What follows belongs to an exercise in optimizing a design on an open flow for small area; a production flow would make more cautious choices. At most, simulation tests tie the RTL to the original design; equivalence was not proved. Some runs may be left out. An edit can pass the tests and still lose a function that they never use. Only the layout flow was run in run 8; the RTL was not checked for function there. Power and IR drop assume default switching activity.

`config.mk`:
```
export PLATFORM = sky130hd
export DESIGN_NAME = sccpu
export DESIGN_NICKNAME = sccpu
export VERILOG_FILES = /design/flow/design.v
export SDC_FILE = /design/flow/constraint.sdc
export NUM_CORES = 4
export LEC_CHECK = 0
export CAP_MARGIN = 20
export CORE_MARGIN = 2
export CORE_UTILIZATION = 30
export PLACE_DENSITY = 0.45
export SETUP_SLACK_MARGIN = 0.6
export SLEW_MARGIN = 20
```
`constraint.sdc`:
```
create_clock -name core_clock -period 13.0 [get_ports {clk}]
set_input_delay 2.6000 -clock core_clock [delete_from_list [all_inputs] [get_ports {clk}]]
set_output_delay 2.6000 -clock core_clock [all_outputs]
set_load 0.01 [all_outputs]
```
`design.v`:
```
`timescale 1ns / 1ps
module PC (newpc1, clk, clrn, pc1);
    input [31:0] newpc1;
    input clk, clrn;
    output reg [31:0] pc1;
    always @(posedge clk or negedge clrn)
    begin
    if (!clrn)
        pc1 <= 32'h00000000;
    else
        pc1 <= newpc1;
    end
endmodule
`timescale 1ns / 1ps
module PCadder (PC, P4);
    input [31:0] PC;
    output reg [31:0] P4;
    always @(*)
    begin
        P4 <= PC + 4;
    end
endmodule
`timescale 1ns / 1ps
module ControlUnit (op, func, z, wreg, regrt, jal, m2reg, shift, aluimm, sext, aluc, wmem, pcsrc);
    input [5:0] op;
    input [5:0] func;
    input z;
    output reg wreg, regrt, jal, m2reg, shift, aluimm, sext, wmem;
    output reg [3:0] aluc;
    output reg [1:0] pcsrc;
    always @(*)
    begin
        wreg = 1'b0;
        regrt = 1'b0;
        jal = 1'b0;
        m2reg = 1'b0;
        shift = 1'b0;
        aluimm = 1'b0;
        sext = 1'b0;
        aluc = 4'b0000;
        wmem = 1'b0;
        pcsrc = 2'b00;
        case(op)
            6'b000000 : begin
            case(func)
                6'b100000 : begin 
                wreg = 1'b1;
                regrt = 1'b0;
                jal = 1'b0;
                m2reg = 1'b0;
                shift = 1'b0;
                aluimm = 1'b0;
                sext = 1'b0;
                aluc = 4'b0000;
                wmem = 1'b0;
                pcsrc = 2'b00;
                end
                6'b100010 : begin 
                wreg = 1'b1;
                regrt = 1'b0;
                jal = 1'b0;
                m2reg = 1'b0;
                shift = 1'b0;
                aluimm = 1'b0;
                sext = 1'b0;
                aluc = 4'b0100;
                wmem = 1'b0;
                pcsrc = 2'b00;
                end
                6'b100100 : begin 
                wreg = 1'b1;
                regrt = 1'b0;
                jal = 1'b0;
                m2reg = 1'b0;
                shift = 1'b0;
                aluimm = 1'b0;
                sext = 1'b0;
                aluc = 4'b0001;
                wmem = 1'b0;
                pcsrc = 2'b00;
                end
                6'b100101 : begin 
                wreg = 1'b1;
                regrt = 1'b0;
                jal = 1'b0;
                m2reg = 1'b0;
                shift = 1'b0;
                aluimm = 1'b0;
                sext = 1'b0;
                aluc = 4'b0101;
                wmem = 1'b0;
                pcsrc = 2'b00;
                end
                6'b100110 : begin 
                wreg = 1'b1;
                regrt = 1'b0;
                jal = 1'b0;
                m2reg = 1'b0;
                shift = 1'b0;
                aluimm = 1'b0;
                sext = 1'b0;
                aluc = 4'b0010;
                wmem = 1'b0;
                pcsrc = 2'b00;
                end
                6'b000000 : begin 
                wreg = 1'b1;
                regrt = 1'b0;
                jal = 1'b0;
                m2reg = 1'b0;
                shift = 1'b1;
                aluimm = 1'b0;
                sext = 1'b0;
                aluc = 4'b0011;
                wmem = 1'b0;
                pcsrc = 2'b00;
                end
                6'b000010 : begin 
                wreg = 1'b1;
                regrt = 1'b0;
                jal = 1'b0;
                m2reg = 1'b0;
                shift = 1'b1;
                aluimm = 1'b0;
                sext = 1'b0;
                aluc = 4'b0111;
                wmem = 1'b0;
                pcsrc = 2'b00;
                end
                6'b000011 : begin  
                wreg = 1'b1;
                regrt = 1'b0;
                jal = 1'b0;
                m2reg = 1'b0;
                shift = 1'b1;
                aluimm = 1'b0;
                sext = 1'b0;
                aluc = 4'b1111;
                wmem = 1'b0;
                pcsrc = 2'b00;
                end
                6'b001000: begin  
                wreg = 1'b0;
                regrt = 1'b0;
                jal = 1'b0;
                m2reg = 1'b0;
                shift = 1'b0;
                aluimm = 1'b0;
                sext = 1'b0;
                aluc = 4'b0000;
                wmem = 1'b0;
                pcsrc = 2'b10;
                end
            endcase
            end
            6'b001000: begin  
            wreg = 1'b1;
            regrt = 1'b1;
            jal = 1'b0;
            m2reg = 1'b0;
            shift = 1'b0;
            aluimm = 1'b1;
            sext = 1'b1;
            aluc = 4'b0000;
            wmem = 1'b0;
            pcsrc = 2'b00;
            end
            6'b001100: begin  
            wreg = 1'b1;
            regrt = 1'b1;
            jal = 1'b0;
            m2reg = 1'b0;
            shift = 1'b0;
            aluimm = 1'b1;
            sext = 1'b0;
            aluc = 4'b0001;
            wmem = 1'b0;
            pcsrc = 2'b00;
            end
            6'b001101: begin  
            wreg = 1'b1;
            regrt = 1'b1;
            jal = 1'b0;
            m2reg = 1'b0;
            shift = 1'b0;
            aluimm = 1'b1;
            sext = 1'b0;
            aluc = 4'b0101;
            wmem = 1'b0;
            pcsrc = 2'b00;
            end
            6'b001110: begin  
            wreg = 1'b1;
            regrt = 1'b1;
            jal = 1'b0;
            m2reg = 1'b0;
            shift = 1'b0;
            aluimm = 1'b1;
            sext = 1'b0;
            aluc = 4'b0010;
            wmem = 1'b0;
            pcsrc = 2'b00;
            end
            6'b100011: begin  
            wreg = 1'b1;
            regrt = 1'b1;
            jal = 1'b0;
            m2reg = 1'b1;
            shift = 1'b0;
            aluimm = 1'b1;
            sext = 1'b1;
            aluc = 4'b0000;
            wmem = 1'b0;
            pcsrc = 2'b00;
            end
            6'b101011: begin  
            wreg = 1'b0;
            regrt = 1'b0;
            jal = 1'b0;
            m2reg = 1'b0;
            shift = 1'b0;
            aluimm = 1'b1;
            sext = 1'b1;
            aluc = 4'b0000;
            wmem = 1'b1;
            pcsrc = 2'b00;
            end
            6'b000100: begin  
            wreg = 1'b0;
            regrt = 1'b0;
            jal = 1'b0;
            m2reg = 1'b0;
            shift = 1'b0;
            aluimm = 1'b0;
            sext = 1'b1;
            aluc = 4'b0010;
            wmem = 1'b0;
            pcsrc = 2'b00;
            if (z == 1)
                begin
                wreg = 1'b0;
                regrt = 1'b0;
                jal = 1'b0;
                m2reg = 1'b0;
                shift = 1'b0;
                aluimm = 1'b0;
                sext = 1'b1;
                aluc = 4'b0010;
                wmem = 1'b0;
                pcsrc = 2'b01;
                end
            end
            6'b000101: begin  
            if (z == 0) begin
            wreg = 1'b0;
            regrt = 1'b0;
            jal = 1'b0;
            m2reg = 1'b0;
            shift = 1'b0;
            aluimm = 1'b0;
            sext = 1'b1;
            aluc = 4'b0010;
            wmem = 1'b0;
            pcsrc = 2'b01;
            end
            if (z == 1) begin
                wreg = 1'b0;
                regrt = 1'b0;
                jal = 1'b0;
                m2reg = 1'b0;
                shift = 1'b0;
                aluimm = 1'b0;
                sext = 1'b1;
                aluc = 4'b0010;
                wmem = 1'b0;
                pcsrc = 2'b00;
                end
            end
            6'b001111: begin  
            wreg = 1'b1;
            regrt = 1'b1;
            jal = 1'b0;
            m2reg = 1'b0;
            shift = 1'b0;
            aluimm = 1'b1;
            sext = 1'b0;
            aluc = 4'b0110;
            wmem = 1'b0;
            pcsrc = 2'b00;
            end
            6'b000010: begin  
            wreg = 1'b0;
            regrt = 1'b0;
            jal = 1'b0;
            m2reg = 1'b0;
            shift = 1'b0;
            aluimm = 1'b0;
            sext = 1'b0;
            aluc = 4'b0000;
            wmem = 1'b0;
            pcsrc = 2'b11;
            end
            6'b000011: begin  
            wreg = 1'b1;
            regrt = 1'b0;
            jal = 1'b1;
            m2reg = 1'b0;
            shift = 1'b0;
            aluimm = 1'b0;
            sext = 1'b0;
            aluc = 4'b0000;
            wmem = 1'b0;
            pcsrc = 2'b11;
            end
        endcase
    end
endmodule
`timescale 1ns / 1ps
module dstMUX (Ain, Bin, Sel, MUXout);
    input [4:0] Ain, Bin;
    input Sel;
    output reg [4:0] MUXout;
    always @(*)
    begin
    MUXout <= Ain;
    if (Sel == 1'b1)
        begin
        MUXout <= Bin;
        end
    end
endmodule
`timescale 1ns / 1ps
module f (jal, dst, dsel, wn);
    input jal;
    input [4:0] dst;
    output reg dsel;
    output reg [4:0] wn;
    always @(*)
    begin
        if (jal) begin
            dsel = 1;
            wn = 5'b11111;
        end
        else
        begin
            dsel = 0;
            wn = dst;
        end
    end
endmodule
`timescale 1ns / 1ps
module MUX2to1 (ina, inb, sel, out);
    input [31:0] ina, inb;
    input sel;
    output reg [31:0] out;
    always @(*)
    begin 
    if (sel == 1)
        begin
        out <= inb;
        end
    else     
        out <= ina;
    end 
endmodule
`timescale 1ns / 1ps
module signextend (in16, sel, out32);
    input [15:0] in16;
    input sel;
    output reg [31:0] out32;
    always @(*)
    begin
    if (sel == 1'b1)
    out32 <= {{16{in16[15]}}, in16};
    else
    begin
    out32 <= {16'b0, in16};
    end
    end
endmodule
`timescale 1ns / 1ps
module regfile (rna, rnb ,d ,wn ,we ,clk ,clrn ,qa ,qb);  
    input [31:0] d;  
    input [4:0] rna;  
    input [4:0] rnb;  
    input [4:0] wn;  
    input we;  
    input clk, clrn;  
    output [31:0] qa, qb;  
    reg [31:0] register [0:31];  
    assign qa = (rna == 0)? 0 : register[rna];  
    assign qb = (rnb == 0)? 0 : register[rnb];  
    integer i;
    always @(posedge clk or negedge clrn)  
        if (!clrn)
            for (i = 1; i < 32; i = i + 1)
                register[i] <= 0;  
        else
            if ((wn != 0) && we)  
                register[wn] <= d;  
endmodule
`timescale 1ns / 1ps
module ALU(INA, INB, aluc, ALUresult, zero);
    input [31:0] INA, INB;
    input [3:0] aluc;
    output reg [31:0] ALUresult;
    output reg zero;
    always @(*)
    begin
    casez (aluc)
    4'b?001: ALUresult = INA&INB; 
    4'b?101: ALUresult = INA|INB; 
    4'b?000: ALUresult = INA+INB; 
    4'b?100: ALUresult = INA-INB; 
    4'b?010: ALUresult = INA^INB; 
    4'b0011: ALUresult = INB << INA; 
    4'b0111: ALUresult = INB >> INA; 
    4'b1111: ALUresult = $signed(INB)>>>INA; 
    4'b?110: ALUresult = INB << 16; 
    default: ALUresult = 0;
    endcase
    if (INA == INB)
    begin
        zero = 1;
    end
    else
    begin
        zero = 0;
    end
    end
endmodule
`timescale 1ns / 1ps
module adder (A, B, S);
    input [31:0] A, B;
    output wire [31:0] S;
    assign S = A+B;
endmodule
`timescale 1ns / 1ps
module PCMux (in0, in1, in2, in3, sel, out);
    input [31:0] in0, in1, in2, in3;
    input [1:0] sel;
    output reg [31:0] out;
    always @(*)
    begin
    out <= in0;
    if (sel == 2'b01)
        begin
        out <= in1;
        end
    else if (sel == 2'b10)
        begin
        out <= in2;
        end
    else if (sel == 2'b11)
        begin
        out <= in3;
        end
    end
endmodule
`timescale 1ns / 1ps
module sccpu (instr, mem, clrn, clk, pc, alu, data, wmem);
    input [31:0] instr, mem;
    input clrn, clk;
    output [31:0] pc, alu, data;
    output wmem;
    wire [31:0] new_pc;
    PC PC_inst1 (new_pc, clk, clrn, pc);
    wire [31:0] p4;
    PCadder PCadder_inst1 (pc, p4);
    wire z, wreg, regrt, jal, m2reg, shift, aluimm, sext;
    wire [3:0] aluc;
    wire [1:0] pcsrc;
    ControlUnit ControlUnit_inst1 (instr[31:26], instr[5:0], z, wreg, regrt, jal, m2reg, shift, aluimm, sext, aluc, wmem, pcsrc);
    wire [4:0] dstout;
    dstMUX dstMUX_inst1 (instr[15:11], instr[20:16], regrt, dstout);
    wire dsel;
    wire [4:0] wn;
    f f_inst1 (jal, dstout, dsel, wn);
    wire [31:0] dmux;
    wire [31:0] dreg;
    MUX2to1 MUX2to1_inst2 (dmux, p4, dsel, dreg);
    wire [31:0] imm;
    signextend signextend_inst1 (instr[15:0], sext, imm);
    wire [31:0] qa, qb;
    regfile regfile_inst1 (instr[25:21], instr[20:16], dreg, wn, wreg, clk, clrn, qa, qb);
    wire [31:0] alu_a;
    MUX2to1 MUX2to1_inst3 (qa, {{27{1'b0}}, instr[10:6]}, shift, alu_a);
    wire [31:0] alu_b;
    MUX2to1 MUX2to1_inst4 (qb, imm, aluimm, alu_b);
    ALU ALU_inst1 (alu_a, alu_b, aluc, alu, z);
    wire [31:0] p1;
    adder adder_inst1 (p4, {imm[29:0], 2'b00}, p1);
    PCMux PCMux_inst1 (p4, p1, qa, {p4[31:28], {instr[25:0], 2'b00}}, pcsrc, new_pc);
    MUX2to1 MUX2to1_inst5 (alu, mem, m2reg, dmux);
    assign data = qb;
endmodule
```
`run.sh`:
```
#!/bin/bash
# synth_recipe.tcl (not shown) runs the flow's synth.tcl, then flattens the netlist and writes it again
# the make line also repeats each setting of config.mk as NAME=value (left out here)
make -C /OpenROAD-flow-scripts/flow DESIGN_CONFIG=/design/flow/config.mk WORK_HOME=/design/flow/orfs CLKGATE_MAP_FILE= SYNTH_SCRIPT=/design/flow/synth_recipe.tcl finish
```
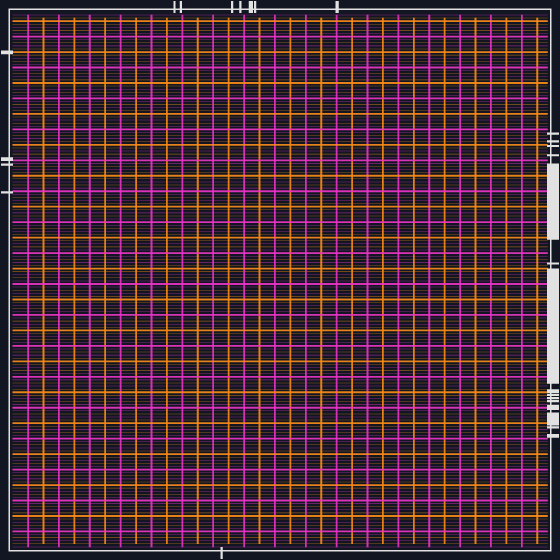
Run 1: supply network
Pins as bars on the die edge.
VDD -> orange
VSS -> magenta
rows = 172
signal pins = 163
met4 straps = 34
largest vdd supply drop: 0.0001178 V
chip width: 474.9 µm
vertical die dimension: 474.9 µm
placeable core area: 0.2202 mm²

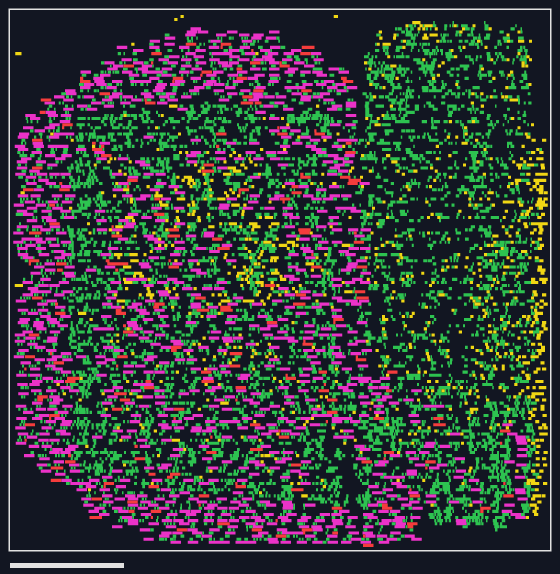
Run 1: placed cells, one color a class
Bar = 100 µm.
registers -> magenta  # cells 1024, share of their area 34%
clock drivers and dummy loads -> red  # cells 223, share of their area 5.6%
remaining buffers and delay cells -> yellow  # cells 909, share of their area 10%
remaining logic cells -> green  # cells 6179, share of their area 50%
fin area: 0.07985 mm²
share of the core filled with cells: 0.3627
FP Rows: 172

==> impl_metrics.ini, run 1 <==
[cells_and_area]
multi_input_gates = 6058
diodes = 49
post_layout_nonfiller_instances = 11340
seq-cell-share = 0.3209
multi_input_gate_share_of_total_cell_area = 0.4746
inverters_excl_clock = 121
clockNetworkAreaShare = 0.05310
top_area_cell_class = multi-input combinational cells
nFlopsAndLatches = 1024
final.fill_count = 23000
clockBufferCount = 156
syn2layout_area_growth_pct = 20.04
layout.nets = 8428
ff_latch_area_mm2 = 0.02562
share_of_cells_above_drive_strength_1 = 0.1690
total_area_of_multi_input_combinational_cells_mm2 = 0.03790
nonClockBufferCount = 909
non_clock_buffer_area_share = 0.09777

[sta]
slew-limit-headroom = 0.1479
grt_setup_unrepaired = yes
timing_hold_violations_final = 0
setup_viol = 0
setup_total_negative_slack_ns = 0
final.hold.worst_slack_ns = 0.4827
final.period_utilization = 0.9661
fin_crit_ns = 12.56
slew_violations = 0
final.setup.worst_slack_ns = 0.4410
fmax_mhz = 79.62
timing_worst_slew_pin_value_ns = 1.246

[power_and_ir_drop]
total_leakage_power_uw = 0.03538
power_per_cell_area_mw_per_mm2 = 128.4
power.total_uw = 10250

[placement]
placement.cell_area_mm2 = 0.07528
final_weighted_congestion_in_routability_driven_placement = 1.079
placed_cells = 11070
detailed_place_hpwl_mm = 356.0
place.port_buffers = 162
place_ws_ns = 0.3946

[global_route]
global_route_met2_usage = 0.6175
grt_pass1_vias = 69520
gr-usage-met1 = 0.5205
global_route.overflow_total = 0
gr-usage-all-layers = 0.4281
busiest_layer = met2
antenna_found_initial = 66
grt_first_pass_wirelength_mm = 654.9
grt_util_met3 = 0.1464
grt_max_degree = 165

[routing]
detail_route.wirelength.met1_mm = 186.8
post_drt_wl_per_cell_um = 43.69
drt_pass1_iterations = 8
dr_wl_met2_mm = 204.9
drc = 0
final_antenna_net_count = 0
route.met3.wl_mm = 57.60
totalWireLength_mm = 495.6
drc_marker_count_from_the_first_detailed_route_iteration = 12260
vias = 75360
via_per_inst = 6.644
maxUsedRoutingLayer = met5

[cts]
cts_max_level = 3
cts_made_buffers = 120
cts_hold_repair.buffers = 0
post-cts-setup-buffers = 2
post_cts_resize_count = 8
cts_tree = done
tritoncts_num_sinks = 1024
clk_pin_slew_ns = 0.06
max-clock-path-buffers = 3
cts_root_buf = sky130_fd_sc_hd__clkbuf_16

[synth]
synth.cell_area_mm2 = 0.06652
synth-seq-cells = 1024
synthTopCellsByArea = sky130_fd_sc_hd__dfrtp_1 39%, sky130_fd_sc_hd__nand2_1 6.7%, sky130_fd_sc_hd__o21ai_0 5.9%, sky130_fd_sc_hd__and3_1 4.6%, sky130_fd_sc_hd__a22oi_1 3.7%
synth_largest_area_cell = sky130_fd_sc_hd__dfrtp_1
number_of_warnings_issued_by_yosys = 15
synth_top_flop_cell = sky130_fd_sc_hd__dfrtp_1
post_synth_inst_count = 7970
top_cell_type_s_share_of_synthesized_area = 0.3852
synth.avg_cell_area_um2 = 8.346
async_flop_share = 1.000
synth_enable_flop_cells = 0
ys_seq_area_frac = 0.3852
synth_common_cells = 1189 x sky130_fd_sc_hd__nand2_1, 1024 x sky130_fd_sc_hd__dfrtp_1, 781 x sky130_fd_sc_hd__o21ai_0
synthMostInstantiatedCell = sky130_fd_sc_hd__nand2_1
yosysUniqueCellTypes = 116
syn_nets = 8164

[floorplan]
tapcell.inserted = 2958
start_util = 0.3022
top_level_ports = 163
die_area_mm2 = 0.2255

[run_status]
status = finished clean

[worst_setup_path]
family_with_the_most_delay_on_the_worst_path = compound AO/OA/AOI/OAI gates
worstPathMaxFanout = 14
critical-path-top-cell-by-count = sky130_fd_sc_hd__buf_4
worst_setup_path_end_kind = output port
cpMaxStageDelayCell = sky130_fd_sc_hd__nor3_4
cp_data_arrival_time_ns = 9.96
cp.required_ns = 10.40
critPathBufInv = 7
critPathLaunchType = primary input
timing.setup.critical_path_class = in -> out
cpPeakStageDelay_ns = 0.94
setup.reg_to_reg.worst_slack_ns = 5.36

[min_path]
timing.hold.worst.class = reg -> reg

[run]
max_cap_violations = 0
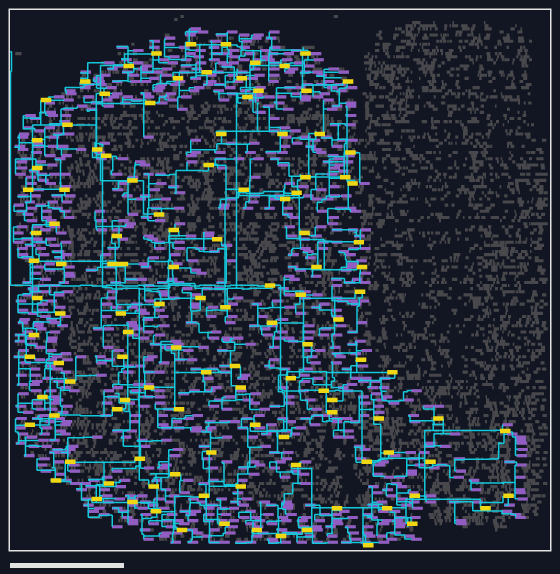
Run 1: clock network drawn from the DEF
Bar = 100 µm.
clock wires -> cyan  # length 16100 µm
flip-flops -> purple  # count 1024
clock-net drivers -> yellow  # count 120
routed clock nets = 121
part of the power in the clock network: 0.365
Clk power: 3740 µW
setup skew after layout: 0.04500 ns
worst-skew pair later-pin latency: 0.83 ns

## run 1: state kept, by name, summed over array words and instances (netlist names)
name and cells:
PC_inst1.pc1 32, regfile_inst1.register 992
## run 1: worst paths after layout
path	startpoint	to	depth (start not counted)
setup / recovery	instr[18]	alu[31]	27
hold / removal	regfile_inst1.register[6][25]	regfile_inst1.register[6][25]	2
setup reg to reg	regfile_inst1.register[5][9]	regfile_inst1.register[3][21]	28
hold reg to reg	regfile_inst1.register[6][25]	regfile_inst1.register[6][25]	2
max in group asynchronous	clrn	PC_inst1.pc1[20]	3
min in group asynchronous	clrn	regfile_inst1.register[26][28]	1
## run 1: cell families (layout without fill, tap and decap cells)
group | Yosys count | in the layout | share of synthesized area
adders and majority gates | 128 | 128 | 0.02441
DFF | 1024 | 1024 | 0.3852
buffers and inverters | 888 | 1253 | 0.06166
other | 0 | 49 | 0
and+or+nand+nor | 3130 | 3130 | 0.2316
xor gates and xnor gates | 72 | 72 | 0.009480
muxes | 285 | 285 | 0.04793
AOI/OAI and AO/OA | 2443 | 2443 | 0.2398
## run 1: placed cells by master, fill, tap and decap left out, types with 57 or more instances in the layout
| master | n |
|---|---|
| sky130_fd_sc_hd__a2111oi_0 | 131 |
| sky130_fd_sc_hd__a21oi_1 | 280 |
| sky130_fd_sc_hd__a22oi_1 | 327 |
| sky130_fd_sc_hd__and3_1 | 490 |
| sky130_fd_sc_hd__buf_4 | 701 |
| sky130_fd_sc_hd__clkbuf_16 | 120 |
| sky130_fd_sc_hd__clkdlybuf4s50_1 | 151 |
| sky130_fd_sc_hd__dfrtp_1 | 1024 |
| sky130_fd_sc_hd__ha_1 | 125 |
| sky130_fd_sc_hd__inv_1 | 112 |
| sky130_fd_sc_hd__mux2_2 | 125 |
| sky130_fd_sc_hd__mux2i_1 | 143 |
| sky130_fd_sc_hd__nand2_1 | 1154 |
| sky130_fd_sc_hd__nand3_1 | 415 |
| sky130_fd_sc_hd__nand4_1 | 176 |
| sky130_fd_sc_hd__nor2_1 | 325 |
| sky130_fd_sc_hd__nor3_1 | 94 |
| sky130_fd_sc_hd__o211ai_1 | 57 |
| sky130_fd_sc_hd__o21ai_0 | 777 |
| sky130_fd_sc_hd__o21ai_1 | 131 |
| sky130_fd_sc_hd__o31ai_1 | 163 |
## run 1: where the power goes
group          leakage [µW]  internal (µW)  switching, µW
logic                0.0192            877           1940
clock network       0.00207           2190           1550
registers            0.0141           3400            296
Run 1, signal routing as the flow saved it:
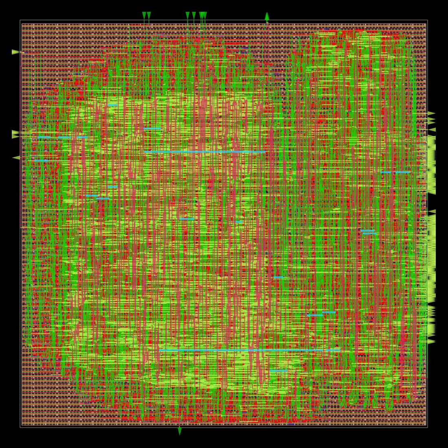

==> run 2: a larger rewrite; changed files in full <==
removed: run.sh
==> design.v <==
module sccpu (instr, mem, clrn, clk, pc, alu, data, wmem);
    input  [31:0] instr, mem;
    input         clrn, clk;
    output [31:0] pc, alu, data;
    output        wmem;
    wire [5:0]  op = instr[31:26];
    wire [5:0]  fn = instr[5:0];
    wire [4:0]  rs = instr[25:21];
    wire [4:0]  rt = instr[20:16];
    wire [4:0]  rd = instr[15:11];
    wire [4:0]  sa = instr[10:6];
    wire [15:0] imm = instr[15:0];
    wire rtype = (op == 6'b000000);
    wire r_alu = rtype & ((fn[5:3] == 3'b100 & ~(fn[2] & fn[1] & fn[0]) & ~(~fn[2] & fn[0]))
                        | (fn[5:2] == 4'b0000 & ~(~fn[1] & fn[0])));
    wire i_jr   = rtype & (fn == 6'b001000);
    wire i_iop  = (op[5:3] == 3'b001) & ~(op[2:0] == 3'b001) & ~(op[2:1] == 2'b01);
    wire i_lw   = (op == 6'b100011);
    wire i_sw   = (op == 6'b101011);
    wire i_beq  = (op == 6'b000100);
    wire i_bne  = (op == 6'b000101);
    wire i_jmp  = (op[5:1] == 5'b00001);
    wire i_jal  = i_jmp & op[0];
    wire wreg = r_alu | i_iop | i_lw | i_jal;
    wire rt_alu  = ~op[5] & ~op[3];
    wire f2      = rt_alu ? fn[2] : op[2];
    wire f1      = rt_alu ? fn[1] : op[1];
    wire f0      = rt_alu ? fn[0] : op[0];
    wire s_shift = rt_alu & ~fn[5];
    wire s_sub   = rt_alu & fn[1];
    wire use_imm = op[5] | op[3];
    wire sx      = ~op[2] & imm[15];
    wire [4:0]  wn = i_jal ? 5'd31 : (rtype ? rd : rt);
    wire [31:0] wd;
    reg  [31:1] vld;
    wire [31:1] wsel;
    wire [31:0] qa, qb;
    wire [30:0] ca [0:31];
    wire [30:0] cb [0:31];
    genvar g, k;
    generate
        for (g = 1; g < 32; g = g + 1) begin : rf
            reg [31:0] q;
            assign wsel[g] = wreg & (wn == g);
            always @(posedge clk)
                if (wsel[g]) q <= wd;
            wire sela = vld[g] & (rs == g);
            wire selb = vld[g] & (rt == g);
            for (k = 0; k < 32; k = k + 1) begin : b
                assign ca[k][g-1] = q[k] & sela;
                assign cb[k][g-1] = q[k] & selb;
            end
        end
        for (k = 0; k < 32; k = k + 1) begin : rdp
            assign qa[k] = |ca[k];
            assign qb[k] = |cb[k];
        end
    endgenerate
    always @(posedge clk or negedge clrn)
        if (!clrn) vld <= 31'd0;
        else       vld <= vld | wsel;
    wire [31:0] b  = use_imm ? {{16{sx}}, imm} : qb;
    wire [31:0] sum = qa + (b ^ {32{s_sub}}) + {31'd0, s_sub};
    wire [31:0] lres = f1 ? (f0 ? {imm, 16'h0000} : (qa ^ b))
                          : (f0 ? (qa | b) : (qa & b));
    wire        sll = ~fn[1];
    wire [31:0] qbr, yr;
    wire [31:0] x;
    wire [31:0] y;
    generate
        for (g = 0; g < 32; g = g + 1) begin : rev
            assign qbr[g] = qb[31-g];
            assign yr[g]  = y[31-g];
        end
    endgenerate
    assign x = sll ? qbr : qb;
    wire fill = fn[0] & qb[31];
    assign y = $signed({fill, x}) >>> sa;
    wire [31:0] sres = sll ? yr : y;
    wire [31:0] res = s_shift ? sres : (f2 ? lres : sum);
    assign alu = res;
    reg  [31:0] pcr;
    wire [31:0] pc4 = {pcr[31:2] + 30'd1, pcr[1:0]};
    wire [31:0] bt  = {pc4[31:2] + {{14{imm[15]}}, imm}, pcr[1:0]};
    wire        z   = (qa == qb);
    wire        taken = (i_beq & z) | (i_bne & ~z);
    wire [31:0] npc = i_jr  ? qa :
                      i_jmp ? {pc4[31:28], instr[25:0], 2'b00} :
                      taken ? bt : pc4;
    always @(posedge clk or negedge clrn)
        if (!clrn) pcr <= 32'd0;
        else       pcr <= npc;
    assign pc = pcr;
    assign wd   = i_lw ? mem : (i_jal ? pc4 : res);
    assign data = qb;
    assign wmem = i_sw;
endmodule
==> flow/run.sh <==
#!/bin/bash
# Own flow: the standard layout, with synthesis mapped by an area-oriented
# ABC script and clock-tree synthesis without dummy loads.
set -euo pipefail
W=$(pwd)
F=$W/flow
export AREA_ABC_SCRIPT=$F/area.abc
sed "s|^source \$::env(SCRIPTS_DIR)/synth.tcl|source $F/abc_swap.tcl|" synth_recipe.tcl > area_synth.tcl
grep -q abc_swap.tcl area_synth.tcl
bash standard.sh SYNTH_SCRIPT=$W/area_synth.tcl \
  "CTS_ARGS=-sink_clustering_enable -repair_clock_nets -dont_use_dummy_load" \
  finish > $W/flow_make.log 2>&1
==> flow/abc_swap.tcl <==
# Runs ORFS's synth.tcl unchanged except that ABC maps with flow/area.abc,
# an area-oriented script, instead of the platform's delay-oriented one.
set f [open $::env(SCRIPTS_DIR)/synth.tcl]
set t [read $f]
close $f
set hook "source \$::env(SCRIPTS_DIR)/synth_preamble.tcl"
set t [string map [list $hook "$hook\nset abc_args \[lreplace \$abc_args 1 1 $::env(AREA_ABC_SCRIPT)\]"] $t]
eval $t
==> flow/area.abc <==
strash
&get -n
&st
&synch2
&nf -R 1000
&put
topo
==> standard.sh <==
#!/bin/bash
# synth_recipe.tcl (not shown) runs the flow's synth.tcl, then flattens the netlist and writes it again
# the make line also repeats each setting of config.mk as NAME=value (left out here)
make -C /OpenROAD-flow-scripts/flow DESIGN_CONFIG=/design/flow/config.mk WORK_HOME=/design/flow/orfs CLKGATE_MAP_FILE= SYNTH_SCRIPT=/design/flow/synth_recipe.tcl "${@:-finish}"
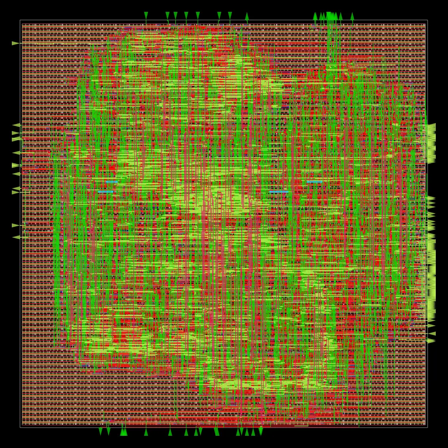
Run 2: signal routing as the flow saved it
routed wire length: 273.6 mm
met3 wirelength from detailed routing: 30.57 mm
All-Layer GR Usage: 0.3019
average detailed-routed wire length per instance: 40.05 µm
highest metal layer with signal wires: met5

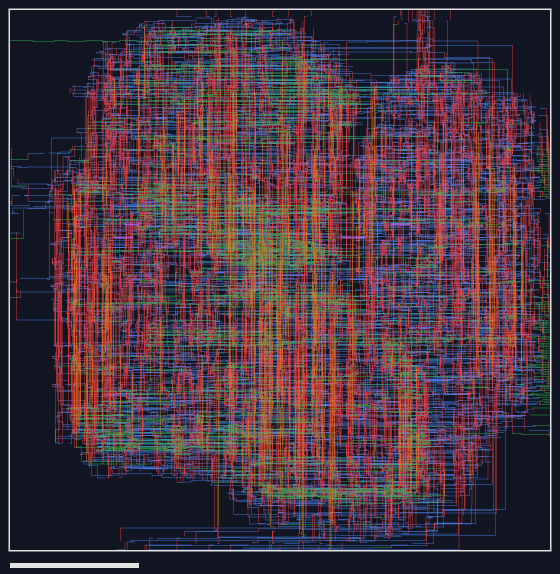
Run 2: wiring by layer
Bar = 100 µm.
M1 -> blue  # wire length 106 mm
M2 -> red  # wire length 120 mm
M3 -> green  # wire length 30.6 mm
M4 -> orange  # wire length 17500 µm
M5 -> purple  # wire length 55.2 µm
via count: 44680

==> run 2 against run 1 <==
Effect of this change:
- still clean
- die area is 22% lower
- maximum frequency rose by 3.3%
- flip-flop and latch count up 31
- sequential power up 8.1%
- wire length down 45%
- cell area decreased by 22%
- setup slack gained 0.41 ns
- worst hold slack gained 0.041 ns
- clock-buffer cell count fell by 42
- synthesized cell count decreased by 50%
- critical path type unchanged
- largest cell class is now sequential cells
==> impl_metrics.ini, run 2 <==
[run_status]
status = finished clean

[worst_setup_path]
cpPeakStageDelay_ns = 0.69
worstPathMaxFanout = 21
cp.required_ns = 10.40
worst_r2r_path_depth = 20
worst_setup_path_end_kind = output port
setup.reg_to_reg.worst_slack_ns = 6.05
family_with_the_most_delay_on_the_worst_path = simple AND/OR/NAND/NOR gates
critPathLaunchType = primary input
critical_path.reg2reg.startpoint = vld[7]
cp_data_arrival_time_ns = 9.55
cpMaxStageDelayCell = sky130_fd_sc_hd__clkdlybuf4s50_1
critPathBufInv = 3
r2r-end = rf[16].q[21]
timing.setup.critical_path_class = in -> out

[synth]
synth_top_family_by_area = compound AO/OA/AOI/OAI gates
synth-seq-cells = 1055
synth.area.mux_share = 0.03630
synth_simple_gate_area_share = 0.09032
synth_top_flop_cell = sky130_fd_sc_hd__edfxtp_1
synth_common_cells = 992 x sky130_fd_sc_hd__edfxtp_1, 558 x sky130_fd_sc_hd__a22oi_1, 272 x sky130_fd_sc_hd__nand2_1
syn_nets = 4176
synth_largest_area_cell = sky130_fd_sc_hd__edfxtp_1
synth_adder_area_share = 0.03064
top_cell_type_s_share_of_synthesized_area = 0.5735
post_synth_inst_count = 3984
yosysUniqueCellTypes = 52
ys_seq_area_frac = 0.6038
synth_enable_flop_cells = 992
async_flop_share = 0.05972
synth.avg_cell_area_um2 = 13.04
number_of_warnings_issued_by_yosys = 1
synth.cell_area_mm2 = 0.05195
synth_compound_area_frac = 0.2077

[power_and_ir_drop]
power_frac_seq = 0.461
internal_power_uw = 6066
comb_power_uw = 1860
clk_power_uw = 2810
power_sequential_uw = 4000
netSwitchingPower_uw = 2603
pwr-share-clk = 0.324
power_per_cell_area_mw_per_mm2 = 140.0
switching_share = 0.3003
top_power_group = registers
power.combinational.fraction = 0.214
total_leakage_power_uw = 0.02072

[cells_and_area]
most_common_cell_after_layout_fill_and_taps_aside = sky130_fd_sc_hd__edfxtp_1
largest-register = rf.q
layout.nets = 4710
share_of_cells_above_drive_strength_1 = 0.1154
reg.largest.list = rf.q (992), pcr (32), vld (31)
syn2layout_area_growth_pct = 19.17

[run]
max_cap_violations = 0

[routing]
detail_route.wirelength.met1_mm = 105.6
drt_pass1_iterations = 9
final_antenna_net_count = 0
drc = 0
via_per_inst = 6.540
drc_marker_count_from_the_first_detailed_route_iteration = 7636
dr_wl_met2_mm = 119.8

[global_route]
global_route_met2_usage = 0.4610
grt_first_pass_wirelength_mm = 364.9
antenna_found_initial = 11
global_route.overflow_total = 0
grt_pass1_vias = 42530

[cts]
insertion_delay_ns = 0.76
cts_tree = done
tritoncts_num_sinks = 1055
cts_max_level = 3
cts_made_buffers = 114
cts_root_buf = sky130_fd_sc_hd__clkbuf_16
clk_pin_slew_ns = 0.06

[sta]
fin_crit_ns = 12.15
fmax_mhz = 82.29
setup_viol = 0
timing_hold_violations_final = 0
timing.clock.skew_ns = 0.08466
slew_violations = 0
timing_worst_slew_pin_value_ns = 1.258
final.period_utilization = 0.9348
grt_setup_unrepaired = yes
slew-limit-headroom = 0.1376

[placement]
final_weighted_congestion_in_routability_driven_placement = 0.9750
place.port_buffers = 162
detailed_place_hpwl_mm = 185.3

[min_path]
min_delay_worst_endpoint = vld[30]
worstHoldStart = vld[30]
hold_path_depth = 1
timing.hold.worst.class = reg -> reg

[floorplan]
row_count = 152
start_util = 0.3025
top_level_ports = 163
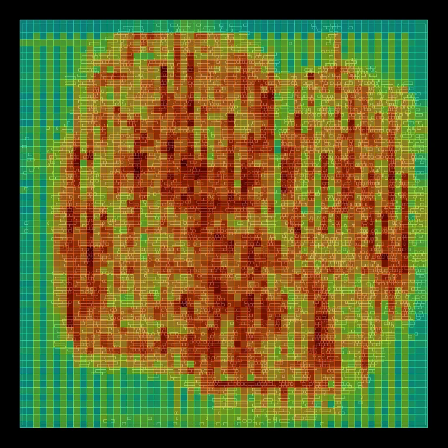
Run 2: track usage over the die
GRT busiest layer: met2
grt met3 use: 0.07683
share of the core filled with cells: 0.3605
global routing usage on met1: 0.3890

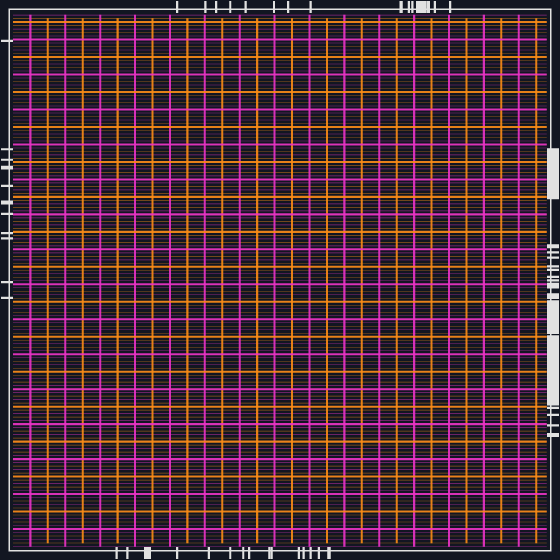
Run 2: supply network
Pins as bars on the die edge.
VDD -> orange
VSS -> magenta
met4 straps = 30
met1 rails = 153
met5 straps = 30
signal pins = 163
rows = 152
placeable core area: 0.1717 mm²
chip width: 420.1 µm
largest vdd supply drop: 0.0001102 V
vertical die dimension: 420.1 µm

==> run 2: changes by cell type after synthesis, moves of 227 or more <==
cell / change
sky130_fd_sc_hd__nand3_1: -287
sky130_fd_sc_hd__and3_1: -421
sky130_fd_sc_hd__dfrtp_1: -961
sky130_fd_sc_hd__clkbuf_1: -469
sky130_fd_sc_hd__a22oi_1: +231
sky130_fd_sc_hd__nand2_1: -917
sky130_fd_sc_hd__nor2_1: -227
sky130_fd_sc_hd__edfxtp_1: +992
sky130_fd_sc_hd__o21ai_0: -592
==> run 2: worst max-delay path by stage <==
stage | from | end | slack (ns)
5_1_grt | instr[18] | alu[30] | 0.61
3_5_place_dp | instr[20] | alu[30] | 0.41
3_3_place_gp | instr[20] | alu[30] | 0.25
2_1_floorplan | instr[20] | alu[30] | 2.71
6_report | instr[18] | alu[29] | 0.85
4_1_cts | instr[20] | alu[28] | 0.63
==> run 2: final cells by class <==
class / instances / area, µm²
Antenna cell: 5 / 12.51
Clock buffer: 114 / 2853
Fill cell: 16590 / 109800
Inverter: 75 / 281.5
Multi-Input combinational cell: 2854 / 20950
Sequential cell: 1055 / 31370
Tap cell: 2310 / 2890
Timing Repair Buffer: 418 / 3553
==> run 2: per-stage QoR <==
step           cell area (µm²)  total power, µW  instances  setup WS (ns)  hold WS, ns
3_3_place_gp             58850             5888       6710         0.2526       0.5003
6_report                 61910             8669       6831         0.8477       0.5240
3_5_place_dp             58910             5884       6711         0.4062       0.4932
5_1_grt                  61890             8954       6826         0.6059       0.5462
2_1_floorplan            51950             5015       3984          2.711       0.4493
4_1_cts                  61780             8663       6825         0.6331       0.5112
==> run 2: cell families after synthesis <==
logic type	count (synthesis)
AOI/OAI and AO/OA	1463
adders and majority gates	126
DFF	1055
muxes	179
and+or+nand+nor	933
xor gates and xnor gates	153
buffers and inverters	75
==> run 2: worst register-to-register path, delay by kind of cell (launching register included) <==
family                     cells  cell delay (ns)
and+or+nand+nor                7             2.09
adders and majority gates      1             0.42
buffers and inverters          1             0.37
AOI/OAI and AO/OA              8             2.53
DFF                            1             0.43
muxes                          1             0.42
xor gates and xnor gates       2             0.34
==> run 2: what timing repair did <==
item / 4_1_cts / 5_1_grt
setup buffers: 0 / 1
gates cloned: 0 / 0
resized for setup: 3 / 14
pin swaps: 0 / 1
setup endpoints to repair: 5 / 6
hold buffers: 0 / 0
--- run 3 (diff from run 2) ---
--- a/design.v
+++ b/design.v
@@ -29,3 +29,3 @@
     wire s_shift = rt_alu & ~fn[5];
-    wire s_sub   = rt_alu & fn[1];
+    wire s_sub   = rtype & fn[1] & ~fn[2];
     wire use_imm = op[5] | op[3];
@@ -44,4 +44,5 @@
             assign wsel[g] = wreg & (wn == g);
+            wire [31:0] we = {32{wsel[g]}};
             always @(posedge clk)
-                if (wsel[g]) q <= wd;
+                q <= (q & ~we) | (wd & we);
             wire sela = vld[g] & (rs == g);
@@ -62,5 +63,26 @@
     wire [31:0] b  = use_imm ? {{16{sx}}, imm} : qb;
-    wire [31:0] sum = qa + (b ^ {32{s_sub}}) + {31'd0, s_sub};
-    wire [31:0] lres = f1 ? (f0 ? {imm, 16'h0000} : (qa ^ b))
-                          : (f0 ? (qa | b) : (qa & b));
+    wire [31:0] bx = b ^ {32{s_sub}};
+    wire [31:0] p  = qa ^ bx;
+    wire [31:0] gg = qa & bx;
+    reg  [31:0] G, P;
+    integer l, i;
+    always @(*) begin
+        G = {gg[31:1], gg[0] | (p[0] & s_sub)};
+        P = p;
+        for (l = 0; l < 5; l = l + 1)
+            for (i = 0; i < 32; i = i + 1)
+                if (((i + 1) % (2 << l)) == 0) begin
+                    G[i] = G[i] | (P[i] & G[i - (1 << l)]);
+                    P[i] = P[i] & P[i - (1 << l)];
+                end
+        for (l = 3; l >= 0; l = l - 1)
+            for (i = 0; i < 32; i = i + 1)
+                if (i + 1 >= (3 << l) && ((i + 1 - (1 << l)) % (2 << l)) == 0) begin
+                    G[i] = G[i] | (P[i] & G[i - (1 << l)]);
+                    P[i] = P[i] & P[i - (1 << l)];
+                end
+    end
+    wire [31:0] sum  = p ^ {G[30:0], s_sub};
+    wire [31:0] lres = f1 ? (f0 ? {imm, 16'h0000} : p)
+                          : (f0 ? (p | gg) : gg);
     wire        sll = ~fn[1];
@@ -82,5 +104,27 @@
     reg  [31:0] pcr;
-    wire [31:0] pc4 = {pcr[31:2] + 30'd1, pcr[1:0]};
-    wire [31:0] bt  = {pc4[31:2] + {{14{imm[15]}}, imm}, pcr[1:0]};
-    wire        z   = (qa == qb);
+    wire [31:0] pc4, bt;
+    wire [30:0] c;
+    wire [16:0] d;
+    wire [14:0] f;
+    wire [13:0] t = pcr[31:18] ^ {14{imm[15]}};
+    assign c[0] = 1'b1;
+    assign d[0] = 1'b1;
+    assign f[0] = d[16] ^ imm[15];
+    generate
+        for (g = 0; g < 30; g = g + 1) begin : inc
+            assign pc4[g+2] = pcr[g+2] ^ c[g];
+            assign c[g+1]   = pcr[g+2] & c[g];
+        end
+        for (g = 0; g < 16; g = g + 1) begin : lo
+            assign bt[g+2] = pcr[g+2] ^ imm[g] ^ d[g];
+            assign d[g+1]  = (pcr[g+2] & imm[g]) | (pcr[g+2] & d[g]) | (imm[g] & d[g]);
+        end
+        for (g = 0; g < 14; g = g + 1) begin : hid
+            assign bt[g+18] = t[g] ^ f[g] ^ imm[15];
+            assign f[g+1]   = t[g] & f[g];
+        end
+    endgenerate
+    assign pc4[1:0]  = pcr[1:0];
+    assign bt[1:0]   = pcr[1:0];
+    wire        z   = ~|p;
     wire        taken = (i_beq & z) | (i_bne & ~z);
==> flow/run.sh (replaced) <==
#!/bin/bash
# Own flow: the standard layout, with synthesis mapped by an area-oriented
# ABC script, smaller port buffers and a clock tree of smaller buffers
# without dummy loads.
set -euo pipefail
W=$(pwd)
F=$W/flow
export AREA_ABC_SCRIPT=$F/area.abc
sed "s|^source \$::env(SCRIPTS_DIR)/synth.tcl|source $F/abc_swap.tcl|" synth_recipe.tcl > area_synth.tcl
grep -q abc_swap.tcl area_synth.tcl
bash standard.sh SYNTH_SCRIPT=$W/area_synth.tcl \
  "CTS_ARGS=-sink_clustering_enable -repair_clock_nets -dont_use_dummy_load -buf_list {sky130_fd_sc_hd__clkbuf_8 sky130_fd_sc_hd__clkbuf_16} -sink_clustering_size 30 -sink_clustering_max_diameter 70" \
  "BUFFER_PORTS_ARGS=-buffer_cell sky130_fd_sc_hd__buf_1" \
  ADDER_MAP_FILE= MATCH_CELL_FOOTPRINT=0 RECOVER_POWER=100 \
  finish > $W/flow_make.log 2>&1
==> flow/area.abc (replaced) <==
strash
&get -n
&st
&syn2
&dch -f
&nf -R 1000 -a -p
&put
topo
--- a/config.mk
+++ b/config.mk
@@ -7,7 +7,7 @@
 export LEC_CHECK = 0
-export CAP_MARGIN = 20
+export CAP_MARGIN = 0
 export CORE_MARGIN = 2
-export CORE_UTILIZATION = 30
-export PLACE_DENSITY = 0.45
-export SETUP_SLACK_MARGIN = 0.6
-export SLEW_MARGIN = 20
+export CORE_UTILIZATION = 55
+export PLACE_DENSITY = 0.68
+export SETUP_SLACK_MARGIN = 0.2
+export SLEW_MARGIN = 0
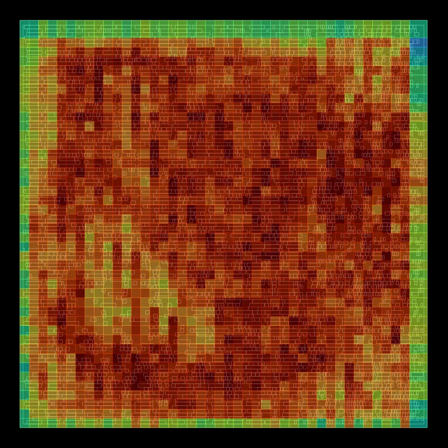
Run 3: track usage over the die
average detailed-routed wire length per instance: 48.21 µm
grt met3 use: 0.3186

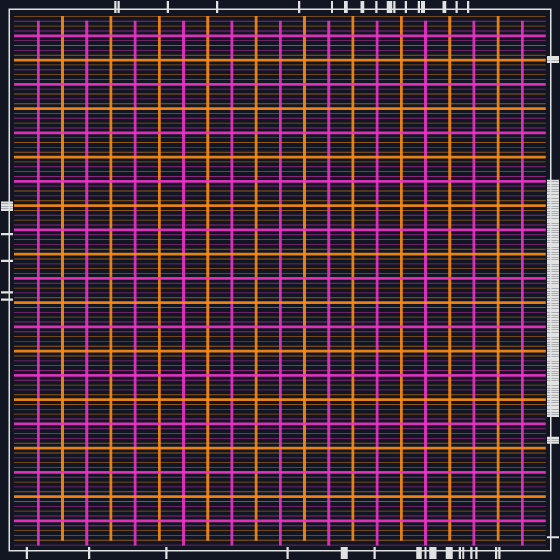
Run 3: supply network
Pins as bars on the die edge.
VDD -> orange
VSS -> magenta
signal pins = 163
met4 straps = 21
met5 straps = 21
met1 rails = 110
rows = 109
vertical die dimension: 302.8 µm
largest vdd supply drop: 0.0001303 V
chip width: 302.8 µm

==> run 3 against run 2 <==
Effect of this change:
- global-route usage up 26 points
- flip-flop and latch count unchanged
- wire length down 5.0%
- core utilization up 26 points
- critical path depth up 9
- now fails the layout checks on capacitance limit, slew limit
- largest cell class unchanged
- clock skew down 0.011 ns
- register-to-register slack worse by 3.2 ns
- largest power group unchanged
- non-clock buffer count down 32
- maximum frequency down 4.2%
- cell area down 12%
- clock power down 36%
==> impl_metrics.ini, run 3 <==
[sta]
slew_violations = 1767
timing.clock.skew_ns = 0.07321
timing_worst_slew_pin_value_ns = 5.006
final.period_utilization = 0.9761
slew-limit-headroom = -2.337
grt_setup_unrepaired = no
final.hold.worst_slack_ns = 0.5169
fin_crit_ns = 12.69
setup_total_negative_slack_ns = 0
fmax_mhz = 78.81
setup_viol = 0
timing_hold_violations_final = 0

[routing]
drt_pass1_iterations = 17
final_antenna_net_count = 0
drc = 0
drc_marker_count_from_the_first_detailed_route_iteration = 14250
via_per_inst = 8.566

[placement]
place.port_buffers = 162
placed_cells = 5314
final_weighted_congestion_in_routability_driven_placement = 1.037
placement.cell_area_mm2 = 0.05342

[global_route]
grt_pass1_vias = 42250
antenna_found_initial = 21
global_route.overflow_total = 0
grt_max_degree = 64
grt_first_pass_wirelength_mm = 345.4

[cells_and_area]
most_common_cell_after_layout_fill_and_taps_aside = sky130_fd_sc_hd__edfxtp_1
layout.nets = 4276
mostFrequentLayoutCells = 992 x sky130_fd_sc_hd__edfxtp_1, 346 x sky130_fd_sc_hd__nand2_1, 340 x sky130_fd_sc_hd__a222oi_1
syn2layout_area_growth_pct = 11.24

[synth]
async_flop_share = 0.05972
yosysUniqueCellTypes = 54
synth.cell_area_mm2 = 0.04910
synth_enable_flop_cells = 992
synth_largest_area_cell = sky130_fd_sc_hd__edfxtp_1
post_synth_inst_count = 3767
synthMostInstantiatedCell = sky130_fd_sc_hd__edfxtp_1
number_of_warnings_issued_by_yosys = 1
syn_nets = 3833
synth_common_cells = 992 x sky130_fd_sc_hd__edfxtp_1, 346 x sky130_fd_sc_hd__nand2_1, 340 x sky130_fd_sc_hd__a222oi_1
top_cell_type_s_share_of_synthesized_area = 0.6066
ys_seq_area_frac = 0.6387
synth_top_flop_cell = sky130_fd_sc_hd__edfxtp_1

[worst_setup_path]
cp_data_arrival_time_ns = 10.09
worst_setup_path_end_kind = output port
timing.setup.critical_path_class = in -> out
cpPeakStageDelay_ns = 0.54
critical_path.reg2reg.startpoint = vld[10]
critical-path-top-cell-by-count = sky130_fd_sc_hd__a31oi_1
worstPathMaxFanout = 8
critPathLaunchType = primary input
cp.required_ns = 10.40
cpMaxStageDelayCell = sky130_fd_sc_hd__nand4_1

[cts]
max-clock-path-buffers = 3
insertion_delay_ns = 0.72
cts_max_level = 2
cts_tree = done
cts_made_buffers = 55
tritoncts_num_sinks = 1055
cts_root_buf = sky130_fd_sc_hd__clkbuf_16
clk_pin_slew_ns = 0.10

[min_path]
timing.hold.worst.class = reg -> reg

[run_status]
violatedChecks = capacitance limit, slew limit
status = complete, but fails checks

[power_and_ir_drop]
total_leakage_power_uw = 0.01775
power.combinational.fraction = 0.182
pwr-share-clk = 0.253
power_per_cell_area_mw_per_mm2 = 131.4
power_frac_seq = 0.565

[floorplan]
fp.coreArea_mm2 = 0.08837
die_area_mm2 = 0.09169
top_level_ports = 163
start_util = 0.5556

[run]
max_cap_violations = 55
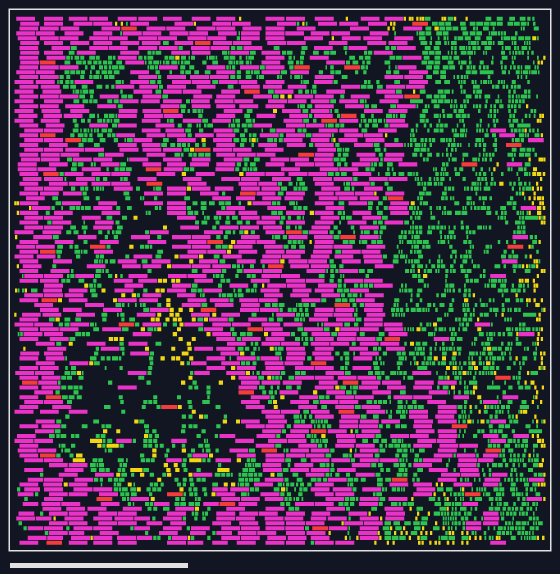
Run 3: placed cells, one color a class
Bar = 100 µm.
remaining logic cells -> green  # cells 2712, share of their area 34%
remaining buffers and delay cells -> yellow  # cells 386, share of their area 4.1%
registers -> magenta  # cells 1055, share of their area 59%
clock-net drivers -> red  # cells 55, share of their area 2.6%
share of the core filled with cells: 0.6181
fin area: 0.05462 mm²
FP Rows: 109

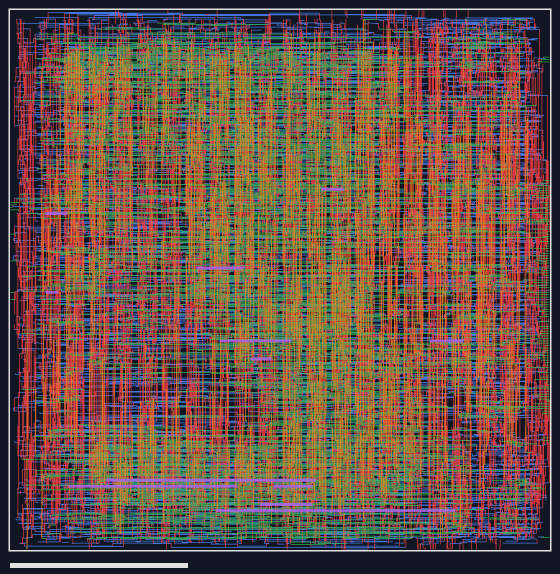
Run 3: wiring by layer
Bar = 100 µm.
M1 -> blue  # wire length 78.5 mm
M5 -> purple  # wire length 508 µm
M3 -> green  # wire length 51.2 mm
M4 -> orange  # wire length 28.6 mm
M2 -> red  # wire length 101 mm
routed wire length: 259.8 mm
via count: 46160
All-Layer GR Usage: 0.5576

-- run 3: power groups by stage --
stage          sequential [µW]  clock [µW]  combinational [µW]
2_1_floorplan             4100           0                 641
3_3_place_gp              4110           0                1200
3_5_place_dp              4110           0                1210
4_1_cts                   4030        1780                1220
5_1_grt                   4060        1880                1350
6_report                  4060        1810                1310
-- run 3: cells by family (layout without fill, tap and decap cells) --
group                    after synthesis  count (layout)  share of synthesized area
AO/OA/AOI/OAI                       1276            1276                     0.1957
AND/OR/NAND/NOR                     1171            1171                     0.1161
flip-flops                          1055            1055                     0.6387
multiplexers                         132             132                    0.02742
XOR/XNOR                             100             100                    0.01784
buffers and inverters                 20             461                   0.001529
adder cells (fa/ha/maj)               13              13                   0.002650
other                                  0              16                          0
-- run 3: critical path, delay by kind of cell --
family,cells,cell delay [ns]
AO/OA/AOI/OAI,14,2.55
XOR/XNOR,1,0.14
buffers and inverters,4,1.07
AND/OR/NAND/NOR,14,3.72
-- run 3: path summary, 6_finish.rpt --
check	endpoint	slack, ns	depth (start not counted)
hold / removal	vld[13]	0.52	1
max in group asynchronous	pcr[10]	6.76	2
setup / recovery	alu[31]	0.31	33
min in group asynchronous	pcr[19]	3.65	2
setup reg to reg	register	2.83	32
hold reg to reg	vld[13]	0.52	1
-- run 3: repair_timing --
item	CTS	global route
setup endpoints to repair	0	8
hold buffers	0	0
resized for setup	0	22
buffers inserted	0	3
hold endpoints to repair	0	0
-- run 3: area by class of cell --
cell class | count | area (µm²) | share of cell area
Sequential cell | 1055 | 31370 | 0.5742
Multi-Input combinational cell | 2692 | 18130 | 0.3319
Timing Repair Buffer | 386 | 2182 | 0.03995
Tap cell | 1165 | 1458 | 0.02668
Clock buffer | 55 | 1376 | 0.02520
Inverter | 20 | 75.07 | 0.001374
Antenna cell | 16 | 40.04 | 0.0007330
-- run 3: stage by stage --
stage | total power [µW] | setup slack, ns
finish | 7176 | 0.3110
floorplan | 4737 | 0.5912
global route | 7293 | 0.1052
global placement | 5318 | 0.3205
CTS | 7028 | 0.2051
detailed placement | 5325 | 0.2173
-- run 3: metal layers --
layer,vias up,GRT usage,part of all wire
met3,1853,0.3186,0.20
met2,5695,0.7548,0.39
li1,16970,-,-
met1,21610,0.6437,0.30
met4,25,0.4391,0.11
met5,-,0.02174,0.0020
Run 3, clock network drawn from the DEF:
Bar = 100 µm.
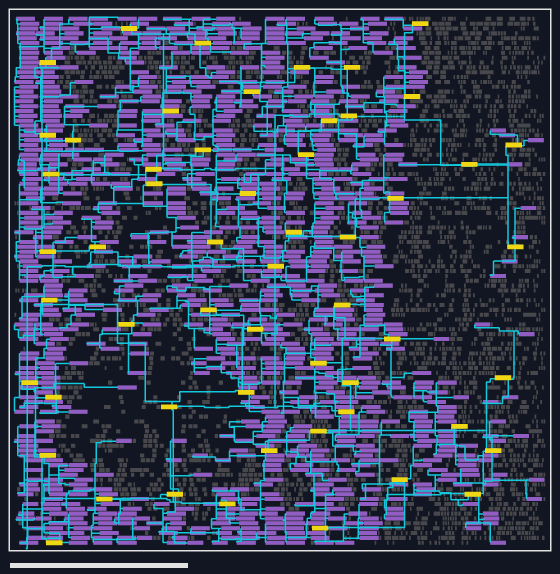

--- run 4 (diff from run 3) ---
--- a/flow/run.sh
+++ b/flow/run.sh
@@ -13,3 +13,3 @@
   "BUFFER_PORTS_ARGS=-buffer_cell sky130_fd_sc_hd__buf_1" \
-  ADDER_MAP_FILE= MATCH_CELL_FOOTPRINT=0 RECOVER_POWER=100 \
+  ADDER_MAP_FILE= MATCH_CELL_FOOTPRINT=0 \
   finish > $W/flow_make.log 2>&1
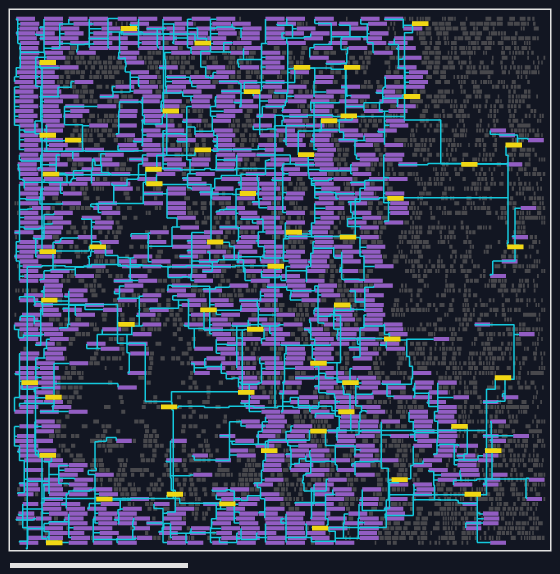
Run 4: clock network drawn from the DEF
Bar = 100 µm.
clock-net drivers -> yellow  # count 55
flip-flops -> purple  # count 1055
clock wires -> cyan  # length 10500 µm
flops lie = spread over the die
routed clock nets = 56
part of the power in the clock network: 0.251
worst-skew pair later-pin latency: 0.71 ns
setup skew after layout: 0.07194 ns
Clk power: 1800 µW

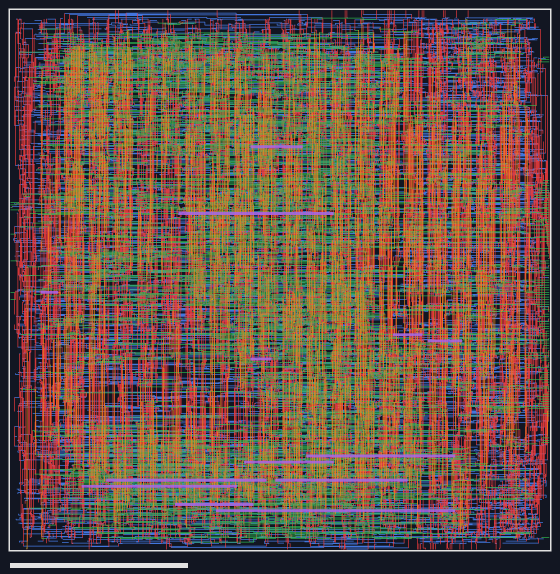
Run 4: wiring by layer
Bar = 100 µm.
M4 -> orange  # wire length 29.1 mm
M5 -> purple  # wire length 716 µm
M1 -> blue  # wire length 78.3 mm
M3 -> green  # wire length 51.4 mm
M2 -> red  # wire length 101 mm
via count: 46320
average detailed-routed wire length per instance: 48.25 µm

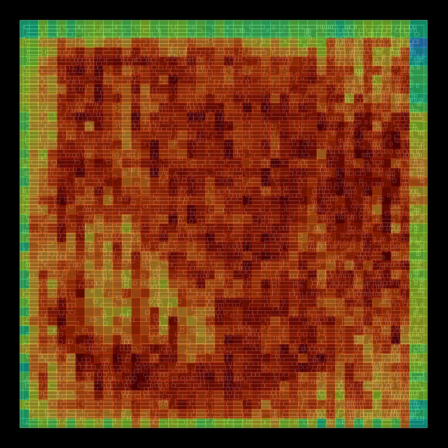
Run 4: track usage over the die
share of the core filled with cells: 0.6216
Global Route met2 Usage: 0.7548
global routing usage on met1: 0.6437

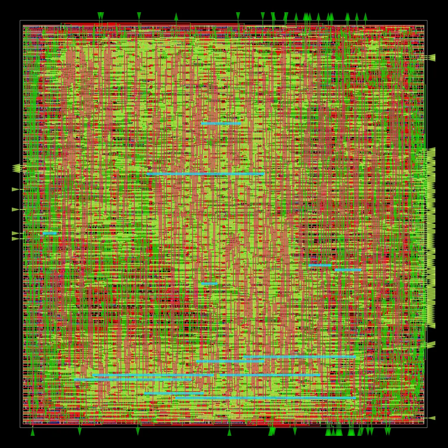
Run 4: signal routing as the flow saved it
total routed wire length on the met1 layer: 78.35 mm
DR WL met2: 100.7 mm

==> run 4 against run 3 <==
Effect of this change:
- fails the layout checks on capacitance limit
- area after synthesis is the same
- maximum frequency increased by 0.59%
- core utilization rose by 0.35 points
- critical path type unchanged
==> impl_metrics.ini, run 4 <==
[global_route]
antenna_found_initial = 21
grt_pass1_vias = 42250
global_route.overflow_total = 0
gr-usage-all-layers = 0.5576
grt_max_degree = 64

[routing]
via_per_inst = 8.586
drc_marker_count_from_the_first_detailed_route_iteration = 14170
drt_pass1_iterations = 17
drc = 0
totalWireLength_mm = 260.3

[sta]
setup_viol = 0
fmax_mhz = 79.28
slew-limit-headroom = -0.06194
final.period_utilization = 0.9703
final.hold.worst_slack_ns = 0.5160
setup_total_negative_slack_ns = 0
final.setup.worst_slack_ns = 0.3857
timing_hold_violations_final = 0
grt_setup_unrepaired = no
timing_worst_slew_pin_value_ns = 1.576
fin_crit_ns = 12.61

[synth]
synth_largest_area_cell = sky130_fd_sc_hd__edfxtp_1
synth.cell_area_mm2 = 0.04910
async_flop_share = 0.05972
synth.avg_cell_area_um2 = 13.04
synthTopCellsByArea = sky130_fd_sc_hd__edfxtp_1 61%, sky130_fd_sc_hd__a222oi_1 6.9%, sky130_fd_sc_hd__a22oi_1 5.0%, sky130_fd_sc_hd__dfrtp_1 3.2%, sky130_fd_sc_hd__nand2_1 2.6%
synth_enable_flop_cells = 992
synth_common_cells = 992 x sky130_fd_sc_hd__edfxtp_1, 346 x sky130_fd_sc_hd__nand2_1, 340 x sky130_fd_sc_hd__a222oi_1
top_cell_type_s_share_of_synthesized_area = 0.6066
number_of_warnings_issued_by_yosys = 1
synth_top_flop_cell = sky130_fd_sc_hd__edfxtp_1
ys_seq_area_frac = 0.6387
yosysUniqueCellTypes = 54

[worst_setup_path]
cpPeakStageDelay_ns = 0.54
timing.setup.critical_path_class = in -> out
cp.required_ns = 10.40
critPathLaunchType = primary input
worst_setup_path_end_kind = output port
setup.reg_to_reg.worst_slack_ns = 4.49
cpMaxStageDelayCell = sky130_fd_sc_hd__nand4_1
critical-path-top-cell-by-count = sky130_fd_sc_hd__a31oi_1
worst_r2r_path_depth = 31
critical_path.reg2reg.startpoint = vld[20]

[cts]
cts_max_level = 2
clk_pin_slew_ns = 0.10
cts_root_buf = sky130_fd_sc_hd__clkbuf_16
max-clock-path-buffers = 3
tritoncts_num_sinks = 1055

[power_and_ir_drop]
switching_share = 0.2987
power_frac_seq = 0.564
power_per_cell_area_mw_per_mm2 = 130.6
power.combinational.fraction = 0.185
peakVddDrop_v = 0.0001302

[cells_and_area]
share_of_cells_above_drive_strength_1 = 0.09933
syn2layout_area_growth_pct = 11.87
final.fill_count = 6860
mostFrequentLayoutCells = 992 x sky130_fd_sc_hd__edfxtp_1, 346 x sky130_fd_sc_hd__nand2_1, 340 x sky130_fd_sc_hd__a222oi_1
layout.nets = 4276
ff_latch_area_mm2 = 0.03137
total_area_of_multi_input_combinational_cells_mm2 = 0.01822

[floorplan]
row_count = 109
top_level_ports = 163
dieHeight_um = 302.8
start_util = 0.5556
die_area_mm2 = 0.09169
fp.coreArea_mm2 = 0.08837

[run_status]
violatedChecks = capacitance limit
status = complete, but fails checks

[min_path]
timing.hold.worst.class = reg -> reg
min_delay_worst_endpoint = vld[13]

[run]
max_cap_violations = 4

[placement]
detailed_place_hpwl_mm = 162.8
run 4: cell counts after synthesis:
No cell type changed its count.
run 4: layer usage:
metal	GRT usage	wire length, µm
met4	0.4391	29110
met2	0.7548	100700
met1	0.6437	78350
met5	0.02174	716
met3	0.3186	51390
run 4: cell type report:
type                            instances  share of cell area
Multi-Input combinational cell       2692              0.3317
Timing Repair Buffer                  386             0.04343
Inverter                               20            0.001367
Antenna cell                           22            0.001002
Tap cell                             1165             0.02653
Sequential cell                      1055              0.5709
Clock buffer                           55             0.02505
run 4: kinds of logic after synthesis:
kind of cell,Yosys count,share of synthesized area
AO/OA/AOI/OAI,1276,0.1957
XOR/XNOR,100,0.01784
adder cells (fa/ha/maj),13,0.002650
buffers and inverters,20,0.001529
flip-flops,1055,0.6387
multiplexers,132,0.02742
AND/OR/NAND/NOR,1171,0.1161
run 4: power by group through the flow:
stage	clock (µW)	sequential, µW	combinational [µW]
final	1800	4040	1330
after global routing	1880	4050	1370
after CTS	1780	4030	1220
after detailed placement	0	4110	1210
after global placement	0	4110	1200
after floorplan	0	4100	641
run 4: through the flow:
stage | total power (µW) | cell area [µm²] | cells
floorplan | 4737 | 49110 | 3767
finish | 7173 | 54940 | 5395
global route | 7297 | 54890 | 5375
detailed placement | 5325 | 53420 | 5314
global placement | 5318 | 53420 | 5314
CTS | 7028 | 54790 | 5369
run 4: how the worst max path moves through the flow:
stage,start,endpoint,slack [ns],depth (start not counted)
after floorplan,instr[31],alu[31],0.59,27
after global placement,instr[17],alu[31],0.32,34
after detailed placement,instr[17],alu[31],0.22,34
after CTS,instr[17],alu[31],0.21,34
after global routing,instr[16],alu[31],0.21,34
final,instr[22],alu[31],0.39,33
run 4: timing repair:
item / in CTS / in global routing
endpoints found under the setup margin: 0 / 8
buffers inserted: 0 / 3
resized for setup: 0 / 22
endpoints found under the hold margin: 0 / 0
run 4: worst max-delay path: cells and delay by family:
kind                   cells  cell delay, ns
buffers and inverters      4            1.02
XOR/XNOR                   1            0.13
AO/OA/AOI/OAI             14            2.49
AND/OR/NAND/NOR           14            3.75
Run 4, placed cells, one color a class:
Bar = 100 µm.
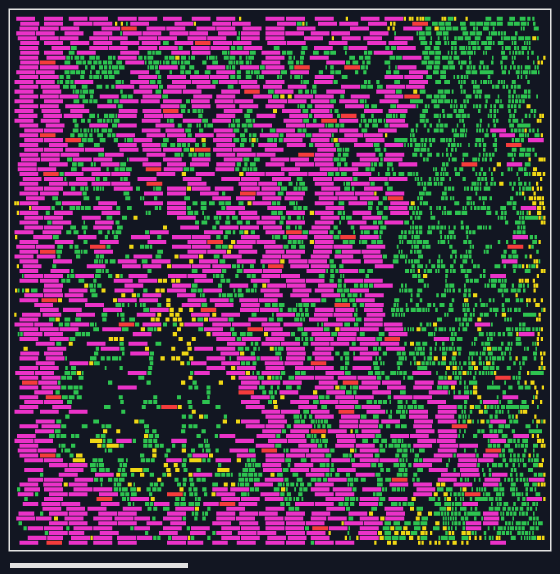

--- run 5 (diff from run 4) ---
--- a/design.v
+++ b/design.v
@@ -44,5 +44,4 @@
             assign wsel[g] = wreg & (wn == g);
-            wire [31:0] we = {32{wsel[g]}};
             always @(posedge clk)
-                q <= (q & ~we) | (wd & we);
+                if (wsel[g]) q <= wd;
             wire sela = vld[g] & (rs == g);
--- a/config.mk
+++ b/config.mk
@@ -7,7 +7,7 @@
 export LEC_CHECK = 0
-export CAP_MARGIN = 0
+export CAP_MARGIN = 10
 export CORE_MARGIN = 2
-export CORE_UTILIZATION = 55
-export PLACE_DENSITY = 0.68
+export CORE_UTILIZATION = 45
+export PLACE_DENSITY = 0.6
 export SETUP_SLACK_MARGIN = 0.2
-export SLEW_MARGIN = 0
+export SLEW_MARGIN = 5
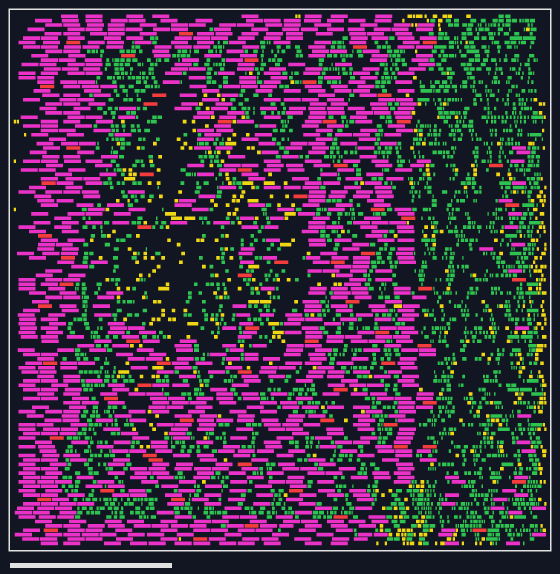
Run 5: placed cells, one color a class
Bar = 100 µm.
clock-net drivers -> red  # cells 68, share of their area 3.1%
remaining logic cells -> green  # cells 2696, share of their area 34%
remaining buffers and delay cells -> yellow  # cells 504, share of their area 6.2%
registers -> magenta  # cells 1055, share of their area 57%
fin area: 0.05679 mm²
placeable core area: 0.1086 mm²
share of the core filled with cells: 0.5232
FP Rows: 121
share of the final layout cell area in sequential cells: 0.5523

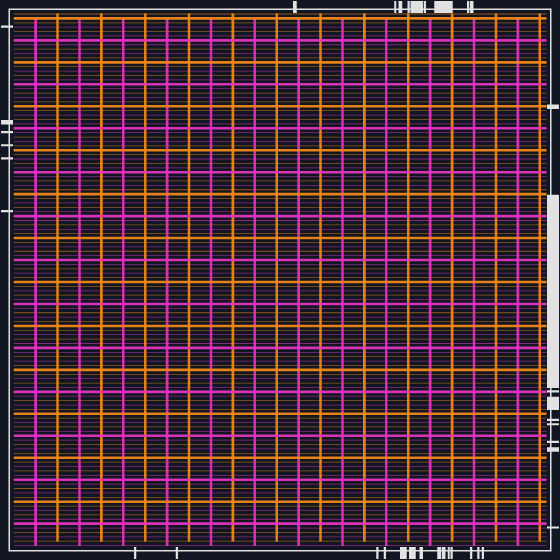
Run 5: supply network
Pins as bars on the die edge.
VSS -> magenta
VDD -> orange
met1 rails = 122
met5 straps = 24
met4 straps = 24
rows = 121
largest vdd supply drop: 0.00009848 V
chip width: 334.3 µm
vertical die dimension: 334.3 µm

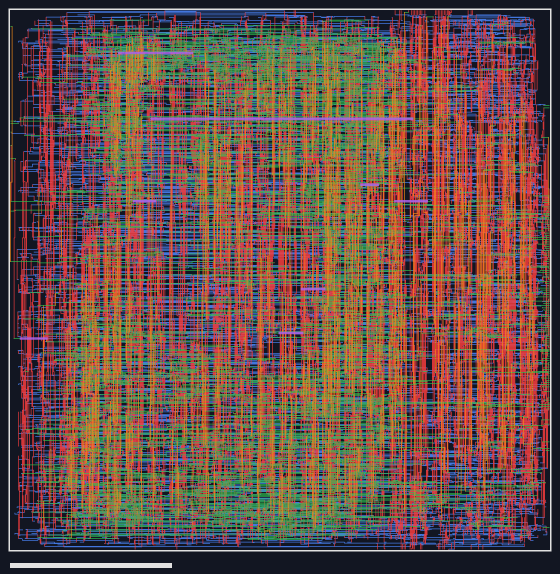
Run 5: wiring by layer
Bar = 100 µm.
M4 -> orange  # wire length 25.8 mm
M3 -> green  # wire length 48.7 mm
M2 -> red  # wire length 114 mm
M1 -> blue  # wire length 94.5 mm
M5 -> purple  # wire length 292 µm
All-Layer GR Usage: 0.4947
average detailed-routed wire length per instance: 49.27 µm
via count: 46090

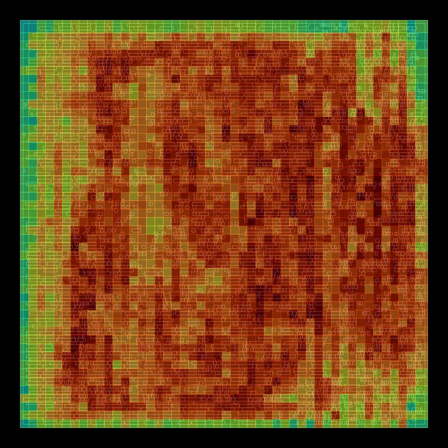
Run 5: track usage over the die
global routing usage on met1: 0.6086
Global Route met2 Usage: 0.6912
grt met3 use: 0.2207

==> run 5 against run 4 <==
Effect of this change:
- synthesized cell count fell by 0.42%
- clock-buffer cell count up 13
- core utilization is 9.8 points lower
- clock power rose by 14%
- register-to-register slack improved by 0.58 ns
- cell area grew 3.4%
- critical endpoint unchanged
- cell count grew 6.6%
- total power up 4.0%
- now clean on timing, DRC and antenna
- sequential share of layout area decreased by 1.9 points
- combinational power grew 4%
==> impl_metrics.ini, run 5 <==
[routing]
final_antenna_net_count = 0
via_per_inst = 8.015
drc = 0
drc_marker_count_from_the_first_detailed_route_iteration = 13290
drt_pass1_iterations = 15
totalWireLength_mm = 283.3

[cts]
cts_hold_repair.buffers = 0
cts_tree = done
cts_max_level = 3
clk_pin_slew_ns = 0.10
max-clock-path-buffers = 3
tritoncts_num_sinks = 1055
insertion_delay_ns = 0.71
cts_root_buf = sky130_fd_sc_hd__clkbuf_16
cts_made_buffers = 68

[run]
max_cap_violations = 0

[sta]
fmax_mhz = 79.45
slew-limit-headroom = 0.1409
timing_worst_slew_pin_value_ns = 1.289
slew_violations = 0
setup_viol = 0
final.period_utilization = 0.9682
setup_total_negative_slack_ns = 0
final.setup.worst_slack_ns = 0.4132

[worst_setup_path]
critPathLaunchType = primary input
cpMaxStageDelayCell = sky130_fd_sc_hd__buf_1
worst_setup_path_end_kind = output port
cp_data_arrival_time_ns = 9.99
cpPeakStageDelay_ns = 0.52
worstPathMaxFanout = 9
critical-path-top-cell-by-count = sky130_fd_sc_hd__nand2_1
cp.required_ns = 10.40

[global_route]
grt_max_degree = 61
grt_first_pass_wirelength_mm = 371.9
global_route.overflow_total = 0
grt_pass1_vias = 42190
antenna_found_initial = 17

[placement]
final_weighted_congestion_in_routability_driven_placement = 1.033
place_ws_ns = 0.2737
placed_cells = 5664
detailed_place_hpwl_mm = 183.7

[cells_and_area]
largest-register = rf.q
layout.nets = 4391
flip_flop_count_of_the_largest_register_all_copies_and_words_added = 992
post_layout_nonfiller_instances = 5751
most_common_cell_after_layout_fill_and_taps_aside = sky130_fd_sc_hd__edfxtp_1
mostFrequentLayoutCells = 992 x sky130_fd_sc_hd__edfxtp_1, 355 x sky130_fd_sc_hd__nand2_1, 350 x sky130_fd_sc_hd__a222oi_1
reg.largest.list = rf.q (992), pcr (32), vld (31)

[synth]
yosysUniqueCellTypes = 56
post_synth_inst_count = 3751
synth_largest_area_cell = sky130_fd_sc_hd__edfxtp_1
synth-seq-cells = 1055
synth.avg_cell_area_um2 = 13.09
synth_enable_flop_cells = 992
syn_nets = 3817
async_flop_share = 0.05972
synth_top_flop_cell = sky130_fd_sc_hd__edfxtp_1
top_cell_type_s_share_of_synthesized_area = 0.6067
synth.cell_area_mm2 = 0.04910
number_of_warnings_issued_by_yosys = 1
ys_seq_area_frac = 0.6388
synthTopCellsByArea = sky130_fd_sc_hd__edfxtp_1 61%, sky130_fd_sc_hd__a222oi_1 7.1%, sky130_fd_sc_hd__a22oi_1 4.5%, sky130_fd_sc_hd__dfrtp_1 3.2%, sky130_fd_sc_hd__nand2_1 2.7%

[run_status]
status = finished clean

[min_path]
timing.hold.worst.class = reg -> reg

[power_and_ir_drop]
total_leakage_power_uw = 0.01890

[floorplan]
top_level_ports = 163
start_util = 0.4523
## run 5: stage by stage
step / hold slack [ns] / util / cell area [µm²] / total power [µW]
after global placement: 0.5056 / 0.5065 / 54980 / 5393
final: 0.5178 / 0.5232 / 56790 / 7458
after floorplan: 0.4493 / - / 49100 / 4722
after detailed placement: 0.4834 / 0.5065 / 54980 / 5390
after CTS: 0.5048 / 0.5222 / 56680 / 7362
after global routing: 0.5207 / 0.5229 / 56760 / 7615
## run 5: logic make-up (layout without fill, tap and decap cells)
kind of cell,Yosys count,in the layout,synth area share
AO/OA/AOI/OAI,1248,1248,0.1950
AND/OR/NAND/NOR,1191,1191,0.1174
flip-flops,1055,1055,0.6388
multiplexers,116,116,0.02492
XOR/XNOR,108,108,0.01927
buffers and inverters,17,589,0.001300
adder cells (fa/ha/maj),16,16,0.003262
other,0,14,0
## run 5: worst paths after layout
check,from,to,slack (ns),cells after the start
max in group asynchronous,clrn,vld[13],9.96,2
hold reg to reg,vld[16],vld[16],0.52,1
setup / recovery,instr[22],alu[31],0.41,39
hold / removal,vld[16],vld[16],0.52,1
setup reg to reg,vld[8],rf[15].q[30],5.07,39
min in group asynchronous,clrn,pcr[30],1.94,1
## run 5: where the power goes
part / switching, µW / internal, µW / total [µW] / leakage [µW]
clock: 1130 / 929 / 2060 / 0.000838
combinational: 970 / 406 / 1380 / 0.00828
sequential: 120 / 3910 / 4030 / 0.00978
## run 5: layout make-up
type,count,area (µm²)
clock buffers,68,1702
well taps,1414,1769
repair buffers,504,3435
inverters,17,63.81
flip-flops and latches,1055,31370
diodes,14,35.03
multi-input cells,2679,18420
fillers,9400,51760
## run 5: worst max-delay path, delay by kind of cell
family | cells | cell delay (ns)
AOI/OAI and AO/OA | 15 | 2.91
xor gates and xnor gates | 1 | 0.19
buffers and inverters | 6 | 1.51
muxes | 1 | 0.29
and+or+nand+nor | 16 | 2.42
## run 5: per-layer routing
metal | wire length (µm) | vias up | track usage
li1 | - | 17180 | -
met1 | 94500 | 22240 | 0.6086
met2 | 114000 | 5300 | 0.6912
met3 | 48740 | 1363 | 0.2207
met4 | 25830 | 16 | 0.3488
met5 | 291 | - | 0.0004342
## run 5: repair_timing
action / in CTS / in global routing
endpoints found under the setup margin: 0 / 5
setup buffers: 0 / 3
gates resized for setup: 0 / 10
Run 5, signal routing as the flow saved it:
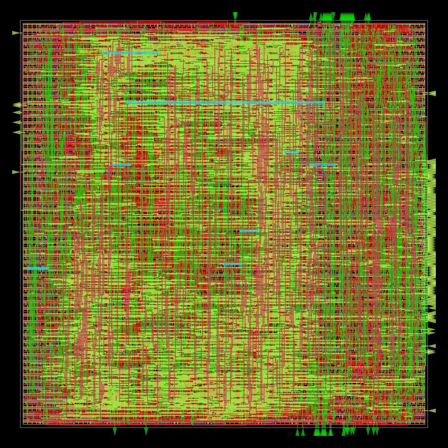

--- run 6 (diff from run 5) ---
--- a/flow/run.sh
+++ b/flow/run.sh
@@ -11,5 +11,5 @@
 bash standard.sh SYNTH_SCRIPT=$W/area_synth.tcl \
-  "CTS_ARGS=-sink_clustering_enable -repair_clock_nets -dont_use_dummy_load -buf_list {sky130_fd_sc_hd__clkbuf_8 sky130_fd_sc_hd__clkbuf_16} -sink_clustering_size 30 -sink_clustering_max_diameter 70" \
+  "CTS_ARGS=-sink_clustering_enable -repair_clock_nets -dont_use_dummy_load -buf_list {sky130_fd_sc_hd__clkbuf_4 sky130_fd_sc_hd__clkbuf_8} -sink_clustering_size 24 -sink_clustering_max_diameter 45" \
   "BUFFER_PORTS_ARGS=-buffer_cell sky130_fd_sc_hd__buf_1" \
-  ADDER_MAP_FILE= MATCH_CELL_FOOTPRINT=0 \
+  ADDER_MAP_FILE= \
   finish > $W/flow_make.log 2>&1
--- a/config.mk
+++ b/config.mk
@@ -7,3 +7,3 @@
 export LEC_CHECK = 0
-export CAP_MARGIN = 10
+export CAP_MARGIN = 2
 export CORE_MARGIN = 2
@@ -12,2 +12,2 @@
 export SETUP_SLACK_MARGIN = 0.2
-export SLEW_MARGIN = 5
+export SLEW_MARGIN = 0
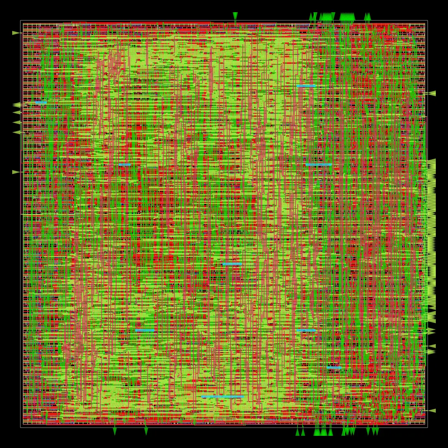
Run 6: signal routing as the flow saved it
via count: 46100
DR WL met2: 114.9 mm

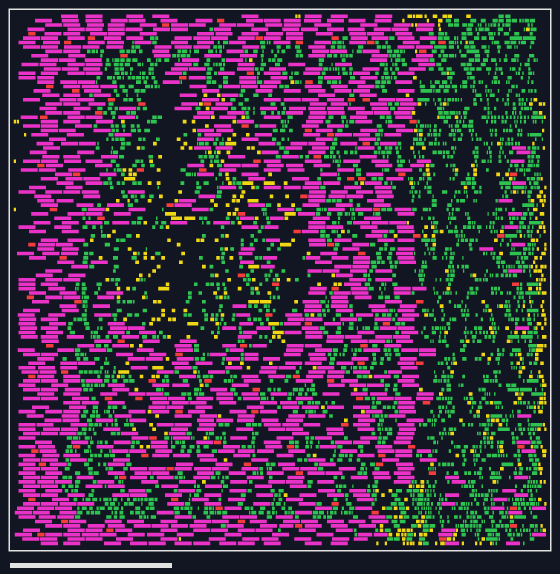
Run 6: placed cells, one color a class
Bar = 100 µm.
remaining buffers and delay cells -> yellow  # cells 502, share of their area 6.2%
clock-net drivers -> red  # cells 112, share of their area 2.8%
registers -> magenta  # cells 1055, share of their area 57%
remaining logic cells -> green  # cells 2696, share of their area 34%
share of the core filled with cells: 0.5216
fin area: 0.05662 mm²

==> run 6 against run 5 <==
Effect of this change:
- clock-buffer cell count grew 44
- combinational power about the same
- core utilization decreased by 0.16 points
- synthesized cell count stayed put
- total power is 2.3% lower
- clock skew is 0.031 ns higher
- via count is essentially flat
==> impl_metrics.ini, run 6 <==
[placement]
placement.cell_area_mm2 = 0.05498
detailed_place_hpwl_mm = 183.7
placed_cells = 5664
place_ws_ns = 0.2737
place.port_buffers = 162

[cells_and_area]
mostFrequentLayoutCells = 992 x sky130_fd_sc_hd__edfxtp_1, 355 x sky130_fd_sc_hd__nand2_1, 350 x sky130_fd_sc_hd__a222oi_1
layout.nets = 4433
reg.largest.list = rf.q (992), pcr (32), vld (31)
share_of_cells_above_drive_strength_1 = 0.1384
flip_flop_count_of_the_largest_register_all_copies_and_words_added = 992
syn2layout_area_growth_pct = 15.31
post_layout_nonfiller_instances = 5793

[routing]
via_per_inst = 7.958
drc = 0
final_antenna_net_count = 0
detail_route.wirelength.met1_mm = 95.17
maxUsedRoutingLayer = met5
drt_pass1_iterations = 12

[synth]
synthTopCellsByArea = sky130_fd_sc_hd__edfxtp_1 61%, sky130_fd_sc_hd__a222oi_1 7.1%, sky130_fd_sc_hd__a22oi_1 4.5%, sky130_fd_sc_hd__dfrtp_1 3.2%, sky130_fd_sc_hd__nand2_1 2.7%
post_synth_inst_count = 3751
synth-seq-cells = 1055
synth_top_flop_cell = sky130_fd_sc_hd__edfxtp_1
synth_enable_flop_cells = 992
synth.cell_area_mm2 = 0.04910
number_of_warnings_issued_by_yosys = 1
synth.avg_cell_area_um2 = 13.09
syn_nets = 3817
async_flop_share = 0.05972
yosysUniqueCellTypes = 56
synth_common_cells = 992 x sky130_fd_sc_hd__edfxtp_1, 356 x sky130_fd_sc_hd__nand2_1, 350 x sky130_fd_sc_hd__a222oi_1

[run_status]
status = finished clean

[global_route]
grt_max_degree = 61
antenna_found_initial = 16
grt_pass1_vias = 42370
global_route.overflow_total = 0
grt_first_pass_wirelength_mm = 372.3

[worst_setup_path]
worst_setup_path_end_kind = output port
cp_data_arrival_time_ns = 10.03
critical_path.reg2reg.startpoint = vld[8]
cp.required_ns = 10.40
worst_r2r_path_depth = 39
worstPathMaxFanout = 9
critPathLaunchType = primary input
cpPeakStageDelay_ns = 0.53
worstSetupStartpoint = instr[21]

[run]
max_cap_violations = 0

[sta]
fin_crit_ns = 12.63
timing_worst_slew_pin_value_ns = 1.301
grt_setup_unrepaired = no
slew-limit-headroom = 0.1330
slew_violations = 0
setup_total_negative_slack_ns = 0
timing_hold_violations_final = 0
final.period_utilization = 0.9713
setup_viol = 0
final.setup.worst_slack_ns = 0.3730
fmax_mhz = 79.20

[floorplan]
start_util = 0.4523
fp.coreArea_mm2 = 0.1086
dieHeight_um = 334.3
die_area_mm2 = 0.1118
row_count = 121
top_level_ports = 163

[power_and_ir_drop]
total_leakage_power_uw = 0.01887

[cts]
cts_hold_repair.buffers = 0
cts_root_buf = sky130_fd_sc_hd__clkbuf_8
cts_max_level = 3
max-clock-path-buffers = 3
clk_pin_slew_ns = 0.04

[min_path]
timing.hold.worst.class = reg -> reg
hold_path_depth = 1
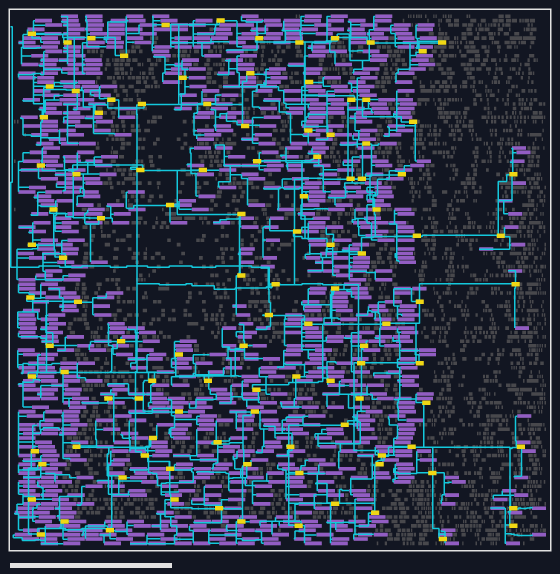
Run 6: clock network drawn from the DEF
Bar = 100 µm.
clock wires -> cyan  # length 12200 µm
flip-flops -> purple  # count 1055
clock-net drivers -> yellow  # count 112
flops lie = spread over the die
routed clock nets = 113
worst-skew pair later-pin latency: 0.88 ns
part of the power in the clock network: 0.259

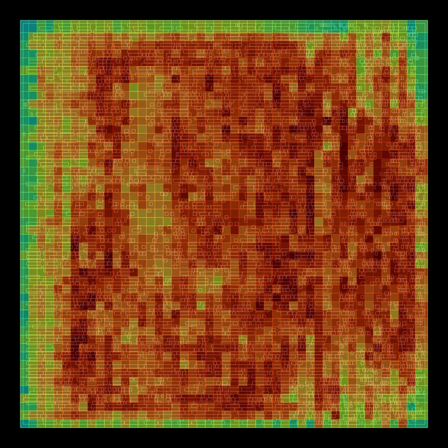
Run 6: track usage over the die
average detailed-routed wire length per instance: 48.86 µm
Global Route met2 Usage: 0.6963
All-Layer GR Usage: 0.4952
global routing usage on met1: 0.6051

-- run 6: routing by layer --
| layer | vias up | track usage |
|---|---|---|
| met5 | - | 0 |
| met4 | 18 | 0.3404 |
| met3 | 1342 | 0.2262 |
| met2 | 5151 | 0.6963 |
| met1 | 22350 | 0.6051 |
| li1 | 17250 | - |
-- run 6: path summary, 6_finish.rpt --
path,to,slack (ns)
worst max-delay path,alu[31],0.37
worst min-delay path,vld[16],0.51
worst max register to register,rf[12].q[30],5.01
worst min register to register,vld[16],0.51
max in group asynchronous,vld[16],10.08
min in group asynchronous,pcr[30],1.77
-- run 6: where the power goes --
| part | switching (µW) | internal [µW] |
|---|---|---|
| registers | 119 | 3910 |
| logic | 970 | 404 |
| clock network | 1130 | 756 |
| total | 2220 | 5070 |
-- run 6: kinds of logic (layout without fill, tap and decap cells) --
family	after synthesis	in the layout	synth area share
AOI/OAI and AO/OA	1248	1248	0.1950
and+or+nand+nor	1191	1191	0.1174
DFF	1055	1055	0.6388
muxes	116	116	0.02492
xor gates and xnor gates	108	108	0.01927
buffers and inverters	17	631	0.001300
adders and majority gates	16	16	0.003262
other	0	14	0
-- run 6: timing repair --
item,in CTS,in global routing
setup endpoints to repair,0,6
gates resized for setup,0,13
buffers inserted,0,2
-- run 6: critical path: cells and delay by family --
kind / cells / cell delay, ns
compound gates: 15 / 2.96
mux: 1 / 0.29
simple gates: 16 / 2.40
buf+inv: 6 / 1.52
xor+xnor: 1 / 0.18
-- run 6: final cells by class --
type / count / area, µm²
Clock buffer: 112 / 1541
Fill cell: 9444 / 51930
Sequential cell: 1055 / 31370
Timing Repair Buffer: 502 / 3415
Inverter: 17 / 63.81
Tap cell: 1414 / 1769
Multi-Input combinational cell: 2679 / 18430
Antenna cell: 14 / 35.03
-- run 6: per-stage QoR --
step / util / hold slack, ns / power (µW)
finish: 0.5216 / 0.5100 / 7288
global route: 0.5213 / 0.5075 / 7442
CTS: 0.5207 / 0.4925 / 7194
detailed placement: 0.5065 / 0.4834 / 5390
global placement: 0.5065 / 0.5056 / 5393
floorplan: - / 0.4493 / 4722
Run 6, wiring by layer:
Bar = 100 µm.
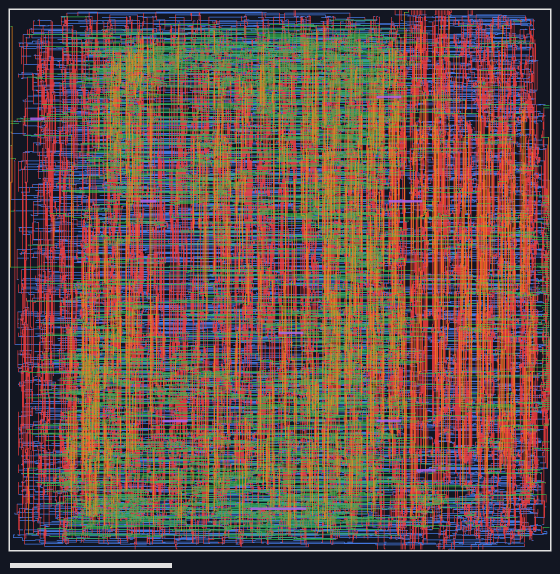

--- run 7 (diff from run 6) ---
==> flow/area.abc (replaced) <==
strash
&get -n
&st
&synch2
&dch -f
&nf -R 1000 -a
&put
topo
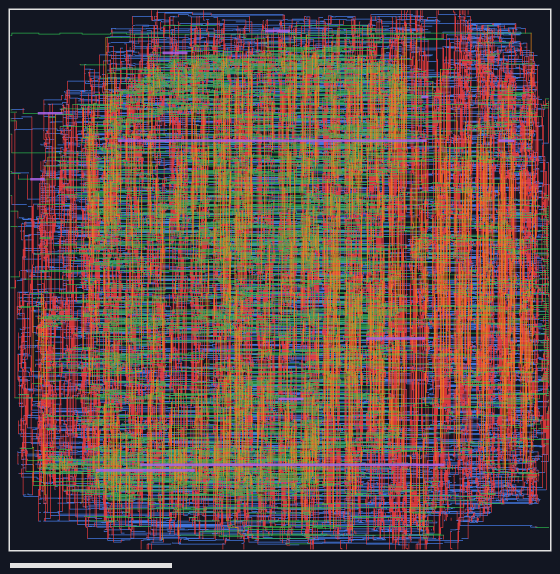
Run 7: wiring by layer
Bar = 100 µm.
M1 -> blue  # wire length 87.3 mm
M3 -> green  # wire length 46.7 mm
M2 -> red  # wire length 108 mm
M4 -> orange  # wire length 24.9 mm
M5 -> purple  # wire length 545 µm
average detailed-routed wire length per instance: 46.49 µm
via count: 45930

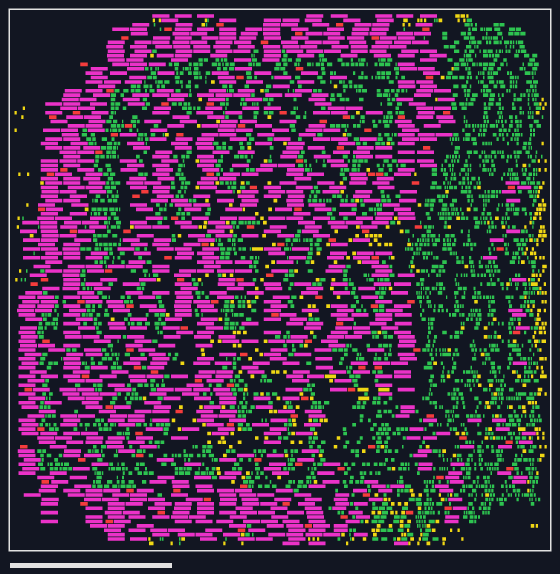
Run 7: placed cells, one color a class
Bar = 100 µm.
remaining logic cells -> green  # cells 2711, share of their area 34%
remaining buffers and delay cells -> yellow  # cells 445, share of their area 5.2%
registers -> magenta  # cells 1055, share of their area 58%
clock-net drivers -> red  # cells 119, share of their area 3.0%
share of the final layout cell area in sequential cells: 0.5617
share of the core filled with cells: 0.5144
fin area: 0.05584 mm²

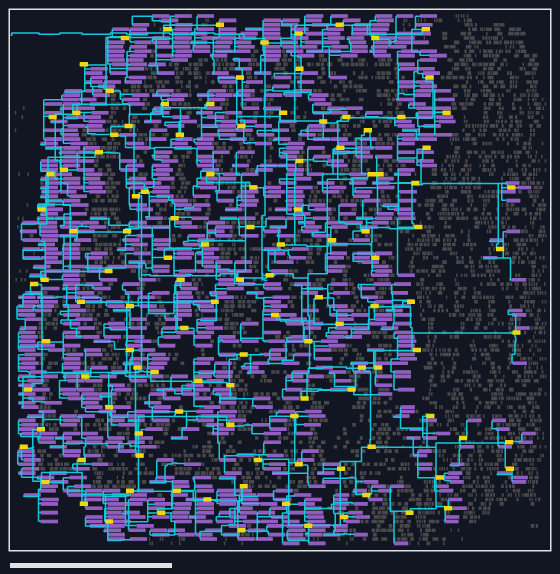
Run 7: clock network drawn from the DEF
Bar = 100 µm.
flip-flops -> purple  # count 1055
clock-net drivers -> yellow  # count 119
clock wires -> cyan  # length 12100 µm
routed clock nets = 120
flops lie = spread over the die
part of the power in the clock network: 0.275
Clk power: 1930 µW
worst-skew pair later-pin latency: 0.86 ns
setup skew after layout: 0.1121 ns

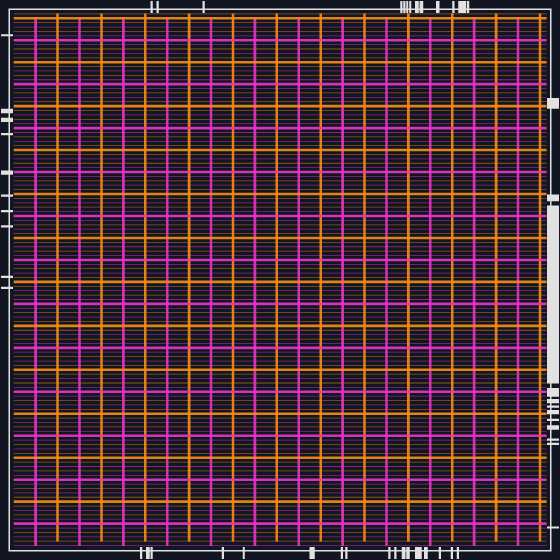
Run 7: supply network
Pins as bars on the die edge.
VSS -> magenta
VDD -> orange
rows = 121
met1 rails = 122
largest vdd supply drop: 0.00009344 V
chip width: 334.2 µm
vertical die dimension: 334.2 µm

==> run 7 against run 6 <==
Effect of this change:
- critical path depth shrank 5
- clock skew shrank 0.017 ns
- sequential power shrank 1%
- non-clock buffer count shrank 57
- global-route usage shrank 2.7 points
- core utilization shrank 0.71 points
- synthesized cell count grew 0.40%
- flip-flop and latch count is the same
- combinational power shrank about 20%
- cell area shrank 1.4%
- maximum frequency grew 1.1%
- area after synthesis is essentially flat
- critical endpoint unchanged
- largest cell class unchanged
- largest power group unchanged
- highest routed layer unchanged
==> impl_metrics.ini, run 7 <==
[run_status]
status = finished clean

[global_route]
grt_pass1_vias = 42110
gr-usage-all-layers = 0.4677
grt_first_pass_wirelength_mm = 355.9
antenna_found_initial = 20
grt_max_degree = 64

[worst_setup_path]
worst_r2r_path_depth = 28
worstPathMaxFanout = 5
cp.required_ns = 10.40
setup.reg_to_reg.worst_slack_ns = 4.62
family_with_the_most_delay_on_the_worst_path = simple AND/OR/NAND/NOR gates
critical_path.reg2reg.startpoint = vld[17]
critPathBufInv = 3
critPathLaunchType = primary input
critical-path-top-cell-by-count = sky130_fd_sc_hd__a21oi_1
r2r-end = rf[9].q[27]
worst_setup_path_end_kind = output port
cp_data_arrival_time_ns = 9.89
cpPeakStageDelay_ns = 0.62
cpMaxStageDelayCell = sky130_fd_sc_hd__or4_1

[power_and_ir_drop]
switching_share = 0.2876
power_frac_seq = 0.567
total_leakage_power_uw = 0.01847
netSwitchingPower_uw = 2012
internal_power_uw = 4983

[cells_and_area]
largest-register = rf.q
layout.nets = 4398
mostFrequentLayoutCells = 992 x sky130_fd_sc_hd__edfxtp_1, 332 x sky130_fd_sc_hd__a222oi_1, 325 x sky130_fd_sc_hd__nand2_1
syn2layout_area_growth_pct = 13.81
share_of_cells_above_drive_strength_1 = 0.1259
reg.largest.list = rf.q (992), pcr (32), vld (31)
post_layout_nonfiller_instances = 5760
most_common_cell_after_layout_fill_and_taps_aside = sky130_fd_sc_hd__edfxtp_1
final.fill_count = 9420
total_area_of_multi_input_combinational_cells_mm2 = 0.01809
flip_flop_count_of_the_largest_register_all_copies_and_words_added = 992

[cts]
cts_made_buffers = 119
cts_root_buf = sky130_fd_sc_hd__clkbuf_8
max-clock-path-buffers = 3
clk_pin_slew_ns = 0.04
cts_hold_repair.buffers = 0
cts_tree = done

[sta]
setup_viol = 0
slew_violations = 0
fmax_mhz = 80.10
grt_setup_unrepaired = no
timing_worst_slew_pin_value_ns = 1.347
timing_hold_violations_final = 0
setup_total_negative_slack_ns = 0
final.hold.worst_slack_ns = 0.5124

[min_path]
min_delay_worst_endpoint = vld[21]
hold_path_depth = 1

[floorplan]
row_count = 121
die_area_mm2 = 0.1117
top_level_ports = 163
fp.coreArea_mm2 = 0.1086

[synth]
syn_nets = 3832
synth_common_cells = 992 x sky130_fd_sc_hd__edfxtp_1, 332 x sky130_fd_sc_hd__a222oi_1, 326 x sky130_fd_sc_hd__nand2_1
number_of_warnings_issued_by_yosys = 1
synthMostInstantiatedCell = sky130_fd_sc_hd__edfxtp_1
synth_xor_xnor_area_share = 0.01910
synth_top_flop_cell = sky130_fd_sc_hd__edfxtp_1
yosysUniqueCellTypes = 52
synth_enable_flop_cells = 992
synth_simple_gate_area_share = 0.1108
synth.avg_cell_area_um2 = 13.03
synth_compound_area_frac = 0.2030
synth_adder_area_share = 0.002244
top_cell_type_s_share_of_synthesized_area = 0.6071
synth.cell_area_mm2 = 0.04907
synth_largest_area_cell = sky130_fd_sc_hd__edfxtp_1
ys_seq_area_frac = 0.6392

[routing]
via_per_inst = 7.974
totalWireLength_mm = 267.8
final_antenna_net_count = 0
drc_marker_count_from_the_first_detailed_route_iteration = 11550

[run]
max_cap_violations = 0

[placement]
place.port_buffers = 162
final_weighted_congestion_in_routability_driven_placement = 1.034
detailed_place_hpwl_mm = 171.2
==> run 7: cell types whose count changed after synthesis, moves of 17 or more <==
cell                       previous run  this run
sky130_fd_sc_hd__clkinv_1            17        35
sky130_fd_sc_hd__nor2b_1             44        27
sky130_fd_sc_hd__a221oi_1            61        80
sky130_fd_sc_hd__o31ai_1             34         8
sky130_fd_sc_hd__a21oi_1            143       209
sky130_fd_sc_hd__nor2_1             305       279
sky130_fd_sc_hd__nand2_1            356       326
sky130_fd_sc_hd__a222oi_1           350       332
==> run 7: how the worst max path moves through the flow <==
stage	startpoint	end	cells past startpoint
finish	instr[16]	alu[31]	34
global route	instr[16]	alu[31]	35
CTS	instr[19]	alu[31]	33
detailed placement	instr[20]	alu[31]	33
global placement	instr[18]	alu[31]	34
floorplan	instr[1]	alu[31]	23
==> run 7: cells by family (layout without fill, tap and decap cells) <==
family,after synthesis,after routing
flops,1055,1055
compound gates,1325,1325
fa+ha+maj,11,11
other cells,0,16
buf+inv,35,599
simple gates,1122,1122
mux,111,111
xor+xnor,107,107
==> run 7: metal layers <==
metal	routed length, µm	part of all wire	GRT usage	vias to the layer above
met3	46740	0.17	0.2263	1517
li1	-	-	-	17220
met1	87340	0.33	0.5548	22100
met4	24940	0.093	0.3264	22
met2	108200	0.40	0.6627	5081
met5	544	0.0020	0.02562	-
==> run 7: power groups by stage <==
stage	registers [µW]	clock network (µW)	logic, µW
detailed placement	4030	0	1050
global route	3970	2040	1150
floorplan	4030	0	542
finish	3970	1930	1100
global placement	4040	0	1050
CTS	3960	1930	1050
==> run 7: cell type report <==
class / instances / share of cell area
Clock buffer: 119 / 0.02933
Antenna cell: 16 / 0.0007170
Multi-Input combinational cell: 2676 / 0.3239
Tap cell: 1414 / 0.03168
Inverter: 35 / 0.002353
Sequential cell: 1055 / 0.5617
Timing Repair Buffer: 445 / 0.05037
==> run 7: repair_timing <==
action,4_1_cts,5_1_grt
setup endpoints to repair,0,3
endpoints found under the hold margin,0,0
resized for setup,0,9
==> run 7: metrics by stage <==
| step | instance area, µm² | power (µW) |
|---|---|---|
| floorplan | 49070 | 4567 |
| global placement | 54120 | 5081 |
| detailed placement | 54120 | 5082 |
| CTS | 55760 | 6937 |
| global route | 55820 | 7171 |
| finish | 55840 | 6994 |
--- run 8 (diff from run 7) ---
--- a/design.v
+++ b/design.v
@@ -44,4 +44,5 @@
             assign wsel[g] = wreg & (wn == g);
+            wire [31:0] we = {32{wsel[g]}};
             always @(posedge clk)
-                if (wsel[g]) q <= wd;
+                q <= (q & ~we) | (wd & we);
             wire sela = vld[g] & (rs == g);
@@ -106,7 +107,9 @@
     wire [16:0] d;
-    wire [14:0] f;
-    wire [13:0] t = pcr[31:18] ^ {14{imm[15]}};
+    wire [14:0] e, f;
+    wire [13:0] hi = pcr[31:18];
+    wire [13:0] hm1, hp1;
     assign c[0] = 1'b1;
     assign d[0] = 1'b1;
-    assign f[0] = d[16] ^ imm[15];
+    assign e[0] = 1'b1;
+    assign f[0] = 1'b1;
     generate
@@ -121,4 +124,6 @@
         for (g = 0; g < 14; g = g + 1) begin : hid
-            assign bt[g+18] = t[g] ^ f[g] ^ imm[15];
-            assign f[g+1]   = t[g] & f[g];
+            assign hm1[g]  = hi[g] ^ e[g];
+            assign e[g+1]  = ~hi[g] & e[g];
+            assign hp1[g]  = hi[g] ^ f[g];
+            assign f[g+1]  = hi[g] & f[g];
         end
@@ -127,2 +132,3 @@
     assign bt[1:0]   = pcr[1:0];
+    assign bt[31:18] = (d[16] == imm[15]) ? hi : (d[16] ? hp1 : hm1);
     wire        z   = ~|p;
--- a/flow/run.sh
+++ b/flow/run.sh
@@ -12,3 +12,3 @@
   "CTS_ARGS=-sink_clustering_enable -repair_clock_nets -dont_use_dummy_load -buf_list {sky130_fd_sc_hd__clkbuf_4 sky130_fd_sc_hd__clkbuf_8} -sink_clustering_size 24 -sink_clustering_max_diameter 45" \
-  "BUFFER_PORTS_ARGS=-buffer_cell sky130_fd_sc_hd__buf_1" \
+  "BUFFER_PORTS_ARGS=-buffer_cell sky130_fd_sc_hd__buf_2" \
   ADDER_MAP_FILE= \
--- a/config.mk
+++ b/config.mk
@@ -7,3 +7,3 @@
 export LEC_CHECK = 0
-export CAP_MARGIN = 2
+export CAP_MARGIN = 0
 export CORE_MARGIN = 2
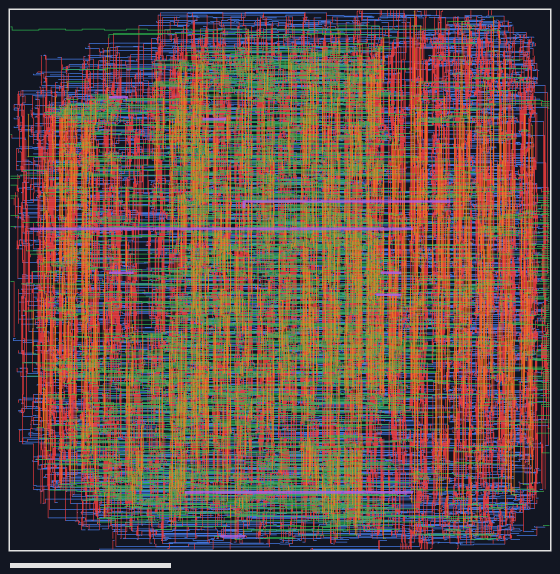
Run 8: wiring by layer
Bar = 100 µm.
M4 -> orange  # wire length 28.0 mm
M3 -> green  # wire length 49.6 mm
M5 -> purple  # wire length 581 µm
M1 -> blue  # wire length 89.7 mm
M2 -> red  # wire length 113 mm
routed wire length: 280.8 mm
average detailed-routed wire length per instance: 48.87 µm
via count: 46910
All-Layer GR Usage: 0.4895

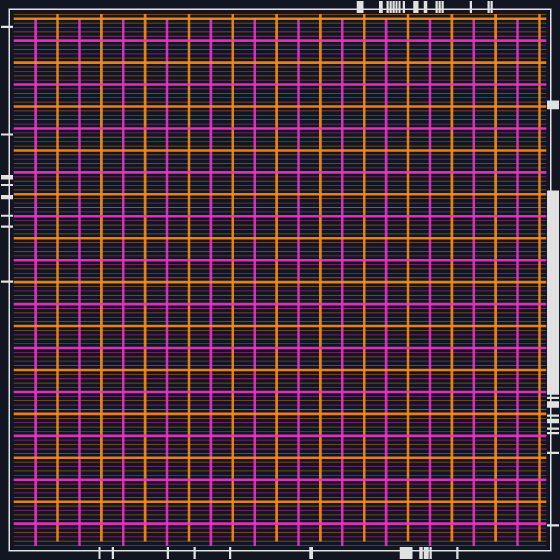
Run 8: supply network
Pins as bars on the die edge.
VSS -> magenta
VDD -> orange
rows = 121
met4 straps = 24
met5 straps = 24
met1 rails = 122
largest vdd supply drop: 0.00008211 V
chip width: 334.5 µm

==> run 8 against run 7 <==
Effect of this change:
- worst hold slack better by 0.011 ns
- setup slack lost 0.028 ns
- synthesized cell count grew 0.24%
- total power is 2.0% higher
- largest power group unchanged
- highest routed layer unchanged
- maximum frequency down 0.23%
==> impl_metrics.ini, run 8 <==
[cts]
cts_max_level = 3
cts_made_buffers = 117
cts_tree = done
clk_pin_slew_ns = 0.06
max-clock-path-buffers = 3
cts_hold_repair.buffers = 0
tritoncts_num_sinks = 1055
cts_root_buf = sky130_fd_sc_hd__clkbuf_8

[global_route]
grt_pass1_vias = 42760
grt_util_met3 = 0.2408
antenna_found_initial = 15
global_route.overflow_total = 0
busiest_layer = met2
global_route_met2_usage = 0.6863

[routing]
drt_pass1_iterations = 17
drc_marker_count_from_the_first_detailed_route_iteration = 13110
final_antenna_net_count = 0
via_per_inst = 8.162
drc = 0

[power_and_ir_drop]
switching_share = 0.2971
power.total_uw = 7132
total_leakage_power_uw = 0.01884
netSwitchingPower_uw = 2119
power_frac_seq = 0.562

[placement]
place.port_buffers = 162
place_ws_ns = 0.5095
detailed_place_hpwl_mm = 177.9
placed_cells = 5612
final_weighted_congestion_in_routability_driven_placement = 1.037

[synth]
yosysUniqueCellTypes = 55
synthTopCellsByArea = sky130_fd_sc_hd__edfxtp_1 61%, sky130_fd_sc_hd__a222oi_1 6.3%, sky130_fd_sc_hd__a22oi_1 4.9%, sky130_fd_sc_hd__dfrtp_1 3.2%, sky130_fd_sc_hd__nand2_1 2.7%
post_synth_inst_count = 3775
synth_top_flop_cell = sky130_fd_sc_hd__edfxtp_1
top_cell_type_s_share_of_synthesized_area = 0.6060
syn_nets = 3841
synth_enable_flop_cells = 992
async_flop_share = 0.05972
synthMostInstantiatedCell = sky130_fd_sc_hd__edfxtp_1
synth-seq-cells = 1055
synth.cell_area_mm2 = 0.04916
synth.avg_cell_area_um2 = 13.02
synth_largest_area_cell = sky130_fd_sc_hd__edfxtp_1
number_of_warnings_issued_by_yosys = 1
synth_common_cells = 992 x sky130_fd_sc_hd__edfxtp_1, 350 x sky130_fd_sc_hd__nand2_1, 322 x sky130_fd_sc_hd__a22oi_1

[cells_and_area]
share_of_cells_above_drive_strength_1 = 0.1532
ff_latch_area_mm2 = 0.03137
finish.instance_area_mm2 = 0.05595
total_area_of_multi_input_combinational_cells_mm2 = 0.01810
layout.nets = 4383
post_layout_nonfiller_instances = 5747
syn2layout_area_growth_pct = 13.83
most_common_cell_after_layout_fill_and_taps_aside = sky130_fd_sc_hd__edfxtp_1
final.fill_count = 9406
finalCoreUtilization = 0.5155

[sta]
slew-limit-headroom = 0.05930
timing_hold_violations_final = 0
fmax_mhz = 79.91
final.setup.worst_slack_ns = 0.4866
setup_total_negative_slack_ns = 0
slew_violations = 0
final.hold.worst_slack_ns = 0.5235
final.period_utilization = 0.9626
grt_setup_unrepaired = no
setup_viol = 0
fin_crit_ns = 12.51
timing_worst_slew_pin_value_ns = 1.396

[worst_setup_path]
cp_data_arrival_time_ns = 9.91
timing.setup.critical_path_class = in -> out
cpPeakStageDelay_ns = 0.60
cpMaxStageDelayCell = sky130_fd_sc_hd__nor4_4
critPathLaunchType = primary input
worst_setup_path_end_kind = output port
family_with_the_most_delay_on_the_worst_path = simple AND/OR/NAND/NOR gates
critPathBufInv = 5
cp.required_ns = 10.40

[floorplan]
start_util = 0.4528
fp.coreArea_mm2 = 0.1086
row_count = 121
top_level_ports = 163

[run_status]
status = finished clean

[run]
max_cap_violations = 0

[min_path]
timing.hold.worst.class = reg -> reg
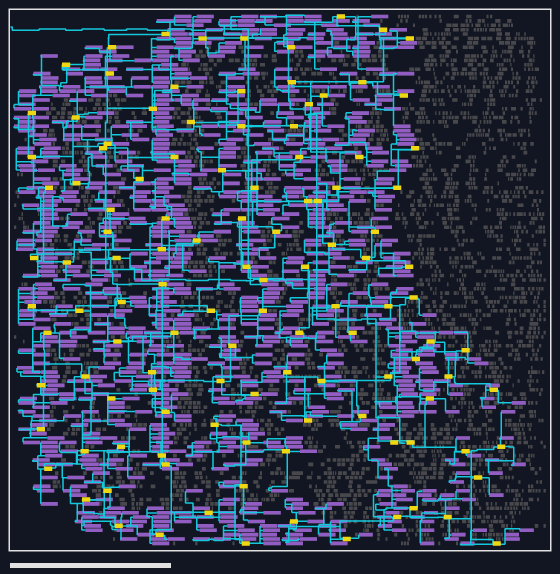
Run 8: clock network drawn from the DEF
Bar = 100 µm.
clock wires -> cyan  # length 12500 µm
clock-net drivers -> yellow  # count 117
flip-flops -> purple  # count 1055
routed clock nets = 118
flops lie = spread over the die
Clk power: 1940 µW
part of the power in the clock network: 0.272
worst-skew pair later-pin latency: 0.88 ns
setup skew after layout: 0.1326 ns

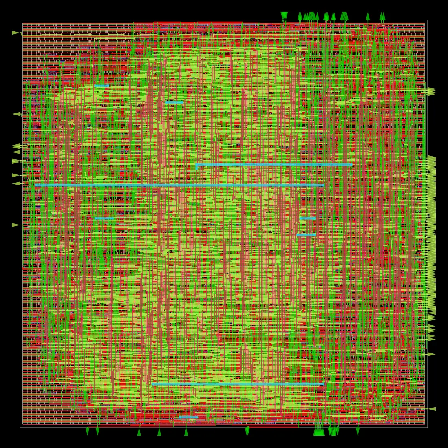
Run 8: signal routing as the flow saved it
met3 wirelength from detailed routing: 49.60 mm
total routed wire length on the met1 layer: 89.69 mm
DR WL met2: 113.0 mm

run 8: cell types whose count changed after synthesis, sizes merged, moves of 7 or more:
cell	previous run	this run
a222oi	332	311
a31oi	16	25
nor4	7	14
nand4	141	150
or3	21	9
o21ai	193	204
nor2b	27	13
and3	90	80
a22oi	287	322
a21oi	209	193
nand2	326	350
nand3	106	96
nor2	279	250
run 8: worst paths after layout:
kind	from	endpoint	cells past startpoint
max	instr[18]	alu[31]	29
min	vld[25]	vld[25]	1
max reg2reg	vld[20]	register	28
min reg2reg	vld[25]	vld[25]	1
max in group asynchronous	clrn	pcr[17]	2
min in group asynchronous	clrn	pcr[31]	2
run 8: metal layers:
layer / vias to the layer above / part of all wire / routed length (µm)
met4: 18 / 0.10 / 28000
met1: 22550 / 0.32 / 89690
met5: - / 0.0021 / 581
li1: 17280 / - / -
met2: 5421 / 0.40 / 113000
met3: 1642 / 0.18 / 49600
run 8: power groups by stage:
stage / Combinational, µW / Sequential, µW / Clock, µW
after CTS: 1140 / 4000 / 1920
after floorplan: 577 / 4050 / 0
after detailed placement: 1130 / 4070 / 0
after global routing: 1240 / 4010 / 2050
final: 1190 / 4000 / 1940
after global placement: 1130 / 4070 / 0
run 8: cells by family (layout without fill, tap and decap cells):
group | count (synthesis) | in the layout | share of synthesized area
xor+xnor | 104 | 104 | 0.01853
flops | 1055 | 1055 | 0.6381
mux | 113 | 113 | 0.02326
other cells | 0 | 18 | 0
fa+ha+maj | 12 | 12 | 0.002444
simple gates | 1092 | 1092 | 0.1071
buf+inv | 39 | 579 | 0.002978
compound gates | 1360 | 1360 | 0.2077
run 8: cell type report:
| type | count | share of cell area |
|---|---|---|
| Sequential cell | 1055 | 0.5606 |
| Multi-Input combinational cell | 2681 | 0.3234 |
| Timing Repair Buffer | 423 | 0.05219 |
| Tap cell | 1414 | 0.03162 |
| Clock buffer | 117 | 0.02878 |
| Inverter | 39 | 0.002616 |
| Antenna cell | 18 | 0.0008050 |
run 8: worst register-to-register path: cells and delay by family (launching register included):
kind | cells | cell delay (ns)
AOI/OAI and AO/OA | 12 | 3.00
xor gates and xnor gates | 2 | 0.35
adders and majority gates | 1 | 0.42
buffers and inverters | 3 | 0.69
DFF | 1 | 0.43
and+or+nand+nor | 10 | 3.04
run 8: timing repair:
action	4_1_cts	5_1_grt
endpoints found under the setup margin	0	1
setup buffers	0	0
endpoints found under the hold margin	0	0
resized for setup	0	3

[port drivers added, routing unchanged]
Ports are ideal in the flow. The routed layouts listed here were re-timed in OpenROAD.
Step 1: set_driving_cell puts a clkbuf_16 on clk and a buf_2 on each other input, an assumption about the parent block.
Step 2 moves the port delays by t, midway between the first and last clock arrival at a register: inputs arrive t later, outputs are due t later. That takes back most of the time a late clock gives input paths.
a / b / c = ideal ports / drivers / drivers and shift; a / b = the first two.
run	t, ns	setup slack, ns	worst slew at a driven data input, ns
run 1	0.891	0.441 / 0.309 / 0.309	0.33
run 2	0.804	0.848 / 0.817 / 0.817	0.10
run 3	0.762	0.311 / 0.287 / -0.126	0.08
run 4	0.758	0.386 / 0.363 / 0.363	0.08
run 5	0.730	0.413 / 0.379 / 0.379	0.06
run 6	0.882	0.373 / 0.340 / 0.340	0.06
run 7	0.883	0.515 / 0.491 / 0.491	0.06
run 8	0.884	0.487 / 0.469 / 0.469	0.07
For run 3, which loses most, drivers alone change the setup slack by -0.024 ns; drivers and shift together by -0.437 ns.
